Background: an optimization exercise with open tools, aiming at small area, a short achievable clock period and few clock cycles per item. Do not read the settings as production practice. Where RTL was checked, it was by simulation tests only, not by an equivalence proof against the original. Some runs may be left out. An edit can pass the tests and still lose a function that they never use. The RTL of runs 2, 3, 5 and 6 was laid out without a check of its function.

**flow/config.mk**
```make
export PLATFORM = sky130hd
export DESIGN_NAME = MS_DMAC_AHBL
export DESIGN_NICKNAME = MS_DMAC_AHBL
export VERILOG_FILES = /design/flow/design.v
export SDC_FILE = /design/flow/constraint.sdc
export NUM_CORES = 4
export LEC_CHECK = 0
export CAP_MARGIN = 20
export CORE_MARGIN = 2
export CORE_UTILIZATION = 40
export SLEW_MARGIN = 20
```
**flow/constraint.sdc**
```tcl
create_clock -name core_clock -period 7.0 [get_ports {HCLK}]
set_input_delay 1.4000 -clock core_clock [delete_from_list [all_inputs] [get_ports {HCLK}]]
set_output_delay 1.4000 -clock core_clock [all_outputs]
set_load 0.01 [all_outputs]
```
**flow/design.v**
```verilog
`timescale          1ns/1ps
`default_nettype    none
module MS_DMAC_AHBL (
    input   wire    HCLK,
    input   wire    HRESETn,
    output  wire    IRQ,
    input wire          HSEL,
    input wire [31:0]   HADDR,
    input wire [1:0]    HTRANS,
    input wire          HWRITE,
    input wire          HREADY,
    input wire [31:0]   HWDATA,
    input wire [2:0]    HSIZE,
    output wire         HREADYOUT,
    output wire [31:0]  HRDATA,
    output wire [31:0]  M_HADDR,
    output wire [1:0]   M_HTRANS,
    output wire [2:0] 	M_HSIZE,
    output wire         M_HWRITE,
    output wire [31:0]  M_HWDATA,
    input wire          M_HREADY,
    input wire [31:0]   M_HRDATA
);
    localparam  CTRL_REG_OFF    =   8'h00, 
                STATUS_REG_OFF  =   8'h04, 
                SADDR_REG_OFF   =   8'h08,
                DADDR_REG_OFF   =   8'h0C,
                SIZE_REG_OFF    =   8'h10,
                TRIG_REG_OFF    =   8'h14;
    wire [31:0] STATUS_REG;
    wire done;
    wire finish;
    assign      STATUS_REG  = {31'h0,done};
    assign      IRQ         = done;
    reg             last_HSEL; 
    reg [31:0]      last_HADDR; 
    reg             last_HWRITE; 
    reg [1:0]       last_HTRANS; 
    always@ (posedge HCLK or negedge HRESETn) begin
        if(!HRESETn) begin 
            last_HSEL       <= 0;   
            last_HADDR      <= 0;  
            last_HWRITE     <= 0; 
            last_HTRANS     <= 0; 
        end else if(HREADY) begin
            last_HSEL       <= HSEL;   
            last_HADDR      <= HADDR;  
            last_HWRITE     <= HWRITE; 
            last_HTRANS     <= HTRANS; 
        end
    end
    wire rd_enable = last_HSEL & (~last_HWRITE) & last_HTRANS[1]; 
    wire wr_enable = last_HSEL & (last_HWRITE) & last_HTRANS[1];
        reg [32-1:0] CTRL_REG; 
        wire CTRL_REG_sel = wr_enable & (last_HADDR[15:0] == CTRL_REG_OFF); 
        always @(posedge HCLK or negedge HRESETn) 
            if (~HRESETn) 
                CTRL_REG <= 'h0; 
            else if (CTRL_REG_sel) 
                CTRL_REG <= HWDATA[32-1:0];
        reg [32-1:0] SADDR_REG; 
        wire SADDR_REG_sel = wr_enable & (last_HADDR[15:0] == SADDR_REG_OFF); 
        always @(posedge HCLK or negedge HRESETn) 
            if (~HRESETn) 
                SADDR_REG <= 'h0; 
            else if (SADDR_REG_sel) 
                SADDR_REG <= HWDATA[32-1:0];
        reg [32-1:0] DADDR_REG; 
        wire DADDR_REG_sel = wr_enable & (last_HADDR[15:0] == DADDR_REG_OFF); 
        always @(posedge HCLK or negedge HRESETn) 
            if (~HRESETn) 
                DADDR_REG <= 'h0; 
            else if (DADDR_REG_sel) 
                DADDR_REG <= HWDATA[32-1:0];
        reg [16-1:0] SIZE_REG; 
        wire SIZE_REG_sel = wr_enable & (last_HADDR[15:0] == SIZE_REG_OFF); 
        always @(posedge HCLK or negedge HRESETn) 
            if (~HRESETn) 
                SIZE_REG <= 'h0; 
            else if (SIZE_REG_sel) 
                SIZE_REG <= HWDATA[16-1:0];
    reg             TRIG_REG;
    wire TRIG_REG_sel = wr_enable & (last_HADDR[7:0] == TRIG_REG_OFF);
    always @(posedge HCLK or negedge HRESETn)
    begin
        if (~HRESETn)
            TRIG_REG <= 1'h0;
        else if (TRIG_REG_sel)
            TRIG_REG <= HWDATA[0];
        else if(finish)
            TRIG_REG <= 1'h0;
    end  
    reg             DONE_REG;
    always @(posedge HCLK or negedge HRESETn)
    begin
        if (~HRESETn)
            DONE_REG <= 1'h0;
        else if (TRIG_REG_sel)
            DONE_REG <= 1'h0;
        else if(finish)
            DONE_REG <= 1'h1;
    end  
    wire [0-0:0] CTRL_REG_EN = CTRL_REG[0:0];
    wire [11-8:0] CTRL_REG_TRIGGER = CTRL_REG[11:8];
    wire [17-16:0] CTRL_REG_SRC_TYPE = CTRL_REG[17:16];
    wire [20-18:0] CTRL_REG_SRC_AI = CTRL_REG[20:18];
    wire [25-24:0] CTRL_REG_DEST_TYPE = CTRL_REG[25:24];
    wire [28-26:0] CTRL_REG_DEST_AI = CTRL_REG[28:26];
    assign HRDATA =
        (last_HADDR[15:0] == CTRL_REG_OFF) ? CTRL_REG :
        (last_HADDR[15:0] == STATUS_REG_OFF) ? STATUS_REG :
        (last_HADDR[15:0] == SADDR_REG_OFF) ? SADDR_REG :
        (last_HADDR[15:0] == DADDR_REG_OFF) ? DADDR_REG :
        (last_HADDR[15:0] == SIZE_REG_OFF) ? SIZE_REG :
        (last_HADDR[15:0] == TRIG_REG_OFF) ? TRIG_REG :
        32'hDEADBEEF; 
    localparam  IDLE_STATE  =   5'b00001,
                RA_STATE    =   5'b00010, 
                RD_STATE    =   5'b00100,
                WA_STATE    =   5'b01000,
                WD_STATE    =   5'b10000;
    reg [4:0] state, nstate;
    reg  [15:0] CNTR;
    wire [15:0] CNTR_NEXT = CNTR + 16'h1;
    wire        all_moved = (CNTR == SIZE_REG);
    wire        last_item = (CNTR_NEXT == SIZE_REG);
    always @(posedge HCLK or negedge HRESETn)
        if(!HRESETn) state <= IDLE_STATE;
        else state <= nstate;
    always @*
        case(state)
            IDLE_STATE: if(TRIG_REG & CTRL_REG_EN & ~all_moved) 
                            nstate = RA_STATE; 
                        else 
                            nstate = IDLE_STATE;
            RA_STATE:   if(M_HREADY) nstate = RD_STATE; else nstate = RA_STATE;
            RD_STATE:   if(M_HREADY) nstate = WA_STATE; else nstate = RD_STATE;
            WA_STATE:   if(M_HREADY) nstate = WD_STATE; else nstate = WA_STATE;
            WD_STATE:   if(M_HREADY) begin
                            if(last_item)
                                nstate = IDLE_STATE;
                            else  
                                nstate = RA_STATE; 
                        end else nstate = WD_STATE;
            default: nstate = state;
        endcase 
    wire [17:0] R_CNTR = (CTRL_REG_SRC_AI == 4) ? CNTR << 2 :
                          (CTRL_REG_SRC_AI == 2) ? CNTR << 1 : 
                          (CTRL_REG_SRC_AI == 1) ? CNTR      : CNTR;
    wire [17:0] W_CNTR  = (CTRL_REG_DEST_AI == 4) ? CNTR << 2 :
                          (CTRL_REG_DEST_AI == 2) ? CNTR << 1 : 
                          (CTRL_REG_DEST_AI == 1) ? CNTR      : CNTR;
    wire [31:0] R_ADDR = (CTRL_REG_SRC_AI != 0) ? (SADDR_REG + R_CNTR) : SADDR_REG;
    wire [31:0] W_ADDR = (CTRL_REG_DEST_AI != 0) ? (DADDR_REG + W_CNTR) : DADDR_REG;
    always @(posedge HCLK or negedge HRESETn)
        if(!HRESETn) CNTR <= 16'h0;
        else if (TRIG_REG_sel) CNTR <= 16'h0;
        else if((state==WD_STATE) & M_HREADY & TRIG_REG) CNTR <= CNTR_NEXT;
    assign finish = (state == IDLE_STATE) & TRIG_REG & CTRL_REG_EN & all_moved;
    assign done = DONE_REG;
    assign HREADYOUT = 1'b1;
    reg [31:0] rdata;
    always @(posedge HCLK)
        if((state == RD_STATE) & M_HREADY)
            rdata <= M_HRDATA;
    wire [31:0] aligned_rdata = (CTRL_REG_SRC_TYPE == 2 & CTRL_REG_DEST_TYPE == 1 & M_HADDR[1]) ? {rdata[15:0], rdata[15:0]} : rdata;  
    assign M_HADDR = (state == RA_STATE) ? R_ADDR : W_ADDR;
    assign M_HTRANS =  M_HREADY & ((state == RA_STATE) || (state == WA_STATE)) ? 2'h2 : 2'h0;
    assign M_HWDATA = (state == WD_STATE)  ? aligned_rdata : 32'hEEEEEEEE;
    assign M_HWRITE = (state == WA_STATE)  ? 1'b1 : 1'b0; 
    assign M_HSIZE = (state == RA_STATE) ? CTRL_REG_SRC_TYPE : CTRL_REG_DEST_TYPE;
endmodule
```
**flow/run.sh**
```bash
#!/bin/bash
# synth_recipe.tcl (not shown) runs the flow's synth.tcl, then flattens the netlist and writes it again
# the make line also repeats each setting of config.mk as NAME=value (left out here)
make -C /OpenROAD-flow-scripts/flow DESIGN_CONFIG=/design/flow/config.mk WORK_HOME=/design/flow/orfs CLKGATE_MAP_FILE= SYNTH_SCRIPT=/design/flow/synth_recipe.tcl finish
```
==> run_1/met1.png <==
Bar = 50 um.
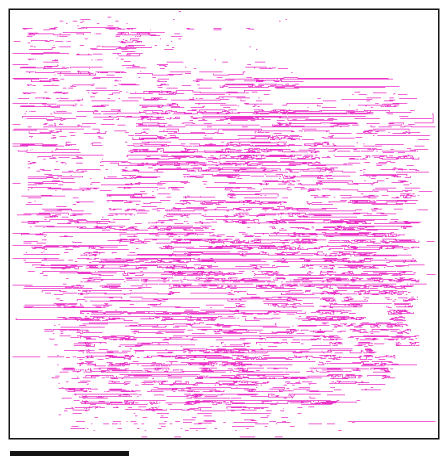
nets with wire on the layer	1,442
wire length on this layer	17,200 um
share of all routed wire	46%
main direction	horizontal
longest straight run	63.9 um

==> run_1/drive_strength.png <==
Bar = 50 um.
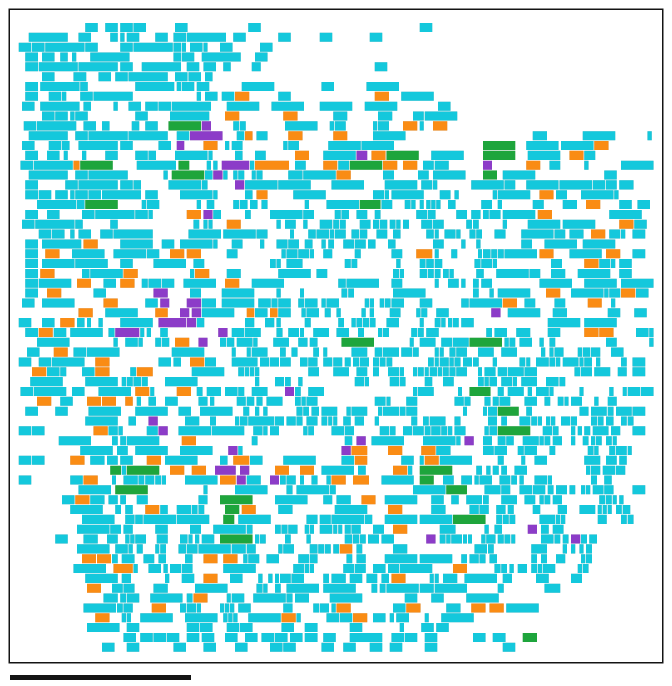
color	size	cells	share
orange	drive 2	114	7.8%
green	drive 6 and up	28	1.9%
purple	drive 3 to 4	34	2.3%
cyan	drive 1 or less	1,287	88%

==> run_1/wire_density.png <==
Bar = 50 um. 36 x 36 tiles, from black (low) to pale yellow (high), scaled to the fullest tile. Values are wire area over tile area, all layers added.
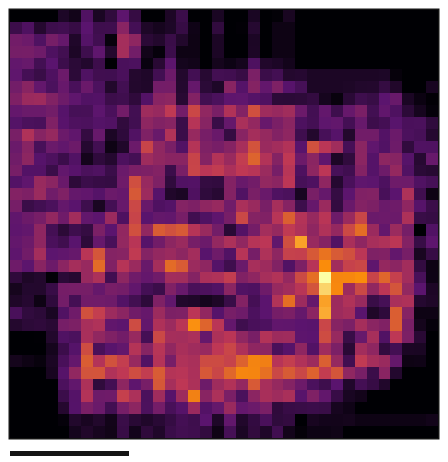
mean over tiles	0.18
emptiest ninth of the die	top right
nearly empty tiles	13%
fullest tile	0.72
tiles over half the peak	8.3%

==> flow_summary.ini, run 1 <==
[run_status]
status = finished clean

[worst_setup_path]
crit-reg2reg-capture = SADDR_REG[19]
setup.worst_path.class = flip-flop to output port
crit_chain = nor3b_2 > buf_4 > mux2i_1 > or2_2 > fa_1 > nor2b_1 > o2111ai_1 > a21oi_1 > a21oi_1 > a21oi_1 > buf_4 > nand4_1 > xor2_1 > o21ai_0 > clkdlybuf4s50_1
slowest_stage = sky130_fd_sc_hd__clkdlybuf4s50_1
critical_path.n_buffers_inverters = 3
cp-start-kind = flip-flop
worstRegToRegCells = 8
worst_path_most_repeated_cell = sky130_fd_sc_hd__a21oi_1
crit_path_start = CTRL_REG[20]
crit_cells = 15

[detailed_routing]
met3WireLength_um = 2760
ant_nets = 0
drc_errors = 0
vias = 10600
topRoutingLayerUsed = met4
route.final.wire_length_um = 37500

[finish]
fillCellCount = 2894
finish.instance_area_um2 = 15300
multi_input_area_share = 0.475
top_area_cell_class = multi-input combinational cells
antennaDiodeCount = 0
mostFrequentLayoutCell = sky130_fd_sc_hd__clkdlybuf4s50_1
post_layout_nonfiller_instances = 1859
non_clock_buffer_area_share = 0.134
drive_above_1_share = 0.120
clock_buffers = 17
clk_share = 0.0381
layout_common_cells = 186 x sky130_fd_sc_hd__clkdlybuf4s50_1, 153 x sky130_fd_sc_hd__dfrtp_1, 151 x sky130_fd_sc_hd__nand2_1, 97 x sky130_fd_sc_hd__mux2_2, 85 x sky130_fd_sc_hd__o21ai_0
layout.comb_gates.multi_input = 1015
sequential_share_of_cell_area = 0.315

[clocking]
cts_post_setup_buffers_inserted = 0
clk_pin_slew_ns = 0.07
root_buffer = sky130_fd_sc_hd__clkbuf_16
tritoncts.num_buffers = 17
clock_latency_on_the_worst_skew_pair_ns = 0.45
numClockSinks = 186

[timing]
period_minus_slack_ns = 6.31
timing.slew.headroom = 0.304
count_of_pins_over_their_slew_limit = 0
report.final.setup_viol = 0
report.final.hold_viol_count = 0
worst_pin_slew_ns = 1.04
final.setup.tns_ns = 0
timing.clock.skew_ns = 0.0144
unrepaired_setup_endpoints_after_global_routing = false

[global_routing]
grt_peak_use_layer = met2
global_route_wire_length_before_repair_um = 58900
first_global_vias = 10400
groute.usage.overall = 0.228
met2_usage = 0.356
met3_usage = 0.0588

[placement]
placement.setup.worst_slack_ns = 1.28
place_hpwl_um = 27000

[yosys]
asyncSetResetFlopFracSynth = 0.828
synth_ff_type = sky130_fd_sc_hd__dfrtp_1
post_synth_xor_area_fraction = 0.0606
yosys.area.top_type_share = 0.308
netlist_top_cells_area = sky130_fd_sc_hd__dfrtp_1 31%, sky130_fd_sc_hd__mux2_2 8.8%, sky130_fd_sc_hd__edfxtp_1 7.7%
ys_seq_elements = 186
synth-warning-count = 1
syn_avg_cell_area_um2 = 9.57
synth.cell_area_um2 = 12400
synth_largest_area_cell = sky130_fd_sc_hd__dfrtp_1
synth.distinct_cells = 69
synth_compound_gate_area_share = 0.147
adder_and_majority_cell_fraction_of_the_synthesized_area = 0.0425
dominant_combinational_cell_family_by_area_after_synthesis = multiplexers

[die]
starting_density = 0.406
die_area_um2 = 32500
num_tap_cells = 396
io-pin-count = 211
fp_rows = 64
die_h_um = 180
die_x_um = 180

[min_path]
worst_hold_check_path_type = flip-flop to flip-flop
whs_endpoint = CTRL_REG[5]
==> run 2: a larger rewrite; changed files in full <==
==> flow/design.v <==
`timescale          1ns/1ps
`default_nettype    none
module MS_DMAC_AHBL (
    input   wire    HCLK,
    input   wire    HRESETn,
    output  wire    IRQ,
    input wire          HSEL,
    input wire [31:0]   HADDR,
    input wire [1:0]    HTRANS,
    input wire          HWRITE,
    input wire          HREADY,
    input wire [31:0]   HWDATA,
    input wire [2:0]    HSIZE,
    output wire         HREADYOUT,
    output wire [31:0]  HRDATA,
    output wire [31:0]  M_HADDR,
    output wire [1:0]   M_HTRANS,
    output wire [2:0] 	M_HSIZE,
    output wire         M_HWRITE,
    output wire [31:0]  M_HWDATA,
    input wire          M_HREADY,
    input wire [31:0]   M_HRDATA
);
    reg         wr_en;
    reg         s_ctrl, s_stat, s_saddr, s_daddr, s_size, s_trig;
    always @(posedge HCLK or negedge HRESETn)
        if (~HRESETn) wr_en <= 1'b0;
        else wr_en <= HREADY & HSEL & HTRANS[1] & HWRITE & (HADDR[7:5] == 3'b000);
    always @(posedge HCLK) begin
        s_ctrl  <= (HADDR[4:2] == 3'd0);
        s_stat  <= (HADDR[4:2] == 3'd1);
        s_saddr <= (HADDR[4:2] == 3'd2);
        s_daddr <= (HADDR[4:2] == 3'd3);
        s_size  <= (HADDR[4:2] == 3'd4);
        s_trig  <= (HADDR[4:2] == 3'd5);
    end
    wire        trig_wr = wr_en & s_trig;
    reg [31:0]  CTRL_REG;
    reg [31:0]  SADDR_REG;
    reg [31:0]  DADDR_REG;
    reg [15:0]  SIZE_REG;
    always @(posedge HCLK or negedge HRESETn)
        if (~HRESETn) CTRL_REG <= 32'h0;
        else if (wr_en & s_ctrl) CTRL_REG <= HWDATA;
    always @(posedge HCLK or negedge HRESETn)
        if (~HRESETn) SADDR_REG <= 32'h0;
        else if (wr_en & s_saddr) SADDR_REG <= HWDATA;
    always @(posedge HCLK or negedge HRESETn)
        if (~HRESETn) DADDR_REG <= 32'h0;
        else if (wr_en & s_daddr) DADDR_REG <= HWDATA;
    always @(posedge HCLK or negedge HRESETn)
        if (~HRESETn) SIZE_REG <= 16'h0;
        else if (wr_en & s_size) SIZE_REG <= HWDATA[15:0];
    wire        EN        = CTRL_REG[0];
    wire [1:0]  SRC_TYPE  = CTRL_REG[17:16];
    wire [2:0]  SRC_AI    = CTRL_REG[20:18];
    wire [1:0]  DEST_TYPE = CTRL_REG[25:24];
    wire [2:0]  DEST_AI   = CTRL_REG[28:26];
    reg         busy;        
    reg         done;        
    reg         htrans_q;    
    reg         hwrite_q;    
    reg [1:0]   hsize_q;
    reg [15:0]  cntr;        
    reg [31:0]  haddr_q;     
    reg [31:0]  nxaddr_q;    
    reg [31:0]  rdata;
    wire        issue     = htrans_q & M_HREADY;
    wire        last      = (cntr == SIZE_REG);
    wire        start     = trig_wr & HWDATA[0] & EN & (SIZE_REG != 16'h0);
    wire        finish    = busy & EN & ~htrans_q & M_HREADY;
    always @(posedge HCLK or negedge HRESETn)
        if (~HRESETn) begin
            htrans_q <= 1'b0;
            hwrite_q <= 1'b1;
        end else if (start) begin
            htrans_q <= 1'b1;
            hwrite_q <= 1'b0;
        end else if (issue) begin
            if (~hwrite_q) begin
                hwrite_q <= 1'b1;
            end else if (last) begin
                htrans_q <= 1'b0;
            end else begin
                hwrite_q <= 1'b0;
            end
        end
    always @(posedge HCLK)
        if (~htrans_q | M_HREADY)
            hsize_q <= (htrans_q & ~hwrite_q) ? DEST_TYPE : SRC_TYPE;
    always @(posedge HCLK or negedge HRESETn)
        if (~HRESETn) cntr <= 16'h0;
        else if (issue & ~hwrite_q) cntr <= cntr + 16'h1;
        else if (issue & last) cntr <= 16'h0;
    wire [2:0]  ai      = hwrite_q ? DEST_AI : SRC_AI;
    wire [2:0]  step    = (ai == 3'd4) ? 3'd4 :
                          (ai == 3'd2) ? 3'd2 :
                          (ai != 3'd0) ? 3'd1 : 3'd0;
    wire [31:0] stepped = haddr_q + {29'h0, step};
    always @(posedge HCLK)
        if (~htrans_q) begin
            haddr_q  <= SADDR_REG;
            nxaddr_q <= DADDR_REG;
        end else if (M_HREADY) begin
            haddr_q  <= nxaddr_q;
            nxaddr_q <= stepped;
        end
    wire        half_from_word = (SRC_TYPE == 2'd2) & (DEST_TYPE == 2'd1);
    always @(posedge HCLK)
        if (htrans_q & hwrite_q) begin
            rdata[15:0]  <= M_HRDATA[15:0];
            rdata[31:16] <= half_from_word ? M_HRDATA[15:0] : M_HRDATA[31:16];
        end
    always @(posedge HCLK or negedge HRESETn)
        if (~HRESETn) busy <= 1'b0;
        else if (trig_wr) busy <= HWDATA[0];
        else if (finish) busy <= 1'b0;
    always @(posedge HCLK or negedge HRESETn)
        if (~HRESETn) done <= 1'b0;
        else if (trig_wr) done <= 1'b0;
        else if (finish) done <= 1'b1;
    assign IRQ       = done;
    assign HREADYOUT = 1'b1;
    assign HRDATA = ({32{s_ctrl}}  & CTRL_REG)
                  | ({32{s_saddr}} & SADDR_REG)
                  | ({32{s_daddr}} & DADDR_REG)
                  | ({32{s_size}}  & {16'h0, SIZE_REG})
                  | {31'h0, (s_stat & done) | (s_trig & busy)};
    assign M_HADDR  = haddr_q;
    assign M_HTRANS = {htrans_q, 1'b0};
    assign M_HWRITE = hwrite_q;
    assign M_HSIZE  = {1'b0, hsize_q};
    assign M_HWDATA = rdata;
endmodule
==> flow/config.mk <==
export PLATFORM = sky130hd
export DESIGN_NAME = MS_DMAC_AHBL
export DESIGN_NICKNAME = MS_DMAC_AHBL
export VERILOG_FILES = /design/flow/design.v
export SDC_FILE = /design/flow/constraint.sdc
export NUM_CORES = 4
export LEC_CHECK = 0
export ABC_CLOCK_PERIOD_IN_PS = 2500
export CAP_MARGIN = 20
export CORE_MARGIN = 2
export CORE_UTILIZATION = 40
export SETUP_SLACK_MARGIN = 4.4
export SLEW_MARGIN = 20
==> run 2 against run 1 <==
Highest routed layer unchanged. First-iteration DRC count decreased by 24%. Worst hold slack improved by 0.016 ns. Still clean on timing, DRC and antenna. Core utilization grew 6.5 points. Sequential cell count is 51 higher. Critical path depth shrank 11. Routed wire length fell by 13%. Fmax grew 100%. Register-to-register slack improved by 0.56 ns.
==> flow_summary.ini, run 2 <==
[run_status]
status = finished clean

[timing]
hold_slack_ns = 0.507
setup_ws_ns = 3.88
count_of_pins_over_their_slew_limit = 0
report.final.setup_viol = 0
timing.clock.skew_ns = 0.0251
final.setup.tns_ns = 0
timing.slew.headroom = 0.412
worst_pin_slew_ns = 0.880
unrepaired_setup_endpoints_after_global_routing = true
period_minus_slack_ns = 3.12
finalCritPeriodShare = 0.445
report.final.hold_viol_count = 0
maxClockFrequency_mhz = 321

[worst_setup_path]
crit_path_max_fanout = 7
timing.critical_path.slowest_cell_delay_ns = 0.39
slowest_stage = sky130_fd_sc_hd__dfxtp_4
worst-r2r-setup-slack_ns = 4.05
worst_path_dominant_cell_family = buffers and inverters
worstRegToRegCells = 12
cp-end-kind = output port
critical_path.n_buffers_inverters = 3
crit_chain = buf_12 > a222oi_1 > inv_1 > buf_2
cp-start-kind = flip-flop
crit_cells = 4
worstPathArrival_ns = 1.72
setup.worst_path.class = flip-flop to output port
timing.critical_path.to = HRDATA[18]
regToRegStartpoint = hwrite_q
crit-reg2reg-capture = nxaddr_q[20]
worstPathRequired_ns = 5.60
crit_path_start = s_ctrl

[placement]
placement.setup.worst_slack_ns = 3.24
postPlaceCellArea_um2 = 13100
final_estimated_routing_congestion_in_global_placement = 0.791
io_buffers = 177
dp.cells = 1310
place_hpwl_um = 18500

[finish]
fillCellCount = 2221
layout.area.seq_um2 = 6410
antennaDiodeCount = 0
non_clock_buffer_area_share = 0.166
layout.comb_gates.multi_input = 522
nets = 1203
layout-area-overhead-vs-synth_pct = 38.8
top_area_cell_class = flip-flops and latches
nonClockBufferCount = 279
drive_above_1_share = 0.423
clock_buffers = 42
layout.non_clock_inverters = 25
multiInputGateArea_um2 = 4870
mostFrequentLayoutCell = sky130_fd_sc_hd__mux2_2
layout_common_cells = 168 x sky130_fd_sc_hd__mux2_2, 131 x sky130_fd_sc_hd__dfrtp_1, 98 x sky130_fd_sc_hd__edfxtp_1, 74 x sky130_fd_sc_hd__clkdlybuf4s50_1, 66 x sky130_fd_sc_hd__buf_4
final_util = 0.564
sequential_cell_count = 237
multi_input_area_share = 0.320
finish.instance_area_um2 = 15200
clk_share = 0.0577

[clocking]
ctsHtreeMaxLevel = 1
cts_tree = yes
tritoncts.num_buffers = 27
resize_count_post_cts = 388
clock_latency_on_the_worst_skew_pair_ns = 0.56
hold_buffers = 0
root_buffer = sky130_fd_sc_hd__clkbuf_16
cts_post_setup_buffers_inserted = 77
bufs_on_longest_clock_path = 3
numClockSinks = 237
clk_pin_slew_ns = 0.06

[die]
io-pin-count = 211
starting_density = 0.407
die_area_um2 = 28700
num_tap_cells = 341
die_x_um = 170
die_h_um = 170

[yosys]
synth_compound_gate_area_share = 0.0953
adder_and_majority_cell_fraction_of_the_synthesized_area = 0.00525
synth.distinct_cells = 63
syn_avg_cell_area_um2 = 13.1
post_synth_mux_area_share = 0.178
ys_seq_elements = 237
yosys.area.top_type_share = 0.301
netlist_top_cells_area = sky130_fd_sc_hd__dfrtp_1 30%, sky130_fd_sc_hd__edfxtp_1 27%, sky130_fd_sc_hd__mux2_2 17%
synth.cell_area_um2 = 11000
post_synth_inst_count = 837
synth_simple_gate_area_share = 0.0751
post_synth_xor_area_fraction = 0.0328
synth_ff_type = sky130_fd_sc_hd__dfrtp_1
synth_largest_area_cell = sky130_fd_sc_hd__dfrtp_1
synth.most_common_cell = sky130_fd_sc_hd__mux2_2
number_of_synthesized_flops_with_an_enable_pin = 98
asyncSetResetFlopFracSynth = 0.561
yosysSeqAreaShare = 0.583
dominant_combinational_cell_family_by_area_after_synthesis = multiplexers
synth-warning-count = 1
synth_commonest_cells = 168 x sky130_fd_sc_hd__mux2_2, 132 x sky130_fd_sc_hd__dfrtp_1, 98 x sky130_fd_sc_hd__edfxtp_1

[detailed_routing]
vias_per_cell = 5.54
met3WireLength_um = 1620
ant_nets = 0
first_pass_iters = 6
detailed_router_s_first_iteration_violation_count = 609
wl_met1_um = 14400
drc_errors = 0
route.met2.wl_um = 15500
topRoutingLayerUsed = met4

[global_routing]
antenna_found_initial = 0
grt_max_degree = 74
met2_usage = 0.369
first_global_vias = 8156
met1_demand_to_capacity_share_in_global_routing = 0.303
global_route_wire_length_before_repair_um = 48900
met3_usage = 0.0347
grt_peak_use_layer = met2
overflow = 0

[min_path]
whs_endpoint = CTRL_REG[22]
timing.hold.worst.start = CTRL_REG[22]
hold_path_depth = 1
worst_hold_check_path_type = flip-flop to flip-flop

[flow_run]
drv.max_cap_violation_count = 0
==> run_2/drive_strength.png <==
Bar = 50 um.
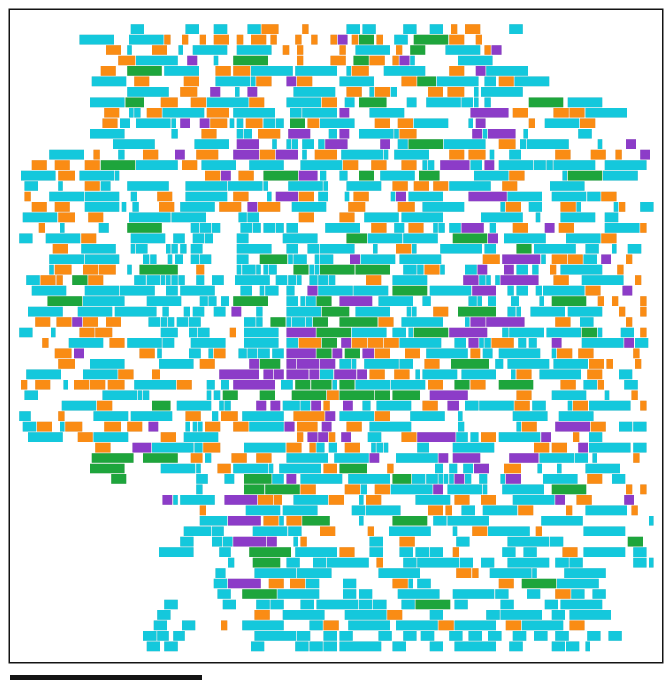
color	size	cells	share
cyan	drive 1 or less	642	58%
orange	drive 2	288	26%
purple	drive 3 to 4	108	9.7%
green	drive 6 and up	75	6.7%

==> run_2/final_placement.png <==
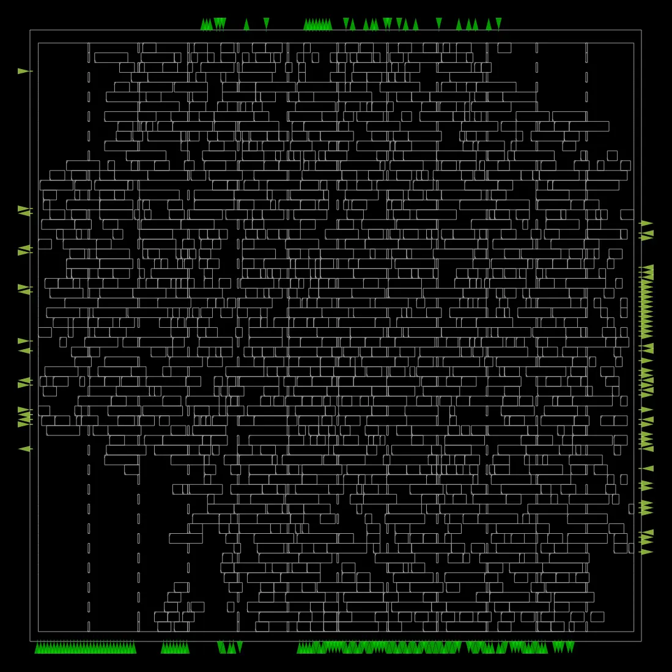
FP Rows: 60
core region area: 27,000 um^2
non-filler cells in the finished layout: 1,454
sequential share of cell area: 0.422

==> run_2/wire_density.png <==
Bar = 50 um. 34 x 34 tiles, from black (low) to pale yellow (high), scaled to the fullest tile. Values are wire area over tile area, all layers added.
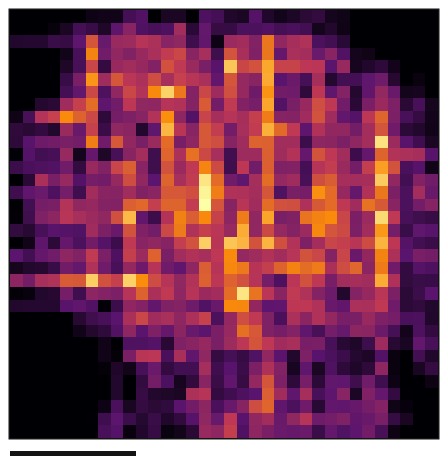
mean over tiles	0.18
tiles over half the peak	18%
emptiest ninth of the die	bottom left
nearly empty tiles	14%
fullest tile	0.58
densest ninth of the die	middle
count of vias placed by the detailed router: 8,057
mean routed wirelength per cell: 22.4 um
total detailed-routing wirelength: 32,600 um
Overall Global Routing Usage: 0.223

==> inputs of run 3 (changes only) <==
--- a/flow/config.mk
+++ b/flow/config.mk
@@ -7,3 +7,2 @@
 export LEC_CHECK = 0
-export ABC_CLOCK_PERIOD_IN_PS = 2500
 export CAP_MARGIN = 20
@@ -11,3 +10,2 @@
 export CORE_UTILIZATION = 40
-export SETUP_SLACK_MARGIN = 4.4
 export SLEW_MARGIN = 20
==> run 3 against run 2 <==
Final cell count shrank 6.4%. Register-to-register slack got worse by 0.97 ns. Critical path type unchanged. Largest cell class unchanged. Critical endpoint is now HRDATA[20]. Fmax down 24%. Clock skew down 0.012 ns. Still clean on timing, DRC and antenna. Critical path depth unchanged. Routed wire length fell by 13%. Worst setup slack got worse by 0.96 ns. Area after synthesis unchanged.
==> flow_summary.ini, run 3 <==
[run_status]
status = finished clean

[yosys]
adder_and_majority_cell_fraction_of_the_synthesized_area = 0.00525
post_synth_inst_count = 837
synth_commonest_cells = 168 x sky130_fd_sc_hd__mux2_2, 132 x sky130_fd_sc_hd__dfrtp_1, 98 x sky130_fd_sc_hd__edfxtp_1
netlist_top_cells_area = sky130_fd_sc_hd__dfrtp_1 30%, sky130_fd_sc_hd__edfxtp_1 27%, sky130_fd_sc_hd__mux2_2 17%
yosysSeqAreaShare = 0.583
yosys.area.top_type_share = 0.301
number_of_synthesized_flops_with_an_enable_pin = 98
dominant_combinational_cell_family_by_area_after_synthesis = multiplexers
synth.distinct_cells = 63
synth.cell_area_um2 = 11000
syn_avg_cell_area_um2 = 13.1
synth_simple_gate_area_share = 0.0751
synth_largest_area_cell = sky130_fd_sc_hd__dfrtp_1
ys_seq_elements = 237
synth-warning-count = 1
post_synth_xor_area_fraction = 0.0328
synth_ff_type = sky130_fd_sc_hd__dfrtp_1
synth.most_common_cell = sky130_fd_sc_hd__mux2_2
synth_compound_gate_area_share = 0.0953
asyncSetResetFlopFracSynth = 0.561

[timing]
report.final.hold_viol_count = 0
count_of_pins_over_their_slew_limit = 0
maxClockFrequency_mhz = 245
timing.clock.skew_ns = 0.0136
hold_slack_ns = 0.500
period_minus_slack_ns = 4.08
worst_pin_slew_ns = 1.01
final.setup.tns_ns = 0
timing.slew.headroom = 0.325
setup_ws_ns = 2.92

[finish]
fillCellCount = 2342
layout-area-overhead-vs-synth_pct = 26.8
clock_buffers = 36
top_area_cell_class = flip-flops and latches
finish.instance_area_um2 = 13900
final_util = 0.516
post_layout_nonfiller_instances = 1361
drive_above_1_share = 0.237
mostFrequentLayoutCell = sky130_fd_sc_hd__clkdlybuf4s50_1
clk_share = 0.0610
multi_input_area_share = 0.308
sequential_share_of_cell_area = 0.460
layout_common_cells = 176 x sky130_fd_sc_hd__clkdlybuf4s50_1, 168 x sky130_fd_sc_hd__mux2_2, 131 x sky130_fd_sc_hd__dfrtp_1, 98 x sky130_fd_sc_hd__edfxtp_1, 41 x sky130_fd_sc_hd__nand2_1
nets = 1110
layout.comb_gates.multi_input = 520
layout.area.seq_um2 = 6400
non_clock_buffer_area_share = 0.134
layout.non_clock_inverters = 25
nonClockBufferCount = 188

[clocking]
hold_buffers = 0
clock_latency_on_the_worst_skew_pair_ns = 0.54
resize_count_post_cts = 0
bufs_on_longest_clock_path = 3
clk_pin_slew_ns = 0.06
cts_tree = yes

[worst_setup_path]
crit-reg2reg-capture = nxaddr_q[31]
timing.critical_path.to = HRDATA[20]
crit_path_start = s_ctrl
worstPathRequired_ns = 5.60
worst-r2r-setup-slack_ns = 3.08
crit_cells = 4
crit_path_max_fanout = 21
worstRegToRegCells = 9
critical_path.n_buffers_inverters = 3
regToRegStartpoint = hwrite_q
cp-start-kind = flip-flop
worst_path_dominant_cell_family = buffers and inverters
crit_chain = buf_4 > a222oi_1 > inv_1 > clkdlybuf4s50_1
timing.critical_path.slowest_cell_delay_ns = 0.77

[global_routing]
overflow = 0
met3_usage = 0.0247
grt_peak_use_layer = met2
grt_max_degree = 70
global_route_wire_length_before_repair_um = 44100
antenna_found_initial = 0
met2_usage = 0.326
groute.usage.overall = 0.197
met1_demand_to_capacity_share_in_global_routing = 0.277

[detailed_routing]
wl_met1_um = 12800
route.met2.wl_um = 13700
first_pass_iters = 5
ant_nets = 0
detailed_router_s_first_iteration_violation_count = 502
met3WireLength_um = 1330
vias_per_cell = 5.54

[die]
die_area_um2 = 28700
die_x_um = 170
fp_rows = 60
num_tap_cells = 341
starting_density = 0.407
die_h_um = 170
core_area_um2 = 27000
io-pin-count = 211

[min_path]
whs_endpoint = done
timing.hold.worst.start = s_trig
worst_hold_check_path_type = flip-flop to flip-flop

[placement]
place_hpwl_um = 18500
dp.cells = 1311
final_estimated_routing_congestion_in_global_placement = 0.761
io_buffers = 177
placement.setup.worst_slack_ns = 3.09
==> run_3/drive_strength.png <==
Bar = 50 um.
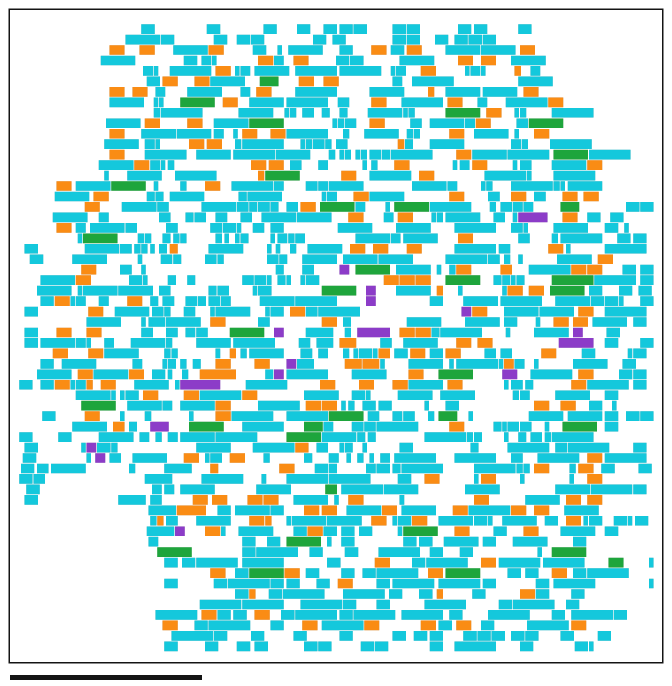
color	size	cells	share
cyan	drive 1 or less	778	76%
green	drive 6 and up	34	3.3%
purple	drive 3 to 4	17	1.7%
orange	drive 2	191	19%

==> run_3/wire_density.png <==
Bar = 50 um. 34 x 34 tiles, from black (low) to pale yellow (high), scaled to the fullest tile. Values are wire area over tile area, all layers added.
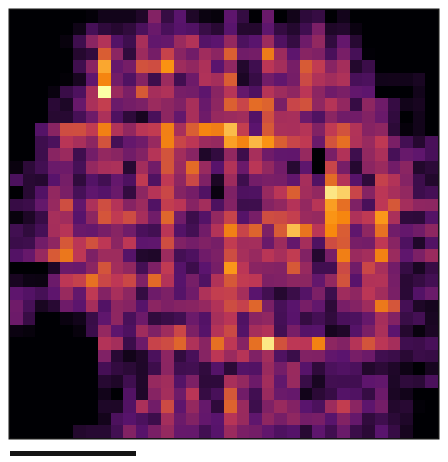
nearly empty tiles	14%
emptiest ninth of the die	bottom left
tiles over half the peak	12%
count of vias placed by the detailed router: 7,536
mean routed wirelength per cell: 20.9 um

==> run_3/cts_layout.png <==
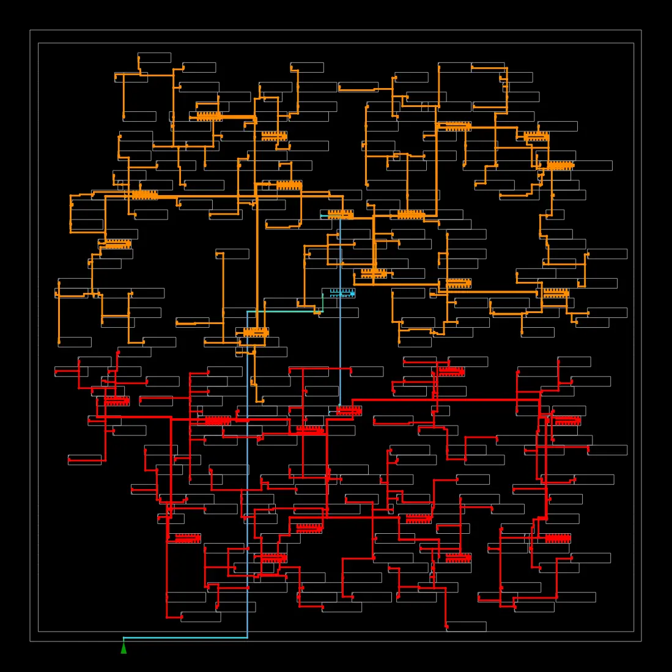
number of buffers created by CTS: 27
sequential cell count: 237
number of H-tree levels: 1
CTS Sinks: 237
Root Buffer: sky130_fd_sc_hd__clkbuf_16

==> inputs of run 4 (changes only) <==
--- a/flow/design.v
+++ b/flow/design.v
@@ -62,6 +62,4 @@
     reg         hwrite_q;    
-    reg [1:0]   hsize_q;
     reg [15:0]  cntr;        
-    reg [31:0]  haddr_q;     
-    reg [31:0]  nxaddr_q;    
+    reg [31:0]  haddr_q;
     reg [31:0]  rdata;
@@ -71,2 +69,8 @@
     wire        finish    = busy & EN & ~htrans_q & M_HREADY;
+    wire [2:0]  ai        = hwrite_q ? SRC_AI : DEST_AI;
+    wire [31:0] base      = hwrite_q ? SADDR_REG : DADDR_REG;
+    wire [17:0] offset    = (ai == 3'd4) ? {cntr, 2'b00} :
+                            (ai == 3'd2) ? {1'b0, cntr, 1'b0} :
+                            (ai != 3'd0) ? {2'b00, cntr} : 18'h0;
+    wire [31:0] next_addr = base + {14'h0, offset};
     always @(posedge HCLK or negedge HRESETn)
@@ -87,5 +91,2 @@
         end
-    always @(posedge HCLK)
-        if (~htrans_q | M_HREADY)
-            hsize_q <= (htrans_q & ~hwrite_q) ? DEST_TYPE : SRC_TYPE;
     always @(posedge HCLK or negedge HRESETn)
@@ -94,15 +95,4 @@
         else if (issue & last) cntr <= 16'h0;
-    wire [2:0]  ai      = hwrite_q ? DEST_AI : SRC_AI;
-    wire [2:0]  step    = (ai == 3'd4) ? 3'd4 :
-                          (ai == 3'd2) ? 3'd2 :
-                          (ai != 3'd0) ? 3'd1 : 3'd0;
-    wire [31:0] stepped = haddr_q + {29'h0, step};
     always @(posedge HCLK)
-        if (~htrans_q) begin
-            haddr_q  <= SADDR_REG;
-            nxaddr_q <= DADDR_REG;
-        end else if (M_HREADY) begin
-            haddr_q  <= nxaddr_q;
-            nxaddr_q <= stepped;
-        end
+        if (~htrans_q | M_HREADY) haddr_q <= next_addr;
     wire        half_from_word = (SRC_TYPE == 2'd2) & (DEST_TYPE == 2'd1);
@@ -131,3 +121,3 @@
     assign M_HWRITE = hwrite_q;
-    assign M_HSIZE  = {1'b0, hsize_q};
+    assign M_HSIZE  = {1'b0, hwrite_q ? DEST_TYPE : SRC_TYPE};
     assign M_HWDATA = rdata;
==> run 4 against run 3 <==
Still clean on timing, DRC and antenna. Critical path depth up 8. Area after synthesis down 3.5%. Non-clock buffer count down 5. Clock-buffer cell count down 6. Register-to-register slack worse by 0.93 ns. First-iteration DRC count up 13%. Sequential share of layout area down 5.7 points. Final cell count up 3.1%. Largest cell class unchanged.
==> flow_summary.ini, run 4 <==
[yosys]
synth_ff_type = sky130_fd_sc_hd__dfrtp_1
synth.distinct_cells = 74
yosys.area.top_type_share = 0.312
netlist_top_cells_area = sky130_fd_sc_hd__dfrtp_1 31%, sky130_fd_sc_hd__edfxtp_1 18%, sky130_fd_sc_hd__mux2_2 16%
synth.most_common_cell = sky130_fd_sc_hd__mux2_2
synth_simple_gate_area_share = 0.0966
dominant_combinational_cell_family_by_area_after_synthesis = multiplexers
synth-warning-count = 1
synth_commonest_cells = 150 x sky130_fd_sc_hd__mux2_2, 132 x sky130_fd_sc_hd__dfrtp_1, 74 x sky130_fd_sc_hd__nand2_1
synth_largest_area_cell = sky130_fd_sc_hd__dfrtp_1
asyncSetResetFlopFracSynth = 0.655
syn_avg_cell_area_um2 = 11.7
adder_and_majority_cell_fraction_of_the_synthesized_area = 0.0244
post_synth_xor_area_fraction = 0.0389
ys_seq_elements = 203
number_of_synthesized_flops_with_an_enable_pin = 64

[placement]
dp.cells = 1362
io_buffers = 177

[timing]
count_of_pins_over_their_slew_limit = 0
report.final.hold_viol_count = 0
maxClockFrequency_mhz = 206
setup_ws_ns = 2.15
timing.slew.headroom = 0.362
timing.clock.skew_ns = 0.0120
hold_slack_ns = 0.505
worst_pin_slew_ns = 0.954
final.setup.tns_ns = 0

[worst_setup_path]
worst_path_dominant_cell_family = compound AO/OA/AOI/OAI gates
worstPathRequired_ns = 7.24
crit_cells = 12
crit-reg2reg-capture = haddr_q[24]
critical_path.n_buffers_inverters = 1
crit_path_start = hwrite_q
timing.critical_path.to = haddr_q[24]
timing.critical_path.slowest_cell_delay_ns = 1.00
worstRegToRegCells = 12

[finish]
clock_buffers = 30
non_clock_buffer_area_share = 0.136
fillCellCount = 2326
layout_common_cells = 176 x sky130_fd_sc_hd__clkdlybuf4s50_1, 150 x sky130_fd_sc_hd__mux2_2, 132 x sky130_fd_sc_hd__dfrtp_1, 71 x sky130_fd_sc_hd__nand2_1, 64 x sky130_fd_sc_hd__edfxtp_1
layout.comb_gates.multi_input = 618
top_area_cell_class = flip-flops and latches
clk_share = 0.0568
mostFrequentLayoutCell = sky130_fd_sc_hd__clkdlybuf4s50_1

[detailed_routing]
vias_per_cell = 5.48
met3WireLength_um = 1770
route.met2.wl_um = 11700
wl_met1_um = 12700
ant_nets = 0
detailed_router_s_first_iteration_violation_count = 569

[clocking]
clk_pin_slew_ns = 0.06
hold_buffers = 0
cts_tree = yes
ctsHtreeMaxLevel = 1
clock_latency_on_the_worst_skew_pair_ns = 0.51
root_buffer = sky130_fd_sc_hd__clkbuf_16
resize_count_post_cts = 0

[min_path]
timing.hold.worst.start = CTRL_REG[10]
whs_endpoint = CTRL_REG[10]

[die]
fp_rows = 59
die_h_um = 167
num_tap_cells = 335
starting_density = 0.407
io-pin-count = 211
die_x_um = 167
die_area_um2 = 27700

[global_routing]
grt_peak_use_layer = met2
met3_usage = 0.0328
groute.usage.overall = 0.187
met2_usage = 0.292

[run_status]
status = finished clean
Testbench counts for the RTL of run 4, summed over its fixed seeds: cycles 18,508, items 5,221.
==> run_4/met1.png <==
Bar = 50 um.
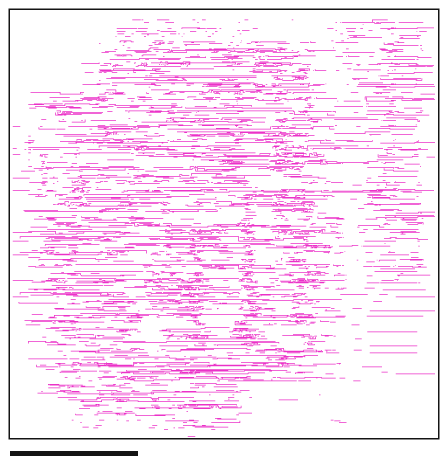
share of all routed wire	48%
main direction	horizontal
count of vias placed by the detailed router: 7,688
total detailed-routing wirelength: 26,600 um
met1 demand-to-capacity share in global routing: 0.272

==> run_4/drive_strength.png <==
Bar = 50 um.
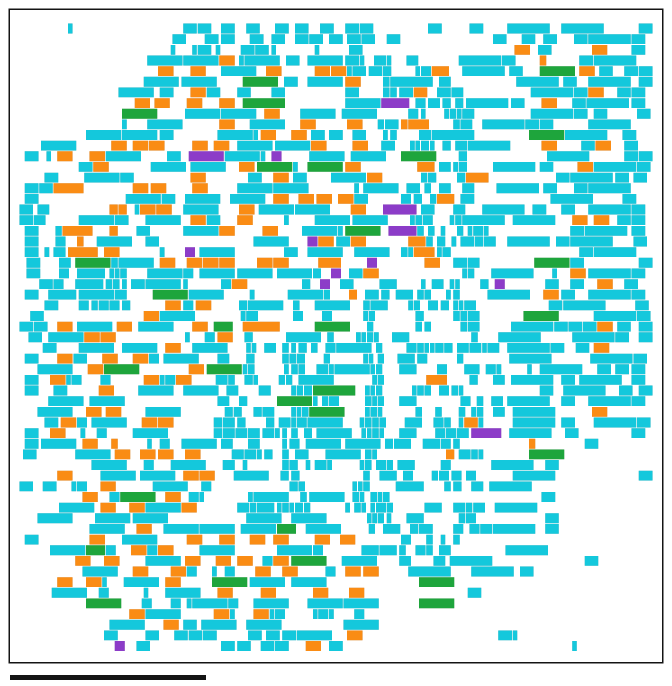
color	size	cells	share
cyan	drive 1 or less	851	80%
purple	drive 3 to 4	13	1.2%
green	drive 6 and up	29	2.7%
orange	drive 2	175	16%

==> run_4/cts_layout.png <==
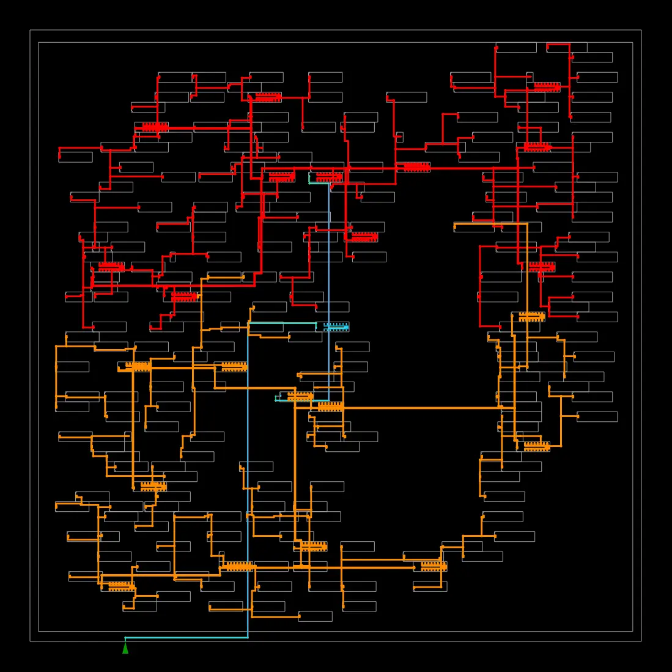
number of buffers created by CTS: 23
CTS Sinks: 203
sequential cell count: 203

## Run 5: files that changed since run 4, shown whole
==> flow/design.v <==
`timescale          1ns/1ps
`default_nettype    none
module MS_DMAC_AHBL (
    input   wire    HCLK,
    input   wire    HRESETn,
    output  wire    IRQ,
    input wire          HSEL,
    input wire [31:0]   HADDR,
    input wire [1:0]    HTRANS,
    input wire          HWRITE,
    input wire          HREADY,
    input wire [31:0]   HWDATA,
    input wire [2:0]    HSIZE,
    output wire         HREADYOUT,
    output wire [31:0]  HRDATA,
    output wire [31:0]  M_HADDR,
    output wire [1:0]   M_HTRANS,
    output wire [2:0] 	M_HSIZE,
    output wire         M_HWRITE,
    output wire [31:0]  M_HWDATA,
    input wire          M_HREADY,
    input wire [31:0]   M_HRDATA
);
    reg         wr_en;
    reg         s_ctrl, s_saddr, s_daddr, s_size, s_trig;
    always @(posedge HCLK or negedge HRESETn)
        if (~HRESETn) wr_en <= 1'b0;
        else wr_en <= HREADY & HSEL & HTRANS[1] & HWRITE & (HADDR[7:5] == 3'b000);
    always @(posedge HCLK) begin
        s_ctrl  <= (HADDR[4:2] == 3'd0);
        s_saddr <= (HADDR[4:2] == 3'd2);
        s_daddr <= (HADDR[4:2] == 3'd3);
        s_size  <= (HADDR[4:2] == 3'd4);
        s_trig  <= (HADDR[4:2] == 3'd5);
    end
    wire        trig_wr = wr_en & s_trig;
    reg [31:0]  CTRL_REG;
    reg [31:0]  SADDR_REG;
    reg [31:0]  DADDR_REG;
    reg [15:0]  SIZE_REG;
    wire [31:0] ctrl_nx  = (wr_en & s_ctrl)  ? HWDATA : CTRL_REG;
    wire [31:0] saddr_nx = (wr_en & s_saddr) ? HWDATA : SADDR_REG;
    wire [31:0] daddr_nx = (wr_en & s_daddr) ? HWDATA : DADDR_REG;
    wire [15:0] size_nx  = (wr_en & s_size)  ? HWDATA[15:0] : SIZE_REG;
    always @(posedge HCLK or negedge HRESETn)
        if (~HRESETn) begin
            CTRL_REG  <= 32'h0;
            SADDR_REG <= 32'h0;
            DADDR_REG <= 32'h0;
            SIZE_REG  <= 16'h0;
        end else begin
            CTRL_REG  <= ctrl_nx;
            SADDR_REG <= saddr_nx;
            DADDR_REG <= daddr_nx;
            SIZE_REG  <= size_nx;
        end
    wire        EN        = CTRL_REG[0];
    wire [1:0]  SRC_TYPE  = CTRL_REG[17:16];
    wire [2:0]  SRC_AI    = CTRL_REG[20:18];
    wire [1:0]  DEST_TYPE = CTRL_REG[25:24];
    wire [2:0]  DEST_AI   = CTRL_REG[28:26];
    reg         busy;        
    reg         done;        
    reg         htrans_q;    
    reg         hwrite_q;    
    reg [1:0]   hsize_q;
    reg         htrans_o;    
    reg         hwrite_o;
    reg [2:0]   step_q;      
    reg [15:0]  cntr;        
    reg [31:0]  haddr_q;     
    reg [31:0]  nxaddr_q;    
    reg [31:0]  rdata;
    wire        issue     = htrans_q & M_HREADY;
    wire        last      = (cntr == SIZE_REG);
    wire        start     = trig_wr & HWDATA[0] & EN & (SIZE_REG != 16'h0);
    wire        finish    = busy & EN & ~htrans_q & M_HREADY;
    reg         htrans_nx, hwrite_nx;
    always @* begin
        htrans_nx = htrans_q;
        hwrite_nx = hwrite_q;
        if (start) begin
            htrans_nx = 1'b1;
            hwrite_nx = 1'b0;
        end else if (issue) begin
            if (~hwrite_q) begin
                hwrite_nx = 1'b1;
            end else if (last) begin
                htrans_nx = 1'b0;
            end else begin
                hwrite_nx = 1'b0;
            end
        end
    end
    always @(posedge HCLK or negedge HRESETn)
        if (~HRESETn) begin
            htrans_q <= 1'b0;
            hwrite_q <= 1'b1;
            htrans_o <= 1'b0;
            hwrite_o <= 1'b1;
        end else begin
            htrans_q <= htrans_nx;
            hwrite_q <= hwrite_nx;
            htrans_o <= htrans_nx;
            hwrite_o <= hwrite_nx;
        end
    function [2:0] ai_step(input [2:0] ai);
        ai_step = (ai == 3'd4) ? 3'b100 :
                  (ai == 3'd2) ? 3'b010 :
                  (ai != 3'd0) ? 3'b001 : 3'b000;
    endfunction
    always @(posedge HCLK)
        if (~htrans_q | M_HREADY) begin
            hsize_q <= (htrans_q & ~hwrite_q) ? DEST_TYPE : SRC_TYPE;
            step_q  <= (htrans_q & ~hwrite_q) ? ai_step(DEST_AI) : ai_step(SRC_AI);
        end
    always @(posedge HCLK or negedge HRESETn)
        if (~HRESETn) cntr <= 16'h0;
        else if (issue & ~hwrite_q) cntr <= cntr + 16'h1;
        else if (issue & last) cntr <= 16'h0;
    wire [31:0] stepped = haddr_q + {29'h0, step_q};
    always @(posedge HCLK)
        if (~htrans_q) begin
            haddr_q  <= SADDR_REG;
            nxaddr_q <= DADDR_REG;
        end else if (M_HREADY) begin
            haddr_q  <= nxaddr_q;
            nxaddr_q <= stepped;
        end
    wire        half_from_word = (SRC_TYPE == 2'd2) & (DEST_TYPE == 2'd1);
    always @(posedge HCLK)
        if (htrans_q & hwrite_q) begin
            rdata[15:0]  <= M_HRDATA[15:0];
            rdata[31:16] <= half_from_word ? M_HRDATA[15:0] : M_HRDATA[31:16];
        end
    wire        busy_nx = trig_wr ? HWDATA[0] : (busy & ~finish);
    wire        done_nx = ~trig_wr & (done | finish);
    always @(posedge HCLK or negedge HRESETn)
        if (~HRESETn) begin
            busy <= 1'b0;
            done <= 1'b0;
        end else begin
            busy <= busy_nx;
            done <= done_nx;
        end
    reg [31:0]  hrdata_q;
    always @(posedge HCLK)
        case (HADDR[4:2])
            3'd0:    hrdata_q <= ctrl_nx;
            3'd1:    hrdata_q <= {31'h0, done_nx};
            3'd2:    hrdata_q <= saddr_nx;
            3'd3:    hrdata_q <= daddr_nx;
            3'd4:    hrdata_q <= {16'h0, size_nx};
            default: hrdata_q <= {31'h0, busy_nx};
        endcase
    assign IRQ       = done;
    assign HREADYOUT = 1'b1;
    assign HRDATA   = hrdata_q;
    assign M_HADDR  = haddr_q;
    assign M_HTRANS = {htrans_o, 1'b0};
    assign M_HWRITE = hwrite_o;
    assign M_HSIZE  = {1'b0, hsize_q};
    assign M_HWDATA = rdata;
endmodule
==> flow/config.mk <==
export PLATFORM = sky130hd
export DESIGN_NAME = MS_DMAC_AHBL
export DESIGN_NICKNAME = MS_DMAC_AHBL
export VERILOG_FILES = /design/flow/design.v
export SDC_FILE = /design/flow/constraint.sdc
export NUM_CORES = 4
export LEC_CHECK = 0
export ABC_CLOCK_PERIOD_IN_PS = 2000
export CAP_MARGIN = 20
export CORE_MARGIN = 2
export CORE_UTILIZATION = 40
export SETUP_SLACK_MARGIN = 4.7
export SLEW_MARGIN = 20
==> run 5 against run 4 <==
First-iteration DRC count fell by 15%. Synthesized cell count grew 4.3%. Area after synthesis rose by 13%. Still clean. Clock skew rose by 0.0054 ns. Fmax increased by 80%. Worst setup slack better by 2.2 ns. Sequential share of layout area increased by 4.3 points. Clock-buffer cell count rose by 14. Via count rose by 9.7%.
==> flow_summary.ini, run 5 <==
[min_path]
timing.hold.worst.start = CTRL_REG[13]
whs_endpoint = CTRL_REG[13]
hold_path_depth = 1

[detailed_routing]
route.met2.wl_um = 15100
wl_met1_um = 15400
first_pass_iters = 4
met3WireLength_um = 2260
detailed_router_s_first_iteration_violation_count = 483
topRoutingLayerUsed = met4
vias_per_cell = 5.23
ant_nets = 0
drc_errors = 0

[finish]
sequential_cell_count = 271
clk_share = 0.0595
finish.instance_area_um2 = 16000
clock_buffers = 44
layout.comb_gates.multi_input = 592
final_util = 0.543
non_clock_buffer_area_share = 0.146
mostFrequentLayoutCell = sky130_fd_sc_hd__mux2_2
layout_common_cells = 149 x sky130_fd_sc_hd__mux2_2, 130 x sky130_fd_sc_hd__dfrtp_1, 101 x sky130_fd_sc_hd__edfxtp_1, 85 x sky130_fd_sc_hd__nand2_1, 71 x sky130_fd_sc_hd__buf_4
top_area_cell_class = flip-flops and latches
fillCellCount = 2508
sequential_share_of_cell_area = 0.446
drive_above_1_share = 0.399

[clocking]
cts_post_setup_buffers_inserted = 57
tritoncts.num_buffers = 29
hold_buffers = 0
ctsHtreeMaxLevel = 1
clk_pin_slew_ns = 0.06
resize_count_post_cts = 499
bufs_on_longest_clock_path = 3
root_buffer = sky130_fd_sc_hd__clkbuf_16
numClockSinks = 271
cts_tree = yes
clock_latency_on_the_worst_skew_pair_ns = 0.55

[yosys]
synth_simple_gate_area_share = 0.106
adder_and_majority_cell_fraction_of_the_synthesized_area = 0.00589
synth.distinct_cells = 54
dominant_combinational_cell_family_by_area_after_synthesis = multiplexers
synth_ff_type = sky130_fd_sc_hd__dfrtp_1
synth-warning-count = 1
ys_seq_elements = 271
asyncSetResetFlopFracSynth = 0.491
netlist_top_cells_area = sky130_fd_sc_hd__dfrtp_1 28%, sky130_fd_sc_hd__edfxtp_1 25%, sky130_fd_sc_hd__mux2_2 14%
synth_largest_area_cell = sky130_fd_sc_hd__dfrtp_1
synth_commonest_cells = 149 x sky130_fd_sc_hd__mux2_2, 132 x sky130_fd_sc_hd__dfrtp_1, 101 x sky130_fd_sc_hd__edfxtp_1
syn_avg_cell_area_um2 = 12.7
synth.most_common_cell = sky130_fd_sc_hd__mux2_2
yosysSeqAreaShare = 0.597
number_of_synthesized_flops_with_an_enable_pin = 101
post_synth_xor_area_fraction = 0.0338
yosys.area.top_type_share = 0.277

[timing]
period_minus_slack_ns = 2.69
timing.clock.skew_ns = 0.0175
report.final.setup_viol = 0
report.final.hold_viol_count = 0
count_of_pins_over_their_slew_limit = 0
worst_pin_slew_ns = 0.820
hold_slack_ns = 0.495
setup_ws_ns = 4.31
final.setup.tns_ns = 0
timing.slew.headroom = 0.453
maxClockFrequency_mhz = 372

[worst_setup_path]
worst-r2r-setup-slack_ns = 4.62
worstPathRequired_ns = 5.60
crit_cells = 1
critical_path.n_buffers_inverters = 1
timing.critical_path.slowest_cell_delay_ns = 0.64
slowest_stage = sky130_fd_sc_hd__dfstp_4
worstRegToRegCells = 8
crit_path_start = hwrite_o
worst_path_dominant_cell_family = flip-flops
crit-reg2reg-capture = nxaddr_q[18]
setup.worst_path.class = flip-flop to output port
timing.critical_path.to = M_HWRITE

[placement]
place_hpwl_um = 20000
postPlaceCellArea_um2 = 14100
io_buffers = 177
dp.cells = 1468

[global_routing]
groute.usage.overall = 0.209
met3_usage = 0.0398
met2_usage = 0.326
overflow = 0
grt_peak_use_layer = met2

[die]
fp_rows = 63
die_x_um = 177
die_h_um = 177
num_tap_cells = 390
starting_density = 0.404
die_area_um2 = 31200
io-pin-count = 211

[run_status]
status = finished clean
==> run_5/drive_strength.png <==
Bar = 50 um.
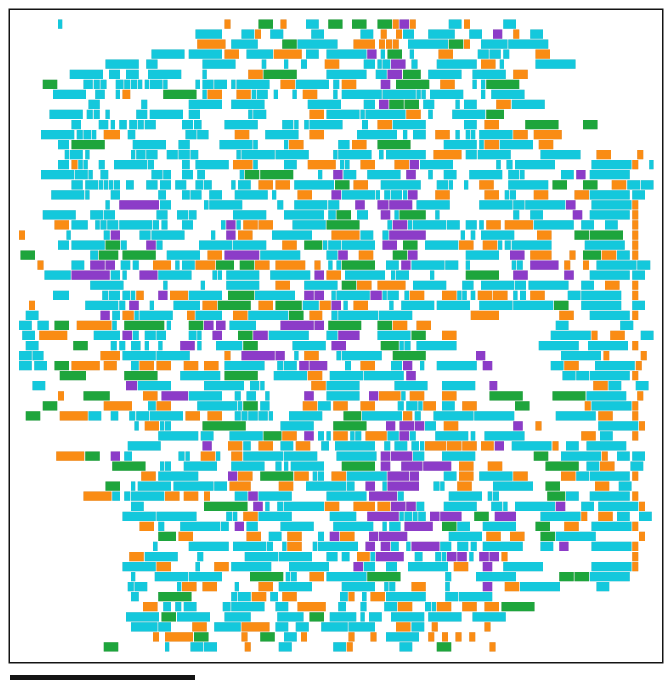
color	size	cells	share
cyan	drive 1 or less	733	60%
orange	drive 2	270	22%
green	drive 6 and up	101	8.3%
purple	drive 3 to 4	116	9.5%

==> run_5/final_placement.png <==
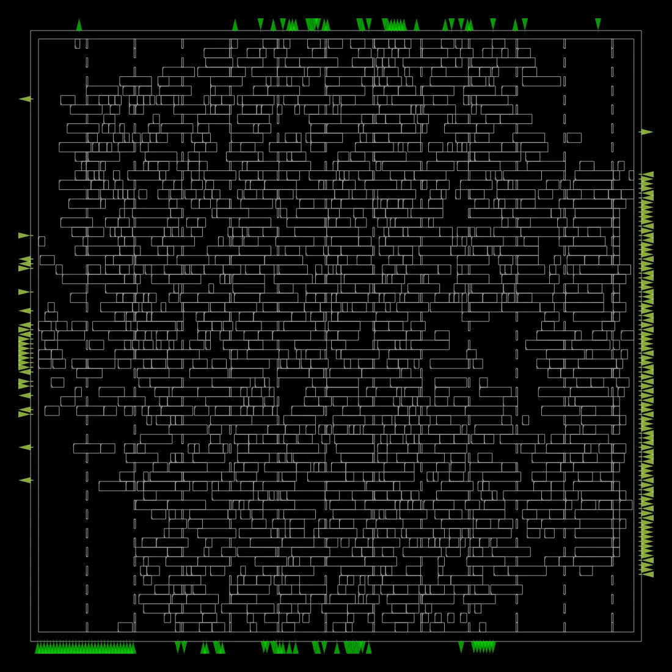
non-filler cells in the finished layout: 1,611
core region area: 29,500 um^2

==> run_5/met1.png <==
Bar = 50 um.
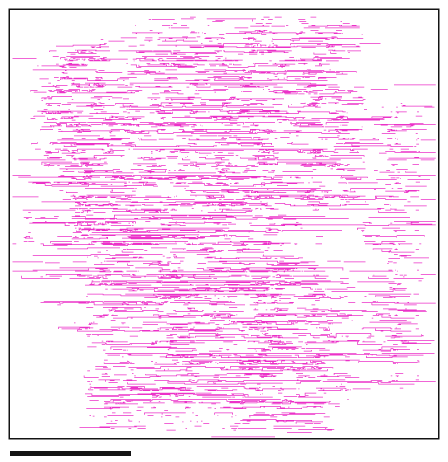
longest straight run	74.5 um
share of all routed wire	46%
total detailed-routing wirelength: 33,400 um
count of vias placed by the detailed router: 8,433
met1 demand-to-capacity share in global routing: 0.301

==> inputs of run 6 (changes only) <==
--- a/flow/config.mk
+++ b/flow/config.mk
@@ -7,3 +7,3 @@
 export LEC_CHECK = 0
-export ABC_CLOCK_PERIOD_IN_PS = 2000
+export ABC_CLOCK_PERIOD_IN_PS = 2500
 export CAP_MARGIN = 20
@@ -11,3 +11,3 @@
 export CORE_UTILIZATION = 40
-export SETUP_SLACK_MARGIN = 4.7
+export SETUP_SLACK_MARGIN = 4.4
 export SLEW_MARGIN = 20
==> run 6 against run 5 <==
Critical path depth is the same. Global-route usage shrank 0.43 points. Clock-buffer cell count up 6. Critical endpoint unchanged. Cell area decreased by 3.5%. Clock skew fell by 0.0021 ns. Area after synthesis stayed put. Fmax is 0.32% higher.
==> flow_summary.ini, run 6 <==
[run_status]
status = finished clean

[finish]
non_clock_buffer_area_share = 0.140
nonClockBufferCount = 237
layout-area-overhead-vs-synth_pct = 29.8
sequential_share_of_cell_area = 0.460
clk_share = 0.0609
multiInputGateArea_um2 = 4610
antennaDiodeCount = 0
drive_above_1_share = 0.280
layout.non_clock_inverters = 32
finish.instance_area_um2 = 15500
clock_buffers = 50
top_area_cell_class = flip-flops and latches
layout.area.seq_um2 = 7110
mostFrequentLayoutCell = sky130_fd_sc_hd__mux2_2
layout.comb_gates.multi_input = 591
post_layout_nonfiller_instances = 1574
final_util = 0.524
multi_input_area_share = 0.298
layout_common_cells = 149 x sky130_fd_sc_hd__mux2_2, 131 x sky130_fd_sc_hd__dfrtp_1, 101 x sky130_fd_sc_hd__edfxtp_1, 86 x sky130_fd_sc_hd__nand2_1, 71 x sky130_fd_sc_hd__clkdlybuf4s50_1

[clocking]
clk_pin_slew_ns = 0.06
resize_count_post_cts = 234
bufs_on_longest_clock_path = 3
root_buffer = sky130_fd_sc_hd__clkbuf_16
ctsHtreeMaxLevel = 1
cts_post_setup_buffers_inserted = 42
clock_latency_on_the_worst_skew_pair_ns = 0.54
hold_buffers = 0
cts_tree = yes

[yosys]
post_synth_inst_count = 940
synth.most_common_cell = sky130_fd_sc_hd__mux2_2
yosys.area.top_type_share = 0.277
post_synth_xor_area_fraction = 0.0338
yosysSeqAreaShare = 0.597
synth_compound_gate_area_share = 0.0564
post_synth_mux_area_share = 0.173
adder_and_majority_cell_fraction_of_the_synthesized_area = 0.00589
netlist_top_cells_area = sky130_fd_sc_hd__dfrtp_1 28%, sky130_fd_sc_hd__edfxtp_1 25%, sky130_fd_sc_hd__mux2_2 14%
number_of_synthesized_flops_with_an_enable_pin = 101
asyncSetResetFlopFracSynth = 0.491
synth.cell_area_um2 = 11900
synth_largest_area_cell = sky130_fd_sc_hd__dfrtp_1
synth-warning-count = 1
dominant_combinational_cell_family_by_area_after_synthesis = multiplexers
syn_avg_cell_area_um2 = 12.7
synth_ff_type = sky130_fd_sc_hd__dfrtp_1
synth_simple_gate_area_share = 0.106
synth_commonest_cells = 149 x sky130_fd_sc_hd__mux2_2, 132 x sky130_fd_sc_hd__dfrtp_1, 101 x sky130_fd_sc_hd__edfxtp_1
synth.distinct_cells = 54
ys_seq_elements = 271

[timing]
count_of_pins_over_their_slew_limit = 0
timing.slew.headroom = 0.295
hold_slack_ns = 0.491
timing.clock.skew_ns = 0.0153
worst_pin_slew_ns = 1.05
unrepaired_setup_endpoints_after_global_routing = true
maxClockFrequency_mhz = 373
report.final.hold_viol_count = 0
setup_ws_ns = 4.32
final.setup.tns_ns = 0
period_minus_slack_ns = 2.68
report.final.setup_viol = 0

[die]
die_h_um = 177
die_area_um2 = 31200
io-pin-count = 211
core_area_um2 = 29500
die_x_um = 177
starting_density = 0.404

[placement]
dp.cells = 1470
postPlaceCellArea_um2 = 14100
place_hpwl_um = 19900
io_buffers = 177

[min_path]
hold_path_depth = 1
timing.hold.worst.start = CTRL_REG[30]
whs_endpoint = CTRL_REG[30]

[detailed_routing]
wl_met1_um = 14700
route.met2.wl_um = 14600
first_pass_iters = 5
drc_errors = 0
vias_per_cell = 5.22
detailed_router_s_first_iteration_violation_count = 475
topRoutingLayerUsed = met4
ant_nets = 0
met3WireLength_um = 2310

[worst_setup_path]
setup.worst_path.class = flip-flop to output port
worstRegToRegCells = 7
worstPathArrival_ns = 1.28
crit-reg2reg-capture = nxaddr_q[25]
timing.critical_path.slowest_cell_delay_ns = 0.64
worst_path_dominant_cell_family = flip-flops
crit_path_start = hwrite_o
worstPathRequired_ns = 5.60
critical_path.n_buffers_inverters = 1
slowest_stage = sky130_fd_sc_hd__dfstp_4
worst-r2r-setup-slack_ns = 4.44
crit_cells = 1
cp-end-kind = output port
timing.critical_path.to = M_HWRITE
crit_path_max_fanout = 2

[global_routing]
met2_usage = 0.325
global_route_wire_length_before_repair_um = 49300
first_global_vias = 8281
overflow = 0
met3_usage = 0.0364
grt_peak_use_layer = met2
groute.usage.overall = 0.205

[flow_run]
drv.max_cap_violation_count = 0
==> run_6/cts_layout.png <==
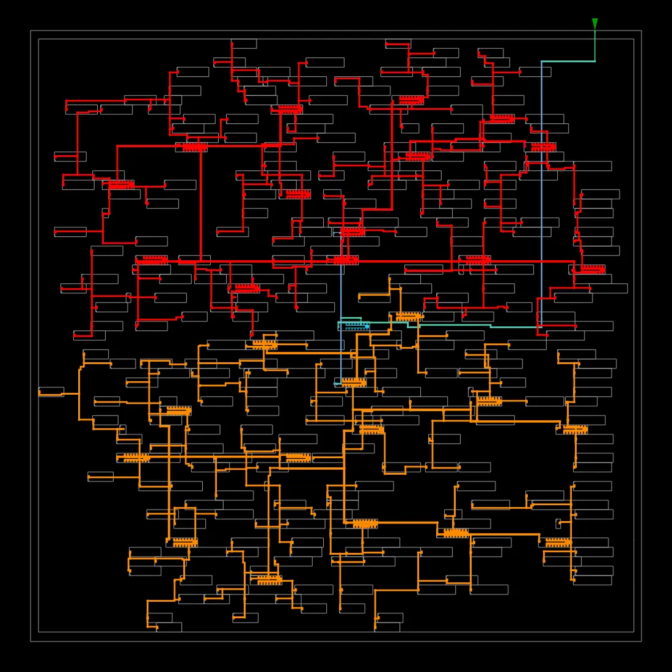
number of buffers created by CTS: 29
sequential cell count: 271
CTS Sinks: 271

==> run_6/met1.png <==
Bar = 50 um.
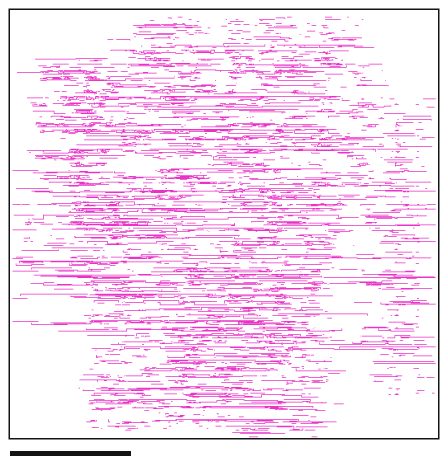
nets with wire on the layer	1,137
wire length on this layer	14,700 um
longest straight run	74.3 um
met1 demand-to-capacity share in global routing: 0.297
total detailed-routing wirelength: 32,000 um
count of vias placed by the detailed router: 8,211

==> run_6/final_placement.png <==
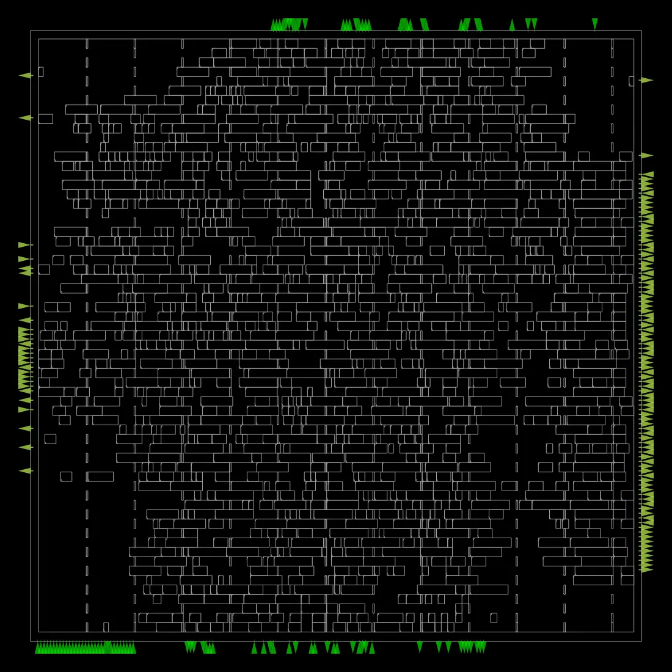
well tap count: 390
FP Rows: 63
number of fill cells in the layout: 2,572

==> inputs of run 7 (changes only) <==
--- a/flow/design.v
+++ b/flow/design.v
@@ -99,3 +99,3 @@
             htrans_o <= 1'b0;
-            hwrite_o <= 1'b1;
+            hwrite_o <= 1'b0;
         end else begin
@@ -104,3 +104,3 @@
             htrans_o <= htrans_nx;
-            hwrite_o <= hwrite_nx;
+            hwrite_o <= hwrite_nx & htrans_nx;
         end
==> run 7 against run 6 <==
Via count down 1.1%. Sequential share of layout area about the same. Fmax up 0.73%. Routed wire length down 2.0%. Register-to-register slack better by 0.03 ns. Largest cell class unchanged. Synthesized cell count down 0.96%.
==> flow_summary.ini, run 7 <==
[yosys]
yosys.area.top_type_share = 0.278
synth.distinct_cells = 61
post_synth_mux_area_share = 0.169
post_synth_xor_area_fraction = 0.0357
post_synth_inst_count = 931
synth-warning-count = 1
synth_ff_type = sky130_fd_sc_hd__dfrtp_1
synth_commonest_cells = 150 x sky130_fd_sc_hd__mux2_2, 133 x sky130_fd_sc_hd__dfrtp_1, 101 x sky130_fd_sc_hd__edfxtp_1
asyncSetResetFlopFracSynth = 0.493
synth_largest_area_cell = sky130_fd_sc_hd__dfrtp_1
number_of_synthesized_flops_with_an_enable_pin = 101
netlist_top_cells_area = sky130_fd_sc_hd__dfrtp_1 28%, sky130_fd_sc_hd__edfxtp_1 25%, sky130_fd_sc_hd__mux2_2 14%
syn_avg_cell_area_um2 = 12.9
synth.most_common_cell = sky130_fd_sc_hd__mux2_2
ys_seq_elements = 272
yosysSeqAreaShare = 0.595
synth.cell_area_um2 = 12000
synth_compound_gate_area_share = 0.0633
synth_simple_gate_area_share = 0.104
dominant_combinational_cell_family_by_area_after_synthesis = multiplexers
adder_and_majority_cell_fraction_of_the_synthesized_area = 0.00585

[timing]
worst_pin_slew_ns = 1.04
period_minus_slack_ns = 2.66
report.final.hold_viol_count = 0
timing.slew.headroom = 0.303
timing.clock.skew_ns = 0.00895
setup_ws_ns = 4.34
hold_slack_ns = 0.496
count_of_pins_over_their_slew_limit = 0
maxClockFrequency_mhz = 376
report.final.setup_viol = 0
final.setup.tns_ns = 0
unrepaired_setup_endpoints_after_global_routing = true

[placement]
io_buffers = 177
placement.setup.worst_slack_ns = 3.18
place_hpwl_um = 19900
dp.cells = 1459
postPlaceCellArea_um2 = 14100

[worst_setup_path]
crit_path_max_fanout = 3
worstPathRequired_ns = 5.60
timing.critical_path.slowest_cell_delay_ns = 0.51
timing.critical_path.to = M_HADDR[29]
critical_path.n_buffers_inverters = 1
crit-reg2reg-capture = hrdata_q[18]
cp-end-kind = output port
setup.worst_path.class = flip-flop to output port
worstRegToRegCells = 6
worstPathArrival_ns = 1.26
worst_path_dominant_cell_family = flip-flops
worst-r2r-setup-slack_ns = 4.47
crit_path_start = haddr_q[29]
crit_cells = 1

[finish]
finish.instance_area_um2 = 15500
layout_common_cells = 150 x sky130_fd_sc_hd__mux2_2, 132 x sky130_fd_sc_hd__dfrtp_1, 101 x sky130_fd_sc_hd__edfxtp_1, 74 x sky130_fd_sc_hd__clkdlybuf4s50_1, 59 x sky130_fd_sc_hd__nand2_1
nonClockBufferCount = 230
clock_buffers = 49
layout-area-overhead-vs-synth_pct = 29.3
multiInputGateArea_um2 = 4620
layout.non_clock_inverters = 25
multi_input_area_share = 0.298
layout.area.seq_um2 = 7130
top_area_cell_class = flip-flops and latches
drive_above_1_share = 0.287
layout.comb_gates.multi_input = 588
non_clock_buffer_area_share = 0.130
antennaDiodeCount = 0
sequential_share_of_cell_area = 0.461
clk_share = 0.0730

[min_path]
timing.hold.worst.start = CTRL_REG[9]
whs_endpoint = CTRL_REG[9]
hold_path_depth = 1

[global_routing]
groute.usage.overall = 0.198
met1_demand_to_capacity_share_in_global_routing = 0.295
met3_usage = 0.0264
grt_peak_use_layer = met2
first_global_vias = 8218
global_route_wire_length_before_repair_um = 47900
met2_usage = 0.314
overflow = 0

[detailed_routing]
drc_errors = 0
vias_per_cell = 5.20
met3WireLength_um = 1690
route.met2.wl_um = 14400
vias = 8118
wl_met1_um = 14900
ant_nets = 0
first_pass_iters = 7
topRoutingLayerUsed = met4
detailed_router_s_first_iteration_violation_count = 487
route.final.wire_length_um = 31400

[flow_run]
drv.max_cap_violation_count = 0

[die]
die_h_um = 177
io-pin-count = 211
starting_density = 0.405
die_x_um = 177
fp_rows = 63
num_tap_cells = 390
die_area_um2 = 31300

[run_status]
status = finished clean

[clocking]
bufs_on_longest_clock_path = 3
tritoncts.num_buffers = 30
cts_tree = yes
clock_latency_on_the_worst_skew_pair_ns = 0.55
resize_count_post_cts = 235
hold_buffers = 0
ctsHtreeMaxLevel = 1
root_buffer = sky130_fd_sc_hd__clkbuf_16
numClockSinks = 272
clk_pin_slew_ns = 0.06
Testbench counts for the RTL of run 7, summed over its fixed seeds: cycles 18,508, items 5,221.
==> run_7/final_placement.png <==
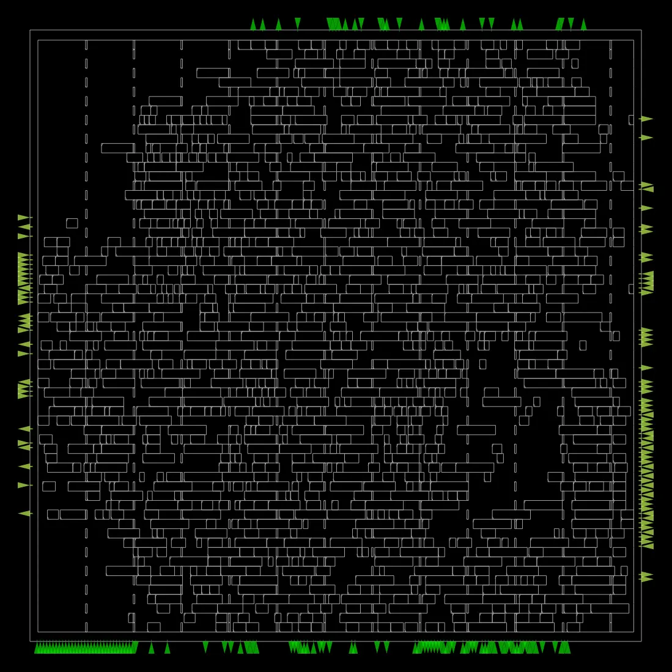
core region area: 29,600 um^2
Util after Layout: 0.524
number of fill cells in the layout: 2,637
sequential cell count: 272
non-filler cells in the finished layout: 1,561

==> run_7/density.png <==
Bar = 50 um. 18 x 18 tiles, from black (low) to pale yellow (high), 0 to 100% covered.
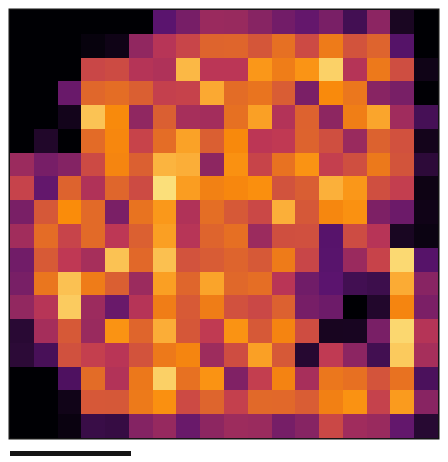
fullest tile	93%
emptiest ninth of the die	top left
mean over tiles	48%

==> run_7/drive_strength.png <==
Bar = 50 um.
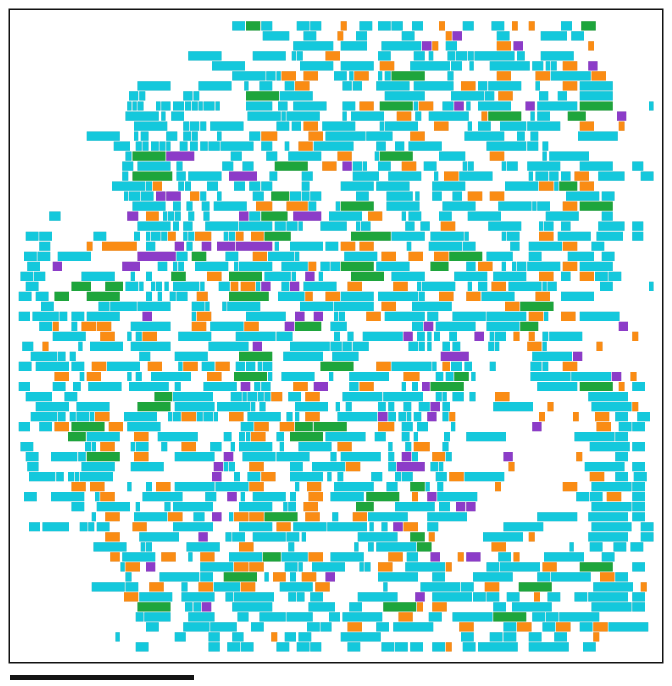
color	size	cells	share
orange	drive 2	212	18%
cyan	drive 1 or less	835	71%
purple	drive 3 to 4	63	5.4%
green	drive 6 and up	61	5.2%

==> inputs of run 8 (changes only) <==
--- a/flow/config.mk
+++ b/flow/config.mk
@@ -11,2 +11,4 @@
 export CORE_UTILIZATION = 40
+export CTS_CLUSTER_DIAMETER = 100
+export CTS_CLUSTER_SIZE = 30
 export SETUP_SLACK_MARGIN = 4.4
==> run 8 against run 7 <==
Fmax increased by 1.8%. Register-to-register slack improved by 0.07 ns. Routed wire length decreased by 1.2%. Clock-buffer cell count down 31. Clock skew increased by 0.0095 ns. Via count down 0.91%. Worst hold slack improved by 0.010 ns. Non-clock buffer count increased by 3. Critical path type unchanged.
==> flow_summary.ini, run 8 <==
[timing]
report.final.hold_viol_count = 0
maxClockFrequency_mhz = 383
unrepaired_setup_endpoints_after_global_routing = true
setup_ws_ns = 4.39
final.setup.tns_ns = 0
timing.slew.headroom = 0.302
timing.clock.skew_ns = 0.0185
report.final.setup_viol = 0

[detailed_routing]
detailed_router_s_first_iteration_violation_count = 536
vias = 8044
topRoutingLayerUsed = met4
ant_nets = 0
drc_errors = 0
route.met2.wl_um = 14100
met3WireLength_um = 1640
first_pass_iters = 4

[finish]
antennaDiodeCount = 0
drive_above_1_share = 0.256
finish.instance_area_um2 = 14800
clk_share = 0.0254
layout_common_cells = 150 x sky130_fd_sc_hd__mux2_2, 132 x sky130_fd_sc_hd__dfrtp_1, 101 x sky130_fd_sc_hd__edfxtp_1, 74 x sky130_fd_sc_hd__clkdlybuf4s50_1, 61 x sky130_fd_sc_hd__dlygate4sd2_1
sequential_cell_count = 272
multiInputGateArea_um2 = 4630
sequential_share_of_cell_area = 0.483
top_area_cell_class = flip-flops and latches

[clocking]
root_buffer = sky130_fd_sc_hd__clkbuf_16
numClockSinks = 272
tritoncts.num_buffers = 13
clk_pin_slew_ns = 0.11
ctsHtreeMaxLevel = 1
clock_latency_on_the_worst_skew_pair_ns = 0.50

[placement]
io_buffers = 177
postPlaceCellArea_um2 = 14100
place_hpwl_um = 19900

[yosys]
syn_avg_cell_area_um2 = 12.9
synth_ff_type = sky130_fd_sc_hd__dfrtp_1
number_of_synthesized_flops_with_an_enable_pin = 101
ys_seq_elements = 272
yosysSeqAreaShare = 0.595
synth_commonest_cells = 150 x sky130_fd_sc_hd__mux2_2, 133 x sky130_fd_sc_hd__dfrtp_1, 101 x sky130_fd_sc_hd__edfxtp_1
asyncSetResetFlopFracSynth = 0.493
post_synth_xor_area_fraction = 0.0357
synth_largest_area_cell = sky130_fd_sc_hd__dfrtp_1
synth_compound_gate_area_share = 0.0633
yosys.area.top_type_share = 0.278
synth.distinct_cells = 61
synth.cell_area_um2 = 12000
adder_and_majority_cell_fraction_of_the_synthesized_area = 0.00585
post_synth_mux_area_share = 0.169

[die]
fp_rows = 63
die_x_um = 177
die_h_um = 177
num_tap_cells = 390

[run_status]
status = finished clean

[global_routing]
met2_usage = 0.306
grt_peak_use_layer = met2
first_global_vias = 7916

[worst_setup_path]
crit_path_start = haddr_q[29]
worstRegToRegCells = 8
worst_path_dominant_cell_family = flip-flops
crit_path_max_fanout = 3
worstPathRequired_ns = 5.60
timing.critical_path.slowest_cell_delay_ns = 0.52
cp-end-kind = output port
timing.critical_path.to = M_HADDR[29]
worstPathArrival_ns = 1.21

[min_path]
timing.hold.worst.start = CTRL_REG[21]
==> run_8/drive_strength.png <==
Bar = 50 um.
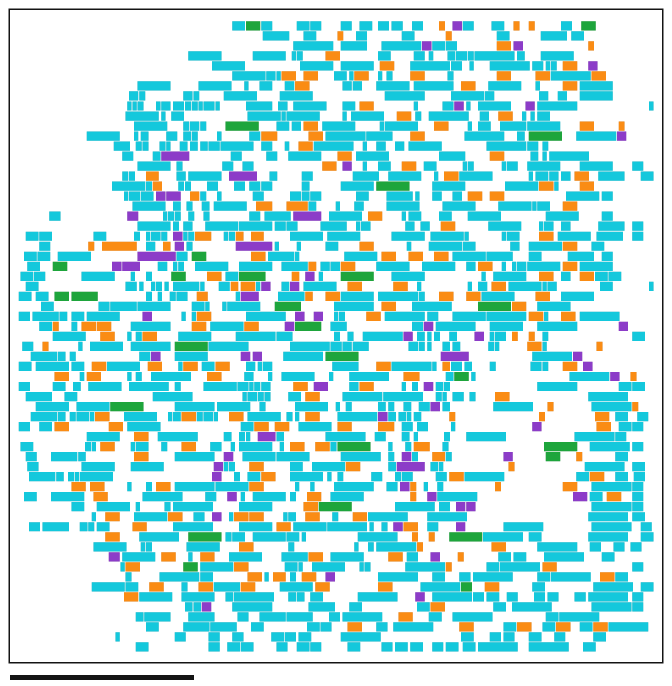
color	size	cells	share
green	drive 6 and up	27	2.4%
cyan	drive 1 or less	847	74%
orange	drive 2	200	18%
purple	drive 3 to 4	65	5.7%

==> run_8/density.png <==
Bar = 50 um. 18 x 18 tiles, from black (low) to pale yellow (high), 0 to 100% covered.
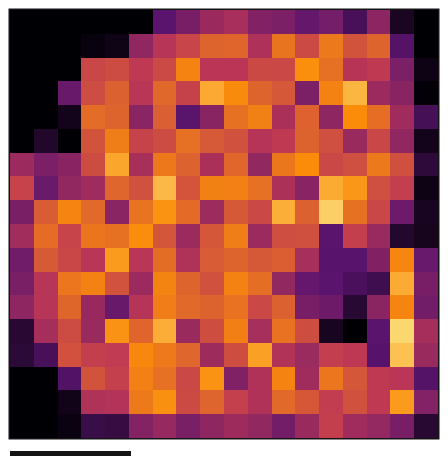
fullest tile	91%
emptiest ninth of the die	top left
mean over tiles	46%
nearly empty tiles	8.6%
tiles over 75% full	7.1%
Util after Layout: 0.500
Starting Density: 0.405

==> run_8/wire_density.png <==
Bar = 50 um. 35 x 35 tiles, from black (low) to pale yellow (high), scaled to the fullest tile. Values are wire area over tile area, all layers added.
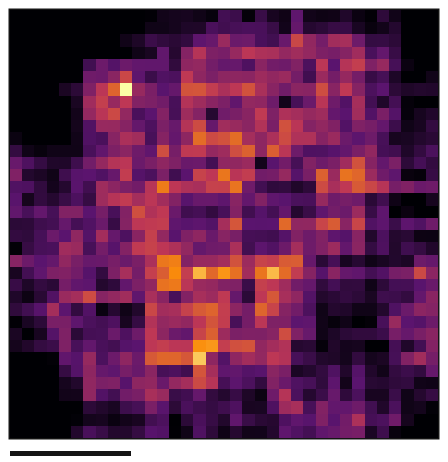
tiles over half the peak	9.1%
fullest tile	0.62
nearly empty tiles	13%
densest ninth of the die	middle
mean over tiles	0.15
total detailed-routing wirelength: 31,000 um
Overall Global Routing Usage: 0.194

==> inputs of run 9 (changes only) <==
--- a/flow/config.mk
+++ b/flow/config.mk
@@ -11,4 +11,4 @@
 export CORE_UTILIZATION = 40
-export CTS_CLUSTER_DIAMETER = 100
-export CTS_CLUSTER_SIZE = 30
+export CTS_CLUSTER_DIAMETER = 80
+export CTS_CLUSTER_SIZE = 20
 export SETUP_SLACK_MARGIN = 4.4
==> run 9 against run 8 <==
Still clean. Critical path depth did not move. Non-clock buffer count decreased by 6. Global-route usage barely moved. Clock-buffer cell count up 9. Die area unchanged. Sequential cell count unchanged. Sequential share of layout area is 0.24 points lower. Clock skew is 0.00064 ns lower.
==> flow_summary.ini, run 9 <==
[worst_setup_path]
regToRegStartpoint = wr_en
worstPathArrival_ns = 1.21
timing.critical_path.slowest_cell_delay_ns = 0.52
worst_path_dominant_cell_family = flip-flops
timing.critical_path.to = M_HADDR[29]
cp-end-kind = output port
slowest_stage = sky130_fd_sc_hd__edfxtp_1
crit_cells = 1
worstRegToRegCells = 6
worstPathRequired_ns = 5.60
crit_path_max_fanout = 3
crit_path_start = haddr_q[29]
crit_chain = buf_2

[finish]
nonClockBufferCount = 227
layout.area.seq_um2 = 7130
antennaDiodeCount = 0
drive_above_1_share = 0.246
layout_common_cells = 150 x sky130_fd_sc_hd__mux2_2, 132 x sky130_fd_sc_hd__dfrtp_1, 101 x sky130_fd_sc_hd__edfxtp_1, 74 x sky130_fd_sc_hd__clkdlybuf4s50_1, 63 x sky130_fd_sc_hd__dlygate4sd2_1
sequential_cell_count = 272
top_area_cell_class = flip-flops and latches
clk_share = 0.0331
finish.instance_area_um2 = 14800
multiInputGateArea_um2 = 4610
non_clock_buffer_area_share = 0.136

[timing]
setup_ws_ns = 4.39
unrepaired_setup_endpoints_after_global_routing = true
finalCritPeriodShare = 0.372
maxClockFrequency_mhz = 384
timing.slew.headroom = 0.305
report.final.setup_viol = 0
timing.clock.skew_ns = 0.0178
report.final.hold_viol_count = 0
hold_slack_ns = 0.502
final.setup.tns_ns = 0

[clocking]
clock_latency_on_the_worst_skew_pair_ns = 0.50
clk_pin_slew_ns = 0.08
root_buffer = sky130_fd_sc_hd__clkbuf_16
resize_count_post_cts = 173
ctsHtreeMaxLevel = 1

[yosys]
synth_simple_gate_area_share = 0.104
syn_avg_cell_area_um2 = 12.9
yosysSeqAreaShare = 0.595
synth.cell_area_um2 = 12000
synth_commonest_cells = 150 x sky130_fd_sc_hd__mux2_2, 133 x sky130_fd_sc_hd__dfrtp_1, 101 x sky130_fd_sc_hd__edfxtp_1
synth_largest_area_cell = sky130_fd_sc_hd__dfrtp_1
asyncSetResetFlopFracSynth = 0.493
post_synth_mux_area_share = 0.169
synth_ff_type = sky130_fd_sc_hd__dfrtp_1
yosys.area.top_type_share = 0.278
synth_compound_gate_area_share = 0.0633
post_synth_xor_area_fraction = 0.0357
adder_and_majority_cell_fraction_of_the_synthesized_area = 0.00585
synth.distinct_cells = 61
netlist_top_cells_area = sky130_fd_sc_hd__dfrtp_1 28%, sky130_fd_sc_hd__edfxtp_1 25%, sky130_fd_sc_hd__mux2_2 14%
ys_seq_elements = 272
number_of_synthesized_flops_with_an_enable_pin = 101

[global_routing]
first_global_vias = 7982
groute.usage.overall = 0.194
met2_usage = 0.308
grt_peak_use_layer = met2
antenna_found_initial = 0

[placement]
io_buffers = 177
final_estimated_routing_congestion_in_global_placement = 0.808
dp.cells = 1459
postPlaceCellArea_um2 = 14100
place_hpwl_um = 19900

[die]
die_h_um = 177
fp_rows = 63
num_tap_cells = 390
die_x_um = 177
starting_density = 0.405

[run_status]
status = finished clean

[detailed_routing]
route.met2.wl_um = 14100
drc_errors = 0
wl_met1_um = 14500
vias_per_cell = 5.24
met3WireLength_um = 1640
vias = 8019
route.final.wire_length_um = 30500
detailed_router_s_first_iteration_violation_count = 501
first_pass_iters = 5
topRoutingLayerUsed = met4
ant_nets = 0

[min_path]
timing.hold.worst.start = CTRL_REG[21]
worst_hold_check_path_type = flip-flop to flip-flop
==> run_9/density.png <==
Bar = 50 um. 18 x 18 tiles, from black (low) to pale yellow (high), 0 to 100% covered.
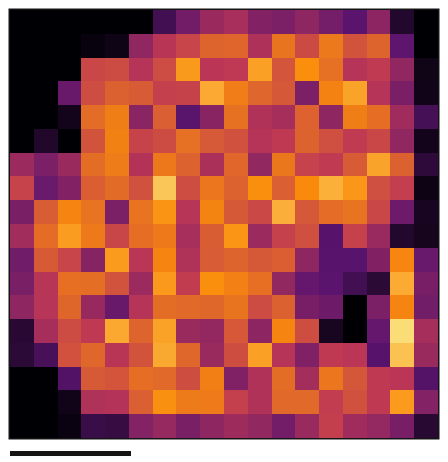
emptiest ninth of the die	top left
nearly empty tiles	8.6%
mean over tiles	46%
fullest tile	93%
densest ninth of the die	middle
tiles over 75% full	8.0%

==> run_9/cts_layout.png <==
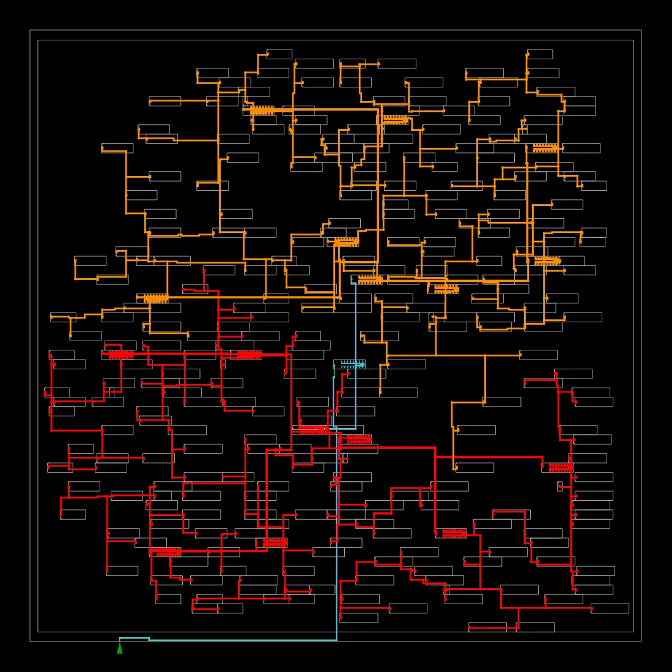
number of buffers created by CTS: 17
CTS Sinks: 272

==> run_9/final_placement.png <==
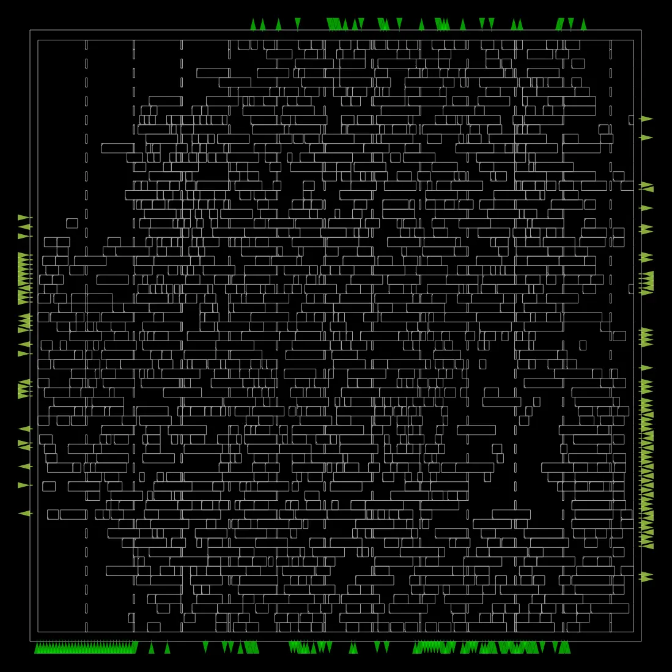
Util after Layout: 0.502
number of fill cells in the layout: 2,718
sequential share of cell area: 0.480
non-filler cells in the finished layout: 1,530

==> inputs of run 10 (changes only) <==
==> flow/flow/run.sh (new file) <==
#!/bin/bash
# The standard layout, with the port buffers built from the smallest buffer
# (buf_1) instead of the resizer's default pick; the resizer may still upsize
# them where timing needs it. make's output goes to flow_make.log here.
set -euo pipefail
export BUFFER_PORTS_ARGS="-buffer_cell sky130_fd_sc_hd__buf_1"
bash standard.sh > flow_make.log 2>&1
==> flow/standard.sh (new file) <==
#!/bin/bash
# synth_recipe.tcl (not shown) runs the flow's synth.tcl, then flattens the netlist and writes it again
# the make line also repeats each setting of config.mk as NAME=value (left out here)
make -C /OpenROAD-flow-scripts/flow DESIGN_CONFIG=/design/flow/config.mk WORK_HOME=/design/flow/orfs CLKGATE_MAP_FILE= SYNTH_SCRIPT=/design/flow/synth_recipe.tcl "${@:-finish}"
removed: flow/run.sh
==> run 10 against run 9 <==
Synthesized cell count unchanged. Fmax increased by 1.2%. Global-route usage decreased by 0.40 points. Register-to-register slack improved by 0.15 ns. Die area unchanged. Worst setup slack improved by 0.031 ns. Sequential share of layout area increased by 3.6 points. Cell area decreased by 7.0%. First-iteration DRC count decreased by 19%.
==> flow_summary.ini, run 10 <==
[worst_setup_path]
crit_path_start = haddr_q[22]
worst_path_dominant_cell_family = flip-flops
critical_path.n_buffers_inverters = 1
timing.critical_path.to = M_HADDR[22]
crit_path_max_fanout = 3
cp-end-kind = output port
worst-r2r-setup-slack_ns = 4.64
worstPathRequired_ns = 5.60
cp-start-kind = flip-flop
crit_chain = buf_1
crit_cells = 1
regToRegStartpoint = haddr_q[2]
timing.critical_path.slowest_cell_delay_ns = 0.49
worstPathArrival_ns = 1.18
crit-reg2reg-capture = nxaddr_q[27]
setup.worst_path.class = flip-flop to output port
slowest_stage = sky130_fd_sc_hd__edfxtp_1
worstRegToRegCells = 6

[finish]
layout.area.seq_um2 = 7130
top_area_cell_class = flip-flops and latches
post_layout_nonfiller_instances = 1519
layout.comb_gates.multi_input = 587
layout_common_cells = 168 x sky130_fd_sc_hd__buf_1, 150 x sky130_fd_sc_hd__mux2_2, 132 x sky130_fd_sc_hd__dfrtp_1, 101 x sky130_fd_sc_hd__edfxtp_1, 61 x sky130_fd_sc_hd__nand2_1
fillCellCount = 2754
clk_share = 0.0352
nonClockBufferCount = 215
finish.instance_area_um2 = 13800
nets = 1230
layout.non_clock_inverters = 25
antennaDiodeCount = 1
multiInputGateArea_um2 = 4590
multi_input_area_share = 0.333
non_clock_buffer_area_share = 0.0726
mostFrequentLayoutCell = sky130_fd_sc_hd__buf_1
sequential_share_of_cell_area = 0.517
drive_above_1_share = 0.221
layout-area-overhead-vs-synth_pct = 15.3
final_util = 0.467
clock_buffers = 28
sequential_cell_count = 272

[yosys]
synth_compound_gate_area_share = 0.0633
yosysSeqAreaShare = 0.595
post_synth_mux_area_share = 0.169
adder_and_majority_cell_fraction_of_the_synthesized_area = 0.00585
synth_ff_type = sky130_fd_sc_hd__dfrtp_1
synth-warning-count = 1
synth.distinct_cells = 61
yosys.area.top_type_share = 0.278
synth.most_common_cell = sky130_fd_sc_hd__mux2_2
asyncSetResetFlopFracSynth = 0.493
netlist_top_cells_area = sky130_fd_sc_hd__dfrtp_1 28%, sky130_fd_sc_hd__edfxtp_1 25%, sky130_fd_sc_hd__mux2_2 14%
synth_largest_area_cell = sky130_fd_sc_hd__dfrtp_1
synth_simple_gate_area_share = 0.104
synth_commonest_cells = 150 x sky130_fd_sc_hd__mux2_2, 133 x sky130_fd_sc_hd__dfrtp_1, 101 x sky130_fd_sc_hd__edfxtp_1
number_of_synthesized_flops_with_an_enable_pin = 101
post_synth_xor_area_fraction = 0.0357
synth.cell_area_um2 = 12000
post_synth_inst_count = 931
syn_avg_cell_area_um2 = 12.9
dominant_combinational_cell_family_by_area_after_synthesis = multiplexers
ys_seq_elements = 272

[global_routing]
grt_max_degree = 75
antenna_found_initial = 1
met3_usage = 0.0320
grt_peak_use_layer = met2
global_route_wire_length_before_repair_um = 45800
met2_usage = 0.299
first_global_vias = 7858

[timing]
report.final.setup_viol = 0
timing.clock.skew_ns = 0.0132
report.final.hold_viol_count = 0
period_minus_slack_ns = 2.58
count_of_pins_over_their_slew_limit = 0
final.setup.tns_ns = 0
hold_slack_ns = 0.503
timing.slew.headroom = 0.295
setup_ws_ns = 4.42
maxClockFrequency_mhz = 388
unrepaired_setup_endpoints_after_global_routing = true
worst_pin_slew_ns = 1.05
finalCritPeriodShare = 0.368

[min_path]
whs_endpoint = CTRL_REG[22]
worst_hold_check_path_type = flip-flop to flip-flop
timing.hold.worst.start = CTRL_REG[22]
hold_path_depth = 1

[clocking]
root_buffer = sky130_fd_sc_hd__clkbuf_16
clock_latency_on_the_worst_skew_pair_ns = 0.51
ctsHtreeMaxLevel = 1
cts_post_setup_buffers_inserted = 12
clk_pin_slew_ns = 0.09
bufs_on_longest_clock_path = 3
numClockSinks = 272
tritoncts.num_buffers = 17
cts_tree = yes
resize_count_post_cts = 9
hold_buffers = 0

[die]
die_area_um2 = 31300
num_tap_cells = 390
io-pin-count = 211
die_x_um = 177
fp_rows = 63
starting_density = 0.405
die_h_um = 177

[detailed_routing]
ant_nets = 0
met3WireLength_um = 1600
drc_errors = 0
vias_per_cell = 5.19
detailed_router_s_first_iteration_violation_count = 407
first_pass_iters = 5
topRoutingLayerUsed = met4
wl_met1_um = 14400
route.met2.wl_um = 13300

[placement]
place_hpwl_um = 19800
dp.cells = 1460
final_estimated_routing_congestion_in_global_placement = 0.837
io_buffers = 177
postPlaceCellArea_um2 = 13000
placement.setup.worst_slack_ns = 3.53

[flow_run]
drv.max_cap_violation_count = 0

[run_status]
status = finished clean
==> run_10/cts_layout.png <==
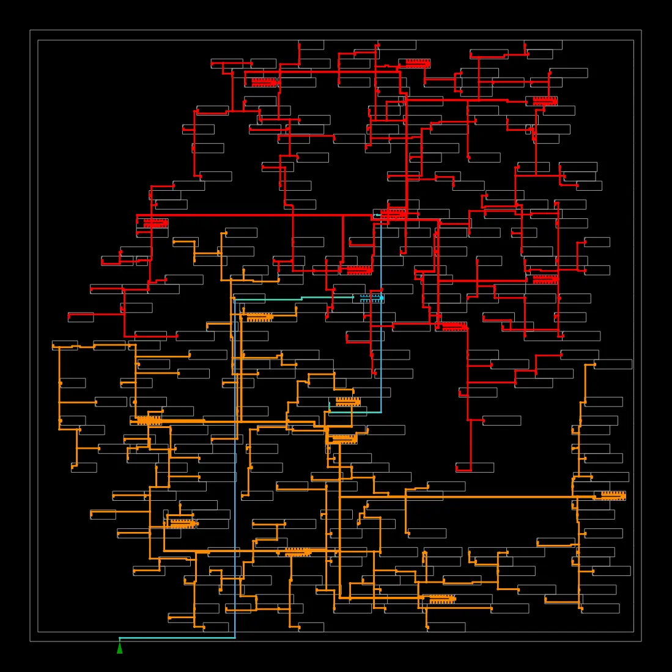

==> run_10/wire_density.png <==
Bar = 50 um. 35 x 35 tiles, from black (low) to pale yellow (high), scaled to the fullest tile. Values are wire area over tile area, all layers added.
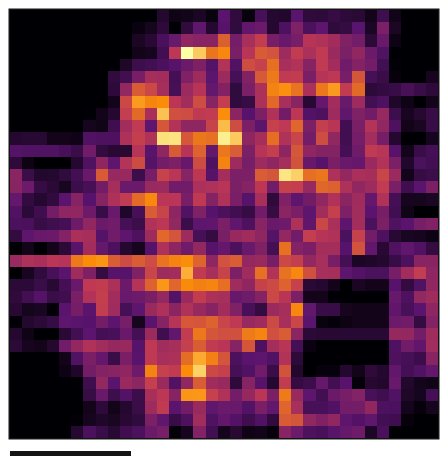
tiles over half the peak	15%
emptiest ninth of the die	top left
mean over tiles	0.15
nearly empty tiles	16%
fullest tile	0.54
mean routed wirelength per cell: 19.6 um
Overall Global Routing Usage: 0.190
count of vias placed by the detailed router: 7,882
total detailed-routing wirelength: 29,800 um

==> run_10/met1.png <==
Bar = 50 um.
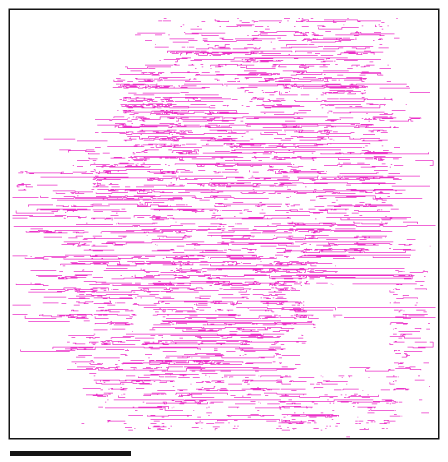
nets with wire on the layer	1,092
wire length on this layer	14,400 um
main direction	horizontal
longest straight run	74.5 um
share of all routed wire	48%
met1 demand-to-capacity share in global routing: 0.275

==> inputs of run 11 (changes only) <==
--- a/flow/config.mk
+++ b/flow/config.mk
@@ -10,5 +10,6 @@
 export CORE_MARGIN = 2
-export CORE_UTILIZATION = 40
+export CORE_UTILIZATION = 65
 export CTS_CLUSTER_DIAMETER = 80
 export CTS_CLUSTER_SIZE = 20
+export PLACE_DENSITY = 0.75
 export SETUP_SLACK_MARGIN = 4.4
==> run 11 against run 10 <==
Still clean. Clock skew increased by 0.0030 ns. Sequential cell count unchanged. Cell area decreased by 2.6%. Final cell count decreased by 12%.
==> flow_summary.ini, run 11 <==
[global_routing]
groute.usage.overall = 0.284
first_global_vias = 8029
met3_usage = 0.0403
grt_peak_use_layer = met2
met1_demand_to_capacity_share_in_global_routing = 0.417
global_route_wire_length_before_repair_um = 43700
overflow = 0
grt_max_degree = 80
antenna_found_initial = 0
met2_usage = 0.465

[timing]
count_of_pins_over_their_slew_limit = 0
timing.clock.skew_ns = 0.0162
hold_slack_ns = 0.493
report.final.hold_viol_count = 0
unrepaired_setup_endpoints_after_global_routing = true
period_minus_slack_ns = 2.59
setup_ws_ns = 4.41
finalCritPeriodShare = 0.370
final.setup.tns_ns = 0
timing.slew.headroom = 0.323
maxClockFrequency_mhz = 386
worst_pin_slew_ns = 1.02
report.final.setup_viol = 0

[worst_setup_path]
crit_chain = buf_1
crit_path_start = haddr_q[22]
slowest_stage = sky130_fd_sc_hd__edfxtp_1
setup.worst_path.class = flip-flop to output port
crit-reg2reg-capture = hrdata_q[27]
timing.critical_path.slowest_cell_delay_ns = 0.52
crit_cells = 1
regToRegStartpoint = wr_en
worst_path_dominant_cell_family = flip-flops
worstPathArrival_ns = 1.19
worstRegToRegCells = 6
timing.critical_path.to = M_HADDR[22]
cp-end-kind = output port
worst-r2r-setup-slack_ns = 4.53
worstPathRequired_ns = 5.60
cp-start-kind = flip-flop
crit_path_max_fanout = 3
critical_path.n_buffers_inverters = 1

[detailed_routing]
route.met2.wl_um = 13300
ant_nets = 0
route.detailed.wl_per_inst_um = 20.7
vias = 8023
detailed_router_s_first_iteration_violation_count = 623
route.final.wire_length_um = 27700
vias_per_cell = 5.99
drc_errors = 0
met3WireLength_um = 1800
topRoutingLayerUsed = met4
first_pass_iters = 5
wl_met1_um = 12200

[clocking]
tritoncts.num_buffers = 17
root_buffer = sky130_fd_sc_hd__clkbuf_16
hold_buffers = 0
ctsHtreeMaxLevel = 1
clock_latency_on_the_worst_skew_pair_ns = 0.49
numClockSinks = 272
bufs_on_longest_clock_path = 3
resize_count_post_cts = 3
cts_post_setup_buffers_inserted = 4
cts_tree = yes
clk_pin_slew_ns = 0.08

[finish]
final_util = 0.746
layout.non_clock_inverters = 25
layout-area-overhead-vs-synth_pct = 12.3
nets = 1214
sequential_share_of_cell_area = 0.530
clock_buffers = 27
multi_input_area_share = 0.340
multiInputGateArea_um2 = 4570
non_clock_buffer_area_share = 0.0635
post_layout_nonfiller_instances = 1340
sequential_cell_count = 272
fillCellCount = 1273
antennaDiodeCount = 0
nonClockBufferCount = 200
finish.instance_area_um2 = 13500
layout.comb_gates.multi_input = 586
top_area_cell_class = flip-flops and latches
mostFrequentLayoutCell = sky130_fd_sc_hd__buf_1
drive_above_1_share = 0.201
layout_common_cells = 175 x sky130_fd_sc_hd__buf_1, 150 x sky130_fd_sc_hd__mux2_2, 132 x sky130_fd_sc_hd__dfrtp_1, 101 x sky130_fd_sc_hd__edfxtp_1, 63 x sky130_fd_sc_hd__nand2_1
clk_share = 0.0382
layout.area.seq_um2 = 7130

[yosys]
post_synth_xor_area_fraction = 0.0357
asyncSetResetFlopFracSynth = 0.493
number_of_synthesized_flops_with_an_enable_pin = 101
synth_simple_gate_area_share = 0.104
synth_commonest_cells = 150 x sky130_fd_sc_hd__mux2_2, 133 x sky130_fd_sc_hd__dfrtp_1, 101 x sky130_fd_sc_hd__edfxtp_1
post_synth_inst_count = 931
synth-warning-count = 1
yosysSeqAreaShare = 0.595
post_synth_mux_area_share = 0.169
synth_ff_type = sky130_fd_sc_hd__dfrtp_1
synth_compound_gate_area_share = 0.0633
dominant_combinational_cell_family_by_area_after_synthesis = multiplexers
yosys.area.top_type_share = 0.278
synth.distinct_cells = 61
syn_avg_cell_area_um2 = 12.9
synth.most_common_cell = sky130_fd_sc_hd__mux2_2
ys_seq_elements = 272
synth_largest_area_cell = sky130_fd_sc_hd__dfrtp_1
synth.cell_area_um2 = 12000
adder_and_majority_cell_fraction_of_the_synthesized_area = 0.00585
netlist_top_cells_area = sky130_fd_sc_hd__dfrtp_1 28%, sky130_fd_sc_hd__edfxtp_1 25%, sky130_fd_sc_hd__mux2_2 14%

[min_path]
timing.hold.worst.start = s_trig
worst_hold_check_path_type = flip-flop to flip-flop
hold_path_depth = 2
whs_endpoint = busy

[placement]
postPlaceCellArea_um2 = 12800
final_estimated_routing_congestion_in_global_placement = 0.833
place_hpwl_um = 18800
placement.setup.worst_slack_ns = 3.60
dp.cells = 1300
io_buffers = 177

[die]
die_x_um = 140
starting_density = 0.664
fp_rows = 49
core_area_um2 = 18000
num_tap_cells = 229
die_area_um2 = 19500
die_h_um = 140
io-pin-count = 211

[flow_run]
drv.max_cap_violation_count = 0

[run_status]
status = finished clean
==> run_11/wire_density.png <==
Bar = 50 um. 28 x 28 tiles, from black (low) to pale yellow (high), scaled to the fullest tile. Values are wire area over tile area, all layers added.
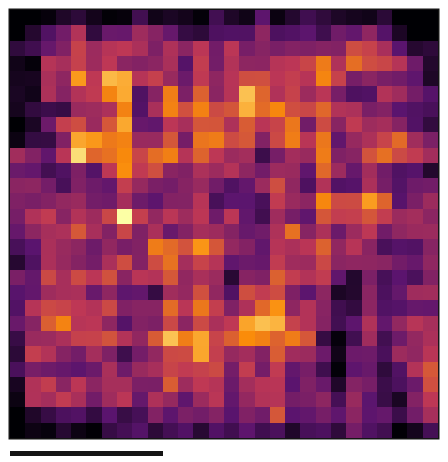
tiles over half the peak	23%
emptiest ninth of the die	bottom right
nearly empty tiles	2.6%
mean over tiles	0.23
fullest tile	0.60

==> run_11/met1.png <==
Bar = 50 um.
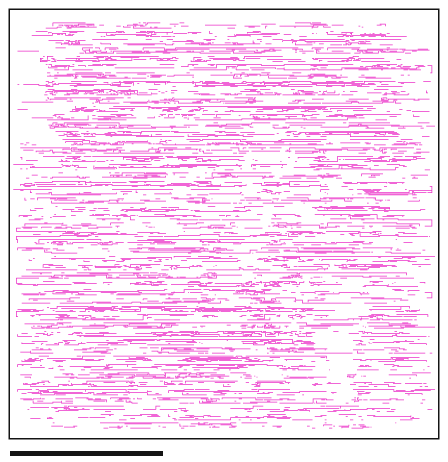
nets with wire on the layer	1,052
share of all routed wire	44%
longest straight run	63.9 um
main direction	horizontal

==> run_11/density.png <==
Bar = 50 um. 14 x 14 tiles, from black (low) to pale yellow (high), 0 to 100% covered.
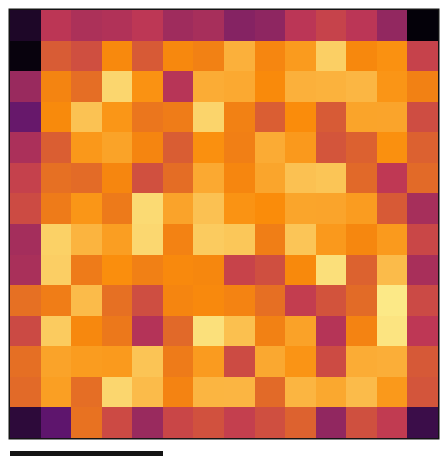
nearly empty tiles	0.50%
emptiest ninth of the die	top left
fullest tile	95%
mean over tiles	67%
tiles over 75% full	38%

==> inputs of run 12 (changes only) <==
--- a/flow/config.mk
+++ b/flow/config.mk
@@ -7,9 +7,8 @@
 export LEC_CHECK = 0
-export ABC_CLOCK_PERIOD_IN_PS = 2500
+export ABC_CLOCK_PERIOD_IN_PS = 5000
 export CAP_MARGIN = 20
 export CORE_MARGIN = 2
-export CORE_UTILIZATION = 65
+export CORE_UTILIZATION = 40
 export CTS_CLUSTER_DIAMETER = 80
 export CTS_CLUSTER_SIZE = 20
-export PLACE_DENSITY = 0.75
 export SETUP_SLACK_MARGIN = 4.4
==> run 12 against run 11 <==
Largest cell class unchanged. Register-to-register slack improved by 0.11 ns. Worst setup slack improved by 0.015 ns. Cell area rose by 2.6%. Sequential cell count did not move. Via count fell by 1.8%. Sequential share of layout area fell by 1.4 points. Critical endpoint unchanged. Core utilization fell by 28 points. Global-route usage fell by 9.4 points. Still clean. Routed wire length rose by 7.5%.
==> flow_summary.ini, run 12 <==
[global_routing]
overflow = 0
groute.usage.overall = 0.190
met2_usage = 0.299
grt_peak_use_layer = met2
met1_demand_to_capacity_share_in_global_routing = 0.275
first_global_vias = 7858
global_route_wire_length_before_repair_um = 45800
grt_max_degree = 75
met3_usage = 0.0320
antenna_found_initial = 1

[worst_setup_path]
crit-reg2reg-capture = nxaddr_q[27]
worstPathRequired_ns = 5.60
timing.critical_path.slowest_cell_delay_ns = 0.49
worstPathArrival_ns = 1.18
worstRegToRegCells = 6
worst_path_dominant_cell_family = flip-flops
critical_path.n_buffers_inverters = 1
crit_path_start = haddr_q[22]
timing.critical_path.to = M_HADDR[22]
cp-end-kind = output port
crit_chain = buf_1
crit_cells = 1
cp-start-kind = flip-flop
regToRegStartpoint = haddr_q[2]
slowest_stage = sky130_fd_sc_hd__edfxtp_1
crit_path_max_fanout = 3
worst-r2r-setup-slack_ns = 4.64
setup.worst_path.class = flip-flop to output port

[timing]
hold_slack_ns = 0.503
unrepaired_setup_endpoints_after_global_routing = true
finalCritPeriodShare = 0.368
timing.clock.skew_ns = 0.0132
period_minus_slack_ns = 2.58
report.final.hold_viol_count = 0
count_of_pins_over_their_slew_limit = 0
setup_ws_ns = 4.42
final.setup.tns_ns = 0
timing.slew.headroom = 0.295
maxClockFrequency_mhz = 388
report.final.setup_viol = 0
worst_pin_slew_ns = 1.05

[yosys]
synth_commonest_cells = 150 x sky130_fd_sc_hd__mux2_2, 133 x sky130_fd_sc_hd__dfrtp_1, 101 x sky130_fd_sc_hd__edfxtp_1
adder_and_majority_cell_fraction_of_the_synthesized_area = 0.00585
synth_ff_type = sky130_fd_sc_hd__dfrtp_1
synth.distinct_cells = 61
synth_largest_area_cell = sky130_fd_sc_hd__dfrtp_1
post_synth_inst_count = 931
post_synth_xor_area_fraction = 0.0357
ys_seq_elements = 272
dominant_combinational_cell_family_by_area_after_synthesis = multiplexers
yosys.area.top_type_share = 0.278
netlist_top_cells_area = sky130_fd_sc_hd__dfrtp_1 28%, sky130_fd_sc_hd__edfxtp_1 25%, sky130_fd_sc_hd__mux2_2 14%
post_synth_mux_area_share = 0.169
yosysSeqAreaShare = 0.595
synth-warning-count = 1
synth.most_common_cell = sky130_fd_sc_hd__mux2_2
synth_simple_gate_area_share = 0.104
number_of_synthesized_flops_with_an_enable_pin = 101
asyncSetResetFlopFracSynth = 0.493
syn_avg_cell_area_um2 = 12.9
synth_compound_gate_area_share = 0.0633
synth.cell_area_um2 = 12000

[min_path]
timing.hold.worst.start = CTRL_REG[22]
worst_hold_check_path_type = flip-flop to flip-flop
whs_endpoint = CTRL_REG[22]
hold_path_depth = 1

[clocking]
cts_post_setup_buffers_inserted = 12
resize_count_post_cts = 9
cts_tree = yes
clk_pin_slew_ns = 0.09
numClockSinks = 272
bufs_on_longest_clock_path = 3
tritoncts.num_buffers = 17
hold_buffers = 0
clock_latency_on_the_worst_skew_pair_ns = 0.51
ctsHtreeMaxLevel = 1
root_buffer = sky130_fd_sc_hd__clkbuf_16

[die]
io-pin-count = 211
die_area_um2 = 31300
die_h_um = 177
fp_rows = 63
num_tap_cells = 390
starting_density = 0.405
die_x_um = 177
core_area_um2 = 29600

[finish]
multi_input_area_share = 0.333
sequential_cell_count = 272
non_clock_buffer_area_share = 0.0726
mostFrequentLayoutCell = sky130_fd_sc_hd__buf_1
layout.area.seq_um2 = 7130
top_area_cell_class = flip-flops and latches
antennaDiodeCount = 1
multiInputGateArea_um2 = 4590
layout.comb_gates.multi_input = 587
layout_common_cells = 168 x sky130_fd_sc_hd__buf_1, 150 x sky130_fd_sc_hd__mux2_2, 132 x sky130_fd_sc_hd__dfrtp_1, 101 x sky130_fd_sc_hd__edfxtp_1, 61 x sky130_fd_sc_hd__nand2_1
finish.instance_area_um2 = 13800
nonClockBufferCount = 215
layout.non_clock_inverters = 25
layout-area-overhead-vs-synth_pct = 15.3
clock_buffers = 28
clk_share = 0.0352
nets = 1230
drive_above_1_share = 0.221

[detailed_routing]
wl_met1_um = 14400
topRoutingLayerUsed = met4
vias = 7882
route.met2.wl_um = 13300
first_pass_iters = 5
met3WireLength_um = 1600
route.final.wire_length_um = 29800
drc_errors = 0
route.detailed.wl_per_inst_um = 19.6
vias_per_cell = 5.19
detailed_router_s_first_iteration_violation_count = 407
ant_nets = 0

[placement]
io_buffers = 177
dp.cells = 1460
place_hpwl_um = 19800
postPlaceCellArea_um2 = 13000
final_estimated_routing_congestion_in_global_placement = 0.837
placement.setup.worst_slack_ns = 3.53

[run_status]
status = finished clean

[flow_run]
drv.max_cap_violation_count = 0
==> run_12/density.png <==
Bar = 50 um. 18 x 18 tiles, from black (low) to pale yellow (high), 0 to 100% covered.
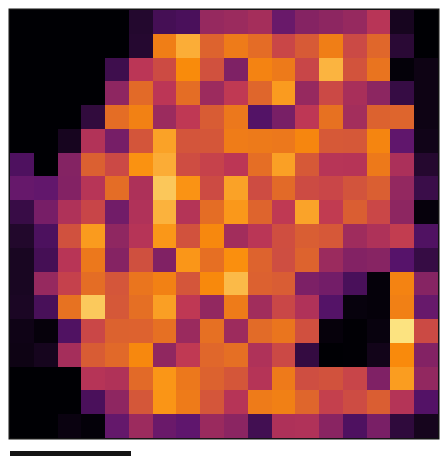
mean over tiles	43%
fullest tile	94%
densest ninth of the die	middle
emptiest ninth of the die	top left
tiles over 75% full	7.4%

==> run_12/final_placement.png <==
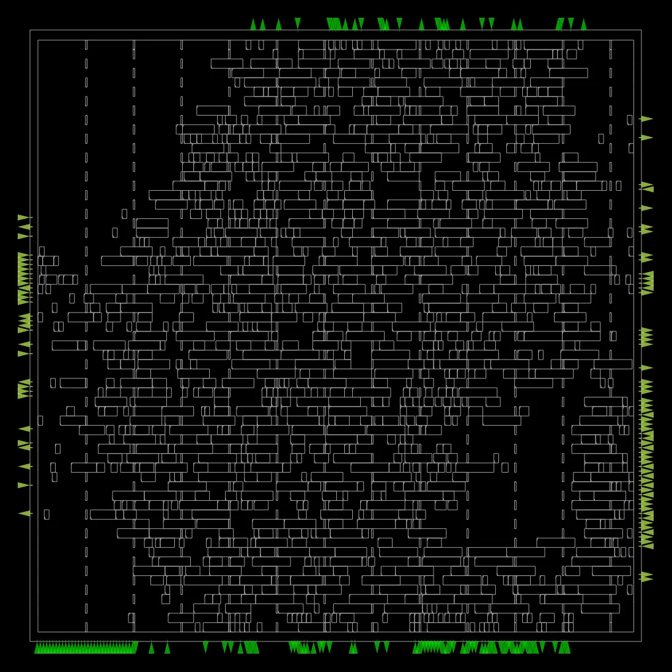
Util after Layout: 0.467
number of fill cells in the layout: 2,754
non-filler cells in the finished layout: 1,519
sequential share of cell area: 0.517

==> run_12/drive_strength.png <==
Bar = 50 um.
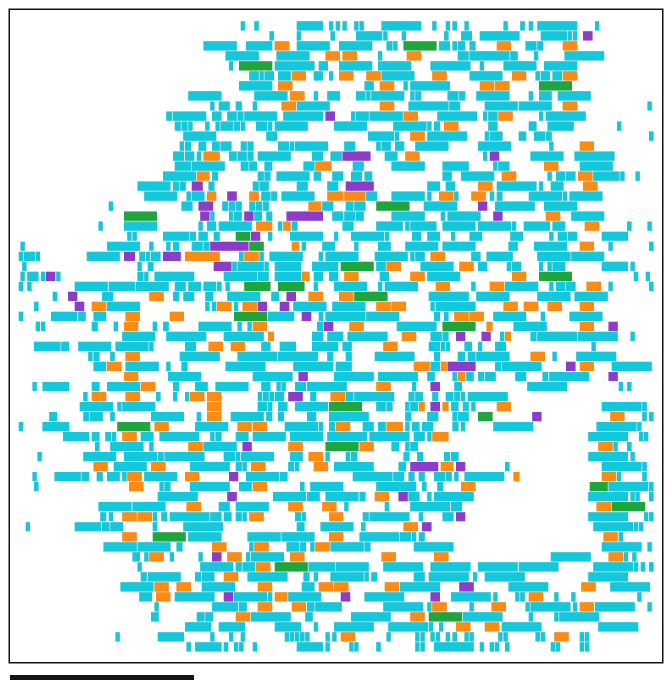
color	size	cells	share
purple	drive 3 to 4	50	4.4%
cyan	drive 1 or less	879	78%
orange	drive 2	176	16%
green	drive 6 and up	23	2.0%


==> gallery <==
Routed metal per tile.
shot_01.png
Bar = 50 um. 35 x 35 tiles, from black (low) to pale yellow (high), scaled to the fullest tile. Values are wire area over tile area, all layers added.
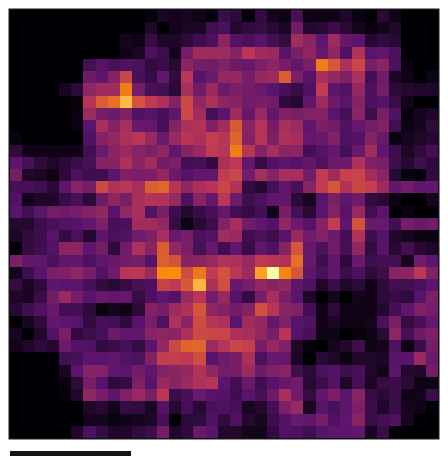
shot_02.png
Bar = 50 um. 35 x 35 tiles, from black (low) to pale yellow (high), scaled to the fullest tile. Values are wire area over tile area, all layers added.
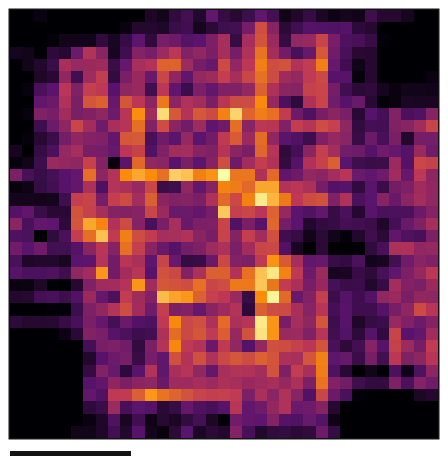
shot_03.png
Bar = 50 um. 33 x 33 tiles, from black (low) to pale yellow (high), scaled to the fullest tile. Values are wire area over tile area, all layers added.
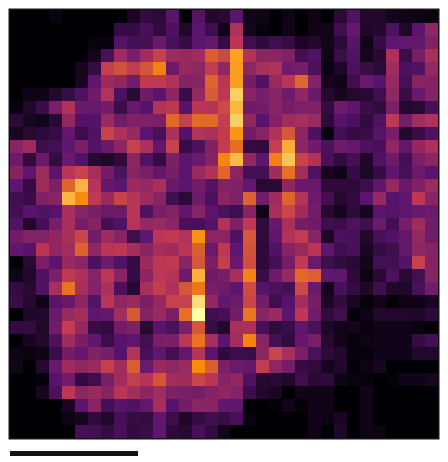
shot_01.png is run 7.
shot_03.png is run 4.
shot_02.png is run 5.

Key to shot_03.png:
tiles over half the peak	9.4%
emptiest ninth of the die	bottom right
nearly empty tiles	11%
fullest tile	0.60
mean over tiles	0.15


==> layout pictures side by side <==
Cells by drive strength.
Bar = 50 um.
panel A
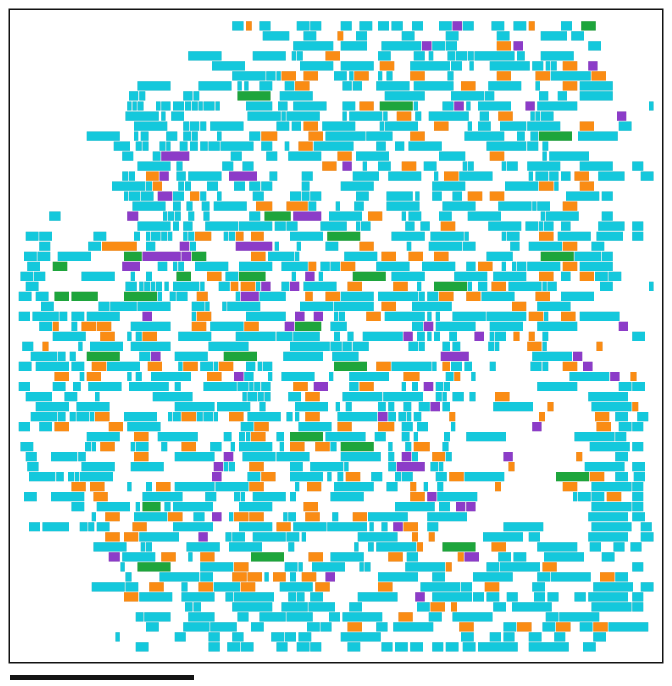
panel B
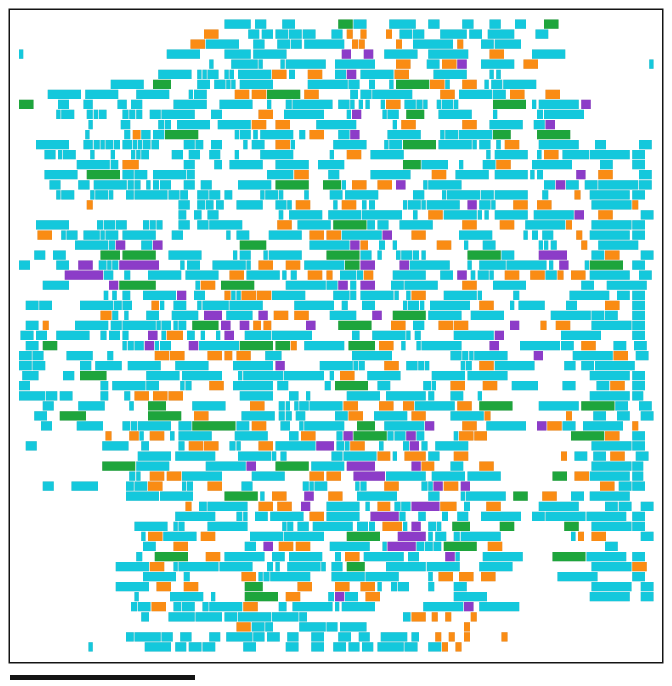
panel C
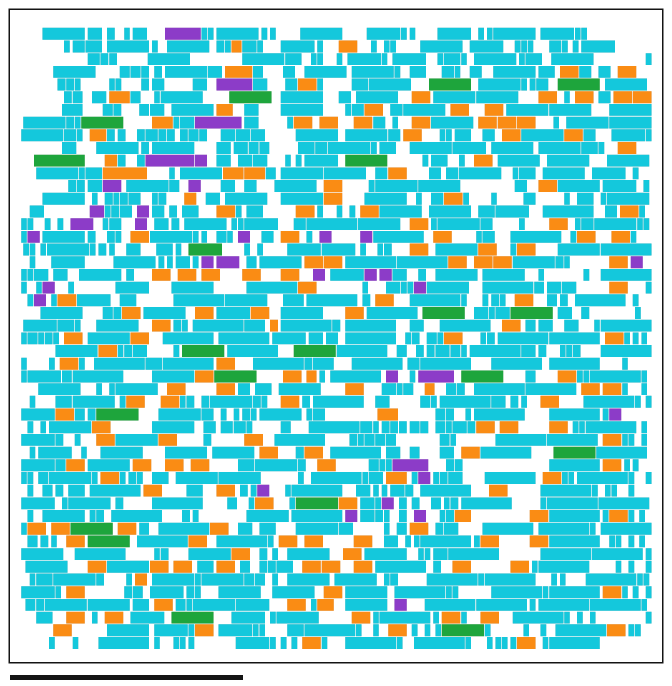
| picture | from |
|---|---|
| panel B | run 6 |
| panel A | run 9 |
| panel C | run 11 |
Of these, smallest die: panel C

Key to panel B:
color	size	cells	share
cyan	drive 1 or less	853	72%
orange	drive 2	205	17%
green	drive 6 and up	59	5.0%
purple	drive 3 to 4	67	5.7%

==> afterwards: timing with drivers on the ports <==
How much do the figures lean on ideal ports? The routed layouts below were timed once more, with nothing changed but the port constraints.
Step 1 sets driving cells, clkbuf_16 on the clock port and buf_2 on the other inputs (assumed; they add their load-dependent delay and slew).
Step 2 times the ports against the registers' clock, not the clock port: input delays grow and output delays shrink by t, the midpoint of the rising clock arrivals with the driver on.
Three values: ideal ports, drivers, drivers and shift; two values: the first two.
run	t (ns)	setup slack, ns	worst setup path at the end
run 1	0.486	0.688 / 0.648 / 1.134	register to output
run 2	0.594	3.883 / 3.833 / 3.976	input to register
run 3	0.577	2.924 / 2.877 / 3.077	register to register
run 4	0.548	2.150 / 2.150 / 2.150	register to register
run 5	0.588	4.313 / 4.266 / 4.134	input to register
run 6	0.585	4.322 / 4.272 / 3.882	input to register
run 7	0.591	4.341 / 4.297 / 3.874	input to register
run 8	0.535	4.389 / 4.342 / 3.936	input to register
run 9	0.533	4.393 / 4.350 / 3.923	input to register
run 10	0.552	4.424 / 4.372 / 3.972	input to register
run 11	0.530	4.409 / 4.365 / 3.949	input to register
run 12	0.552	4.424 / 4.372 / 3.972	input to register
After both steps setup and hold are still met in every run listed. For run 9, which loses most, drivers alone change the setup slack by -0.043 ns; drivers and shift together by -0.470 ns.
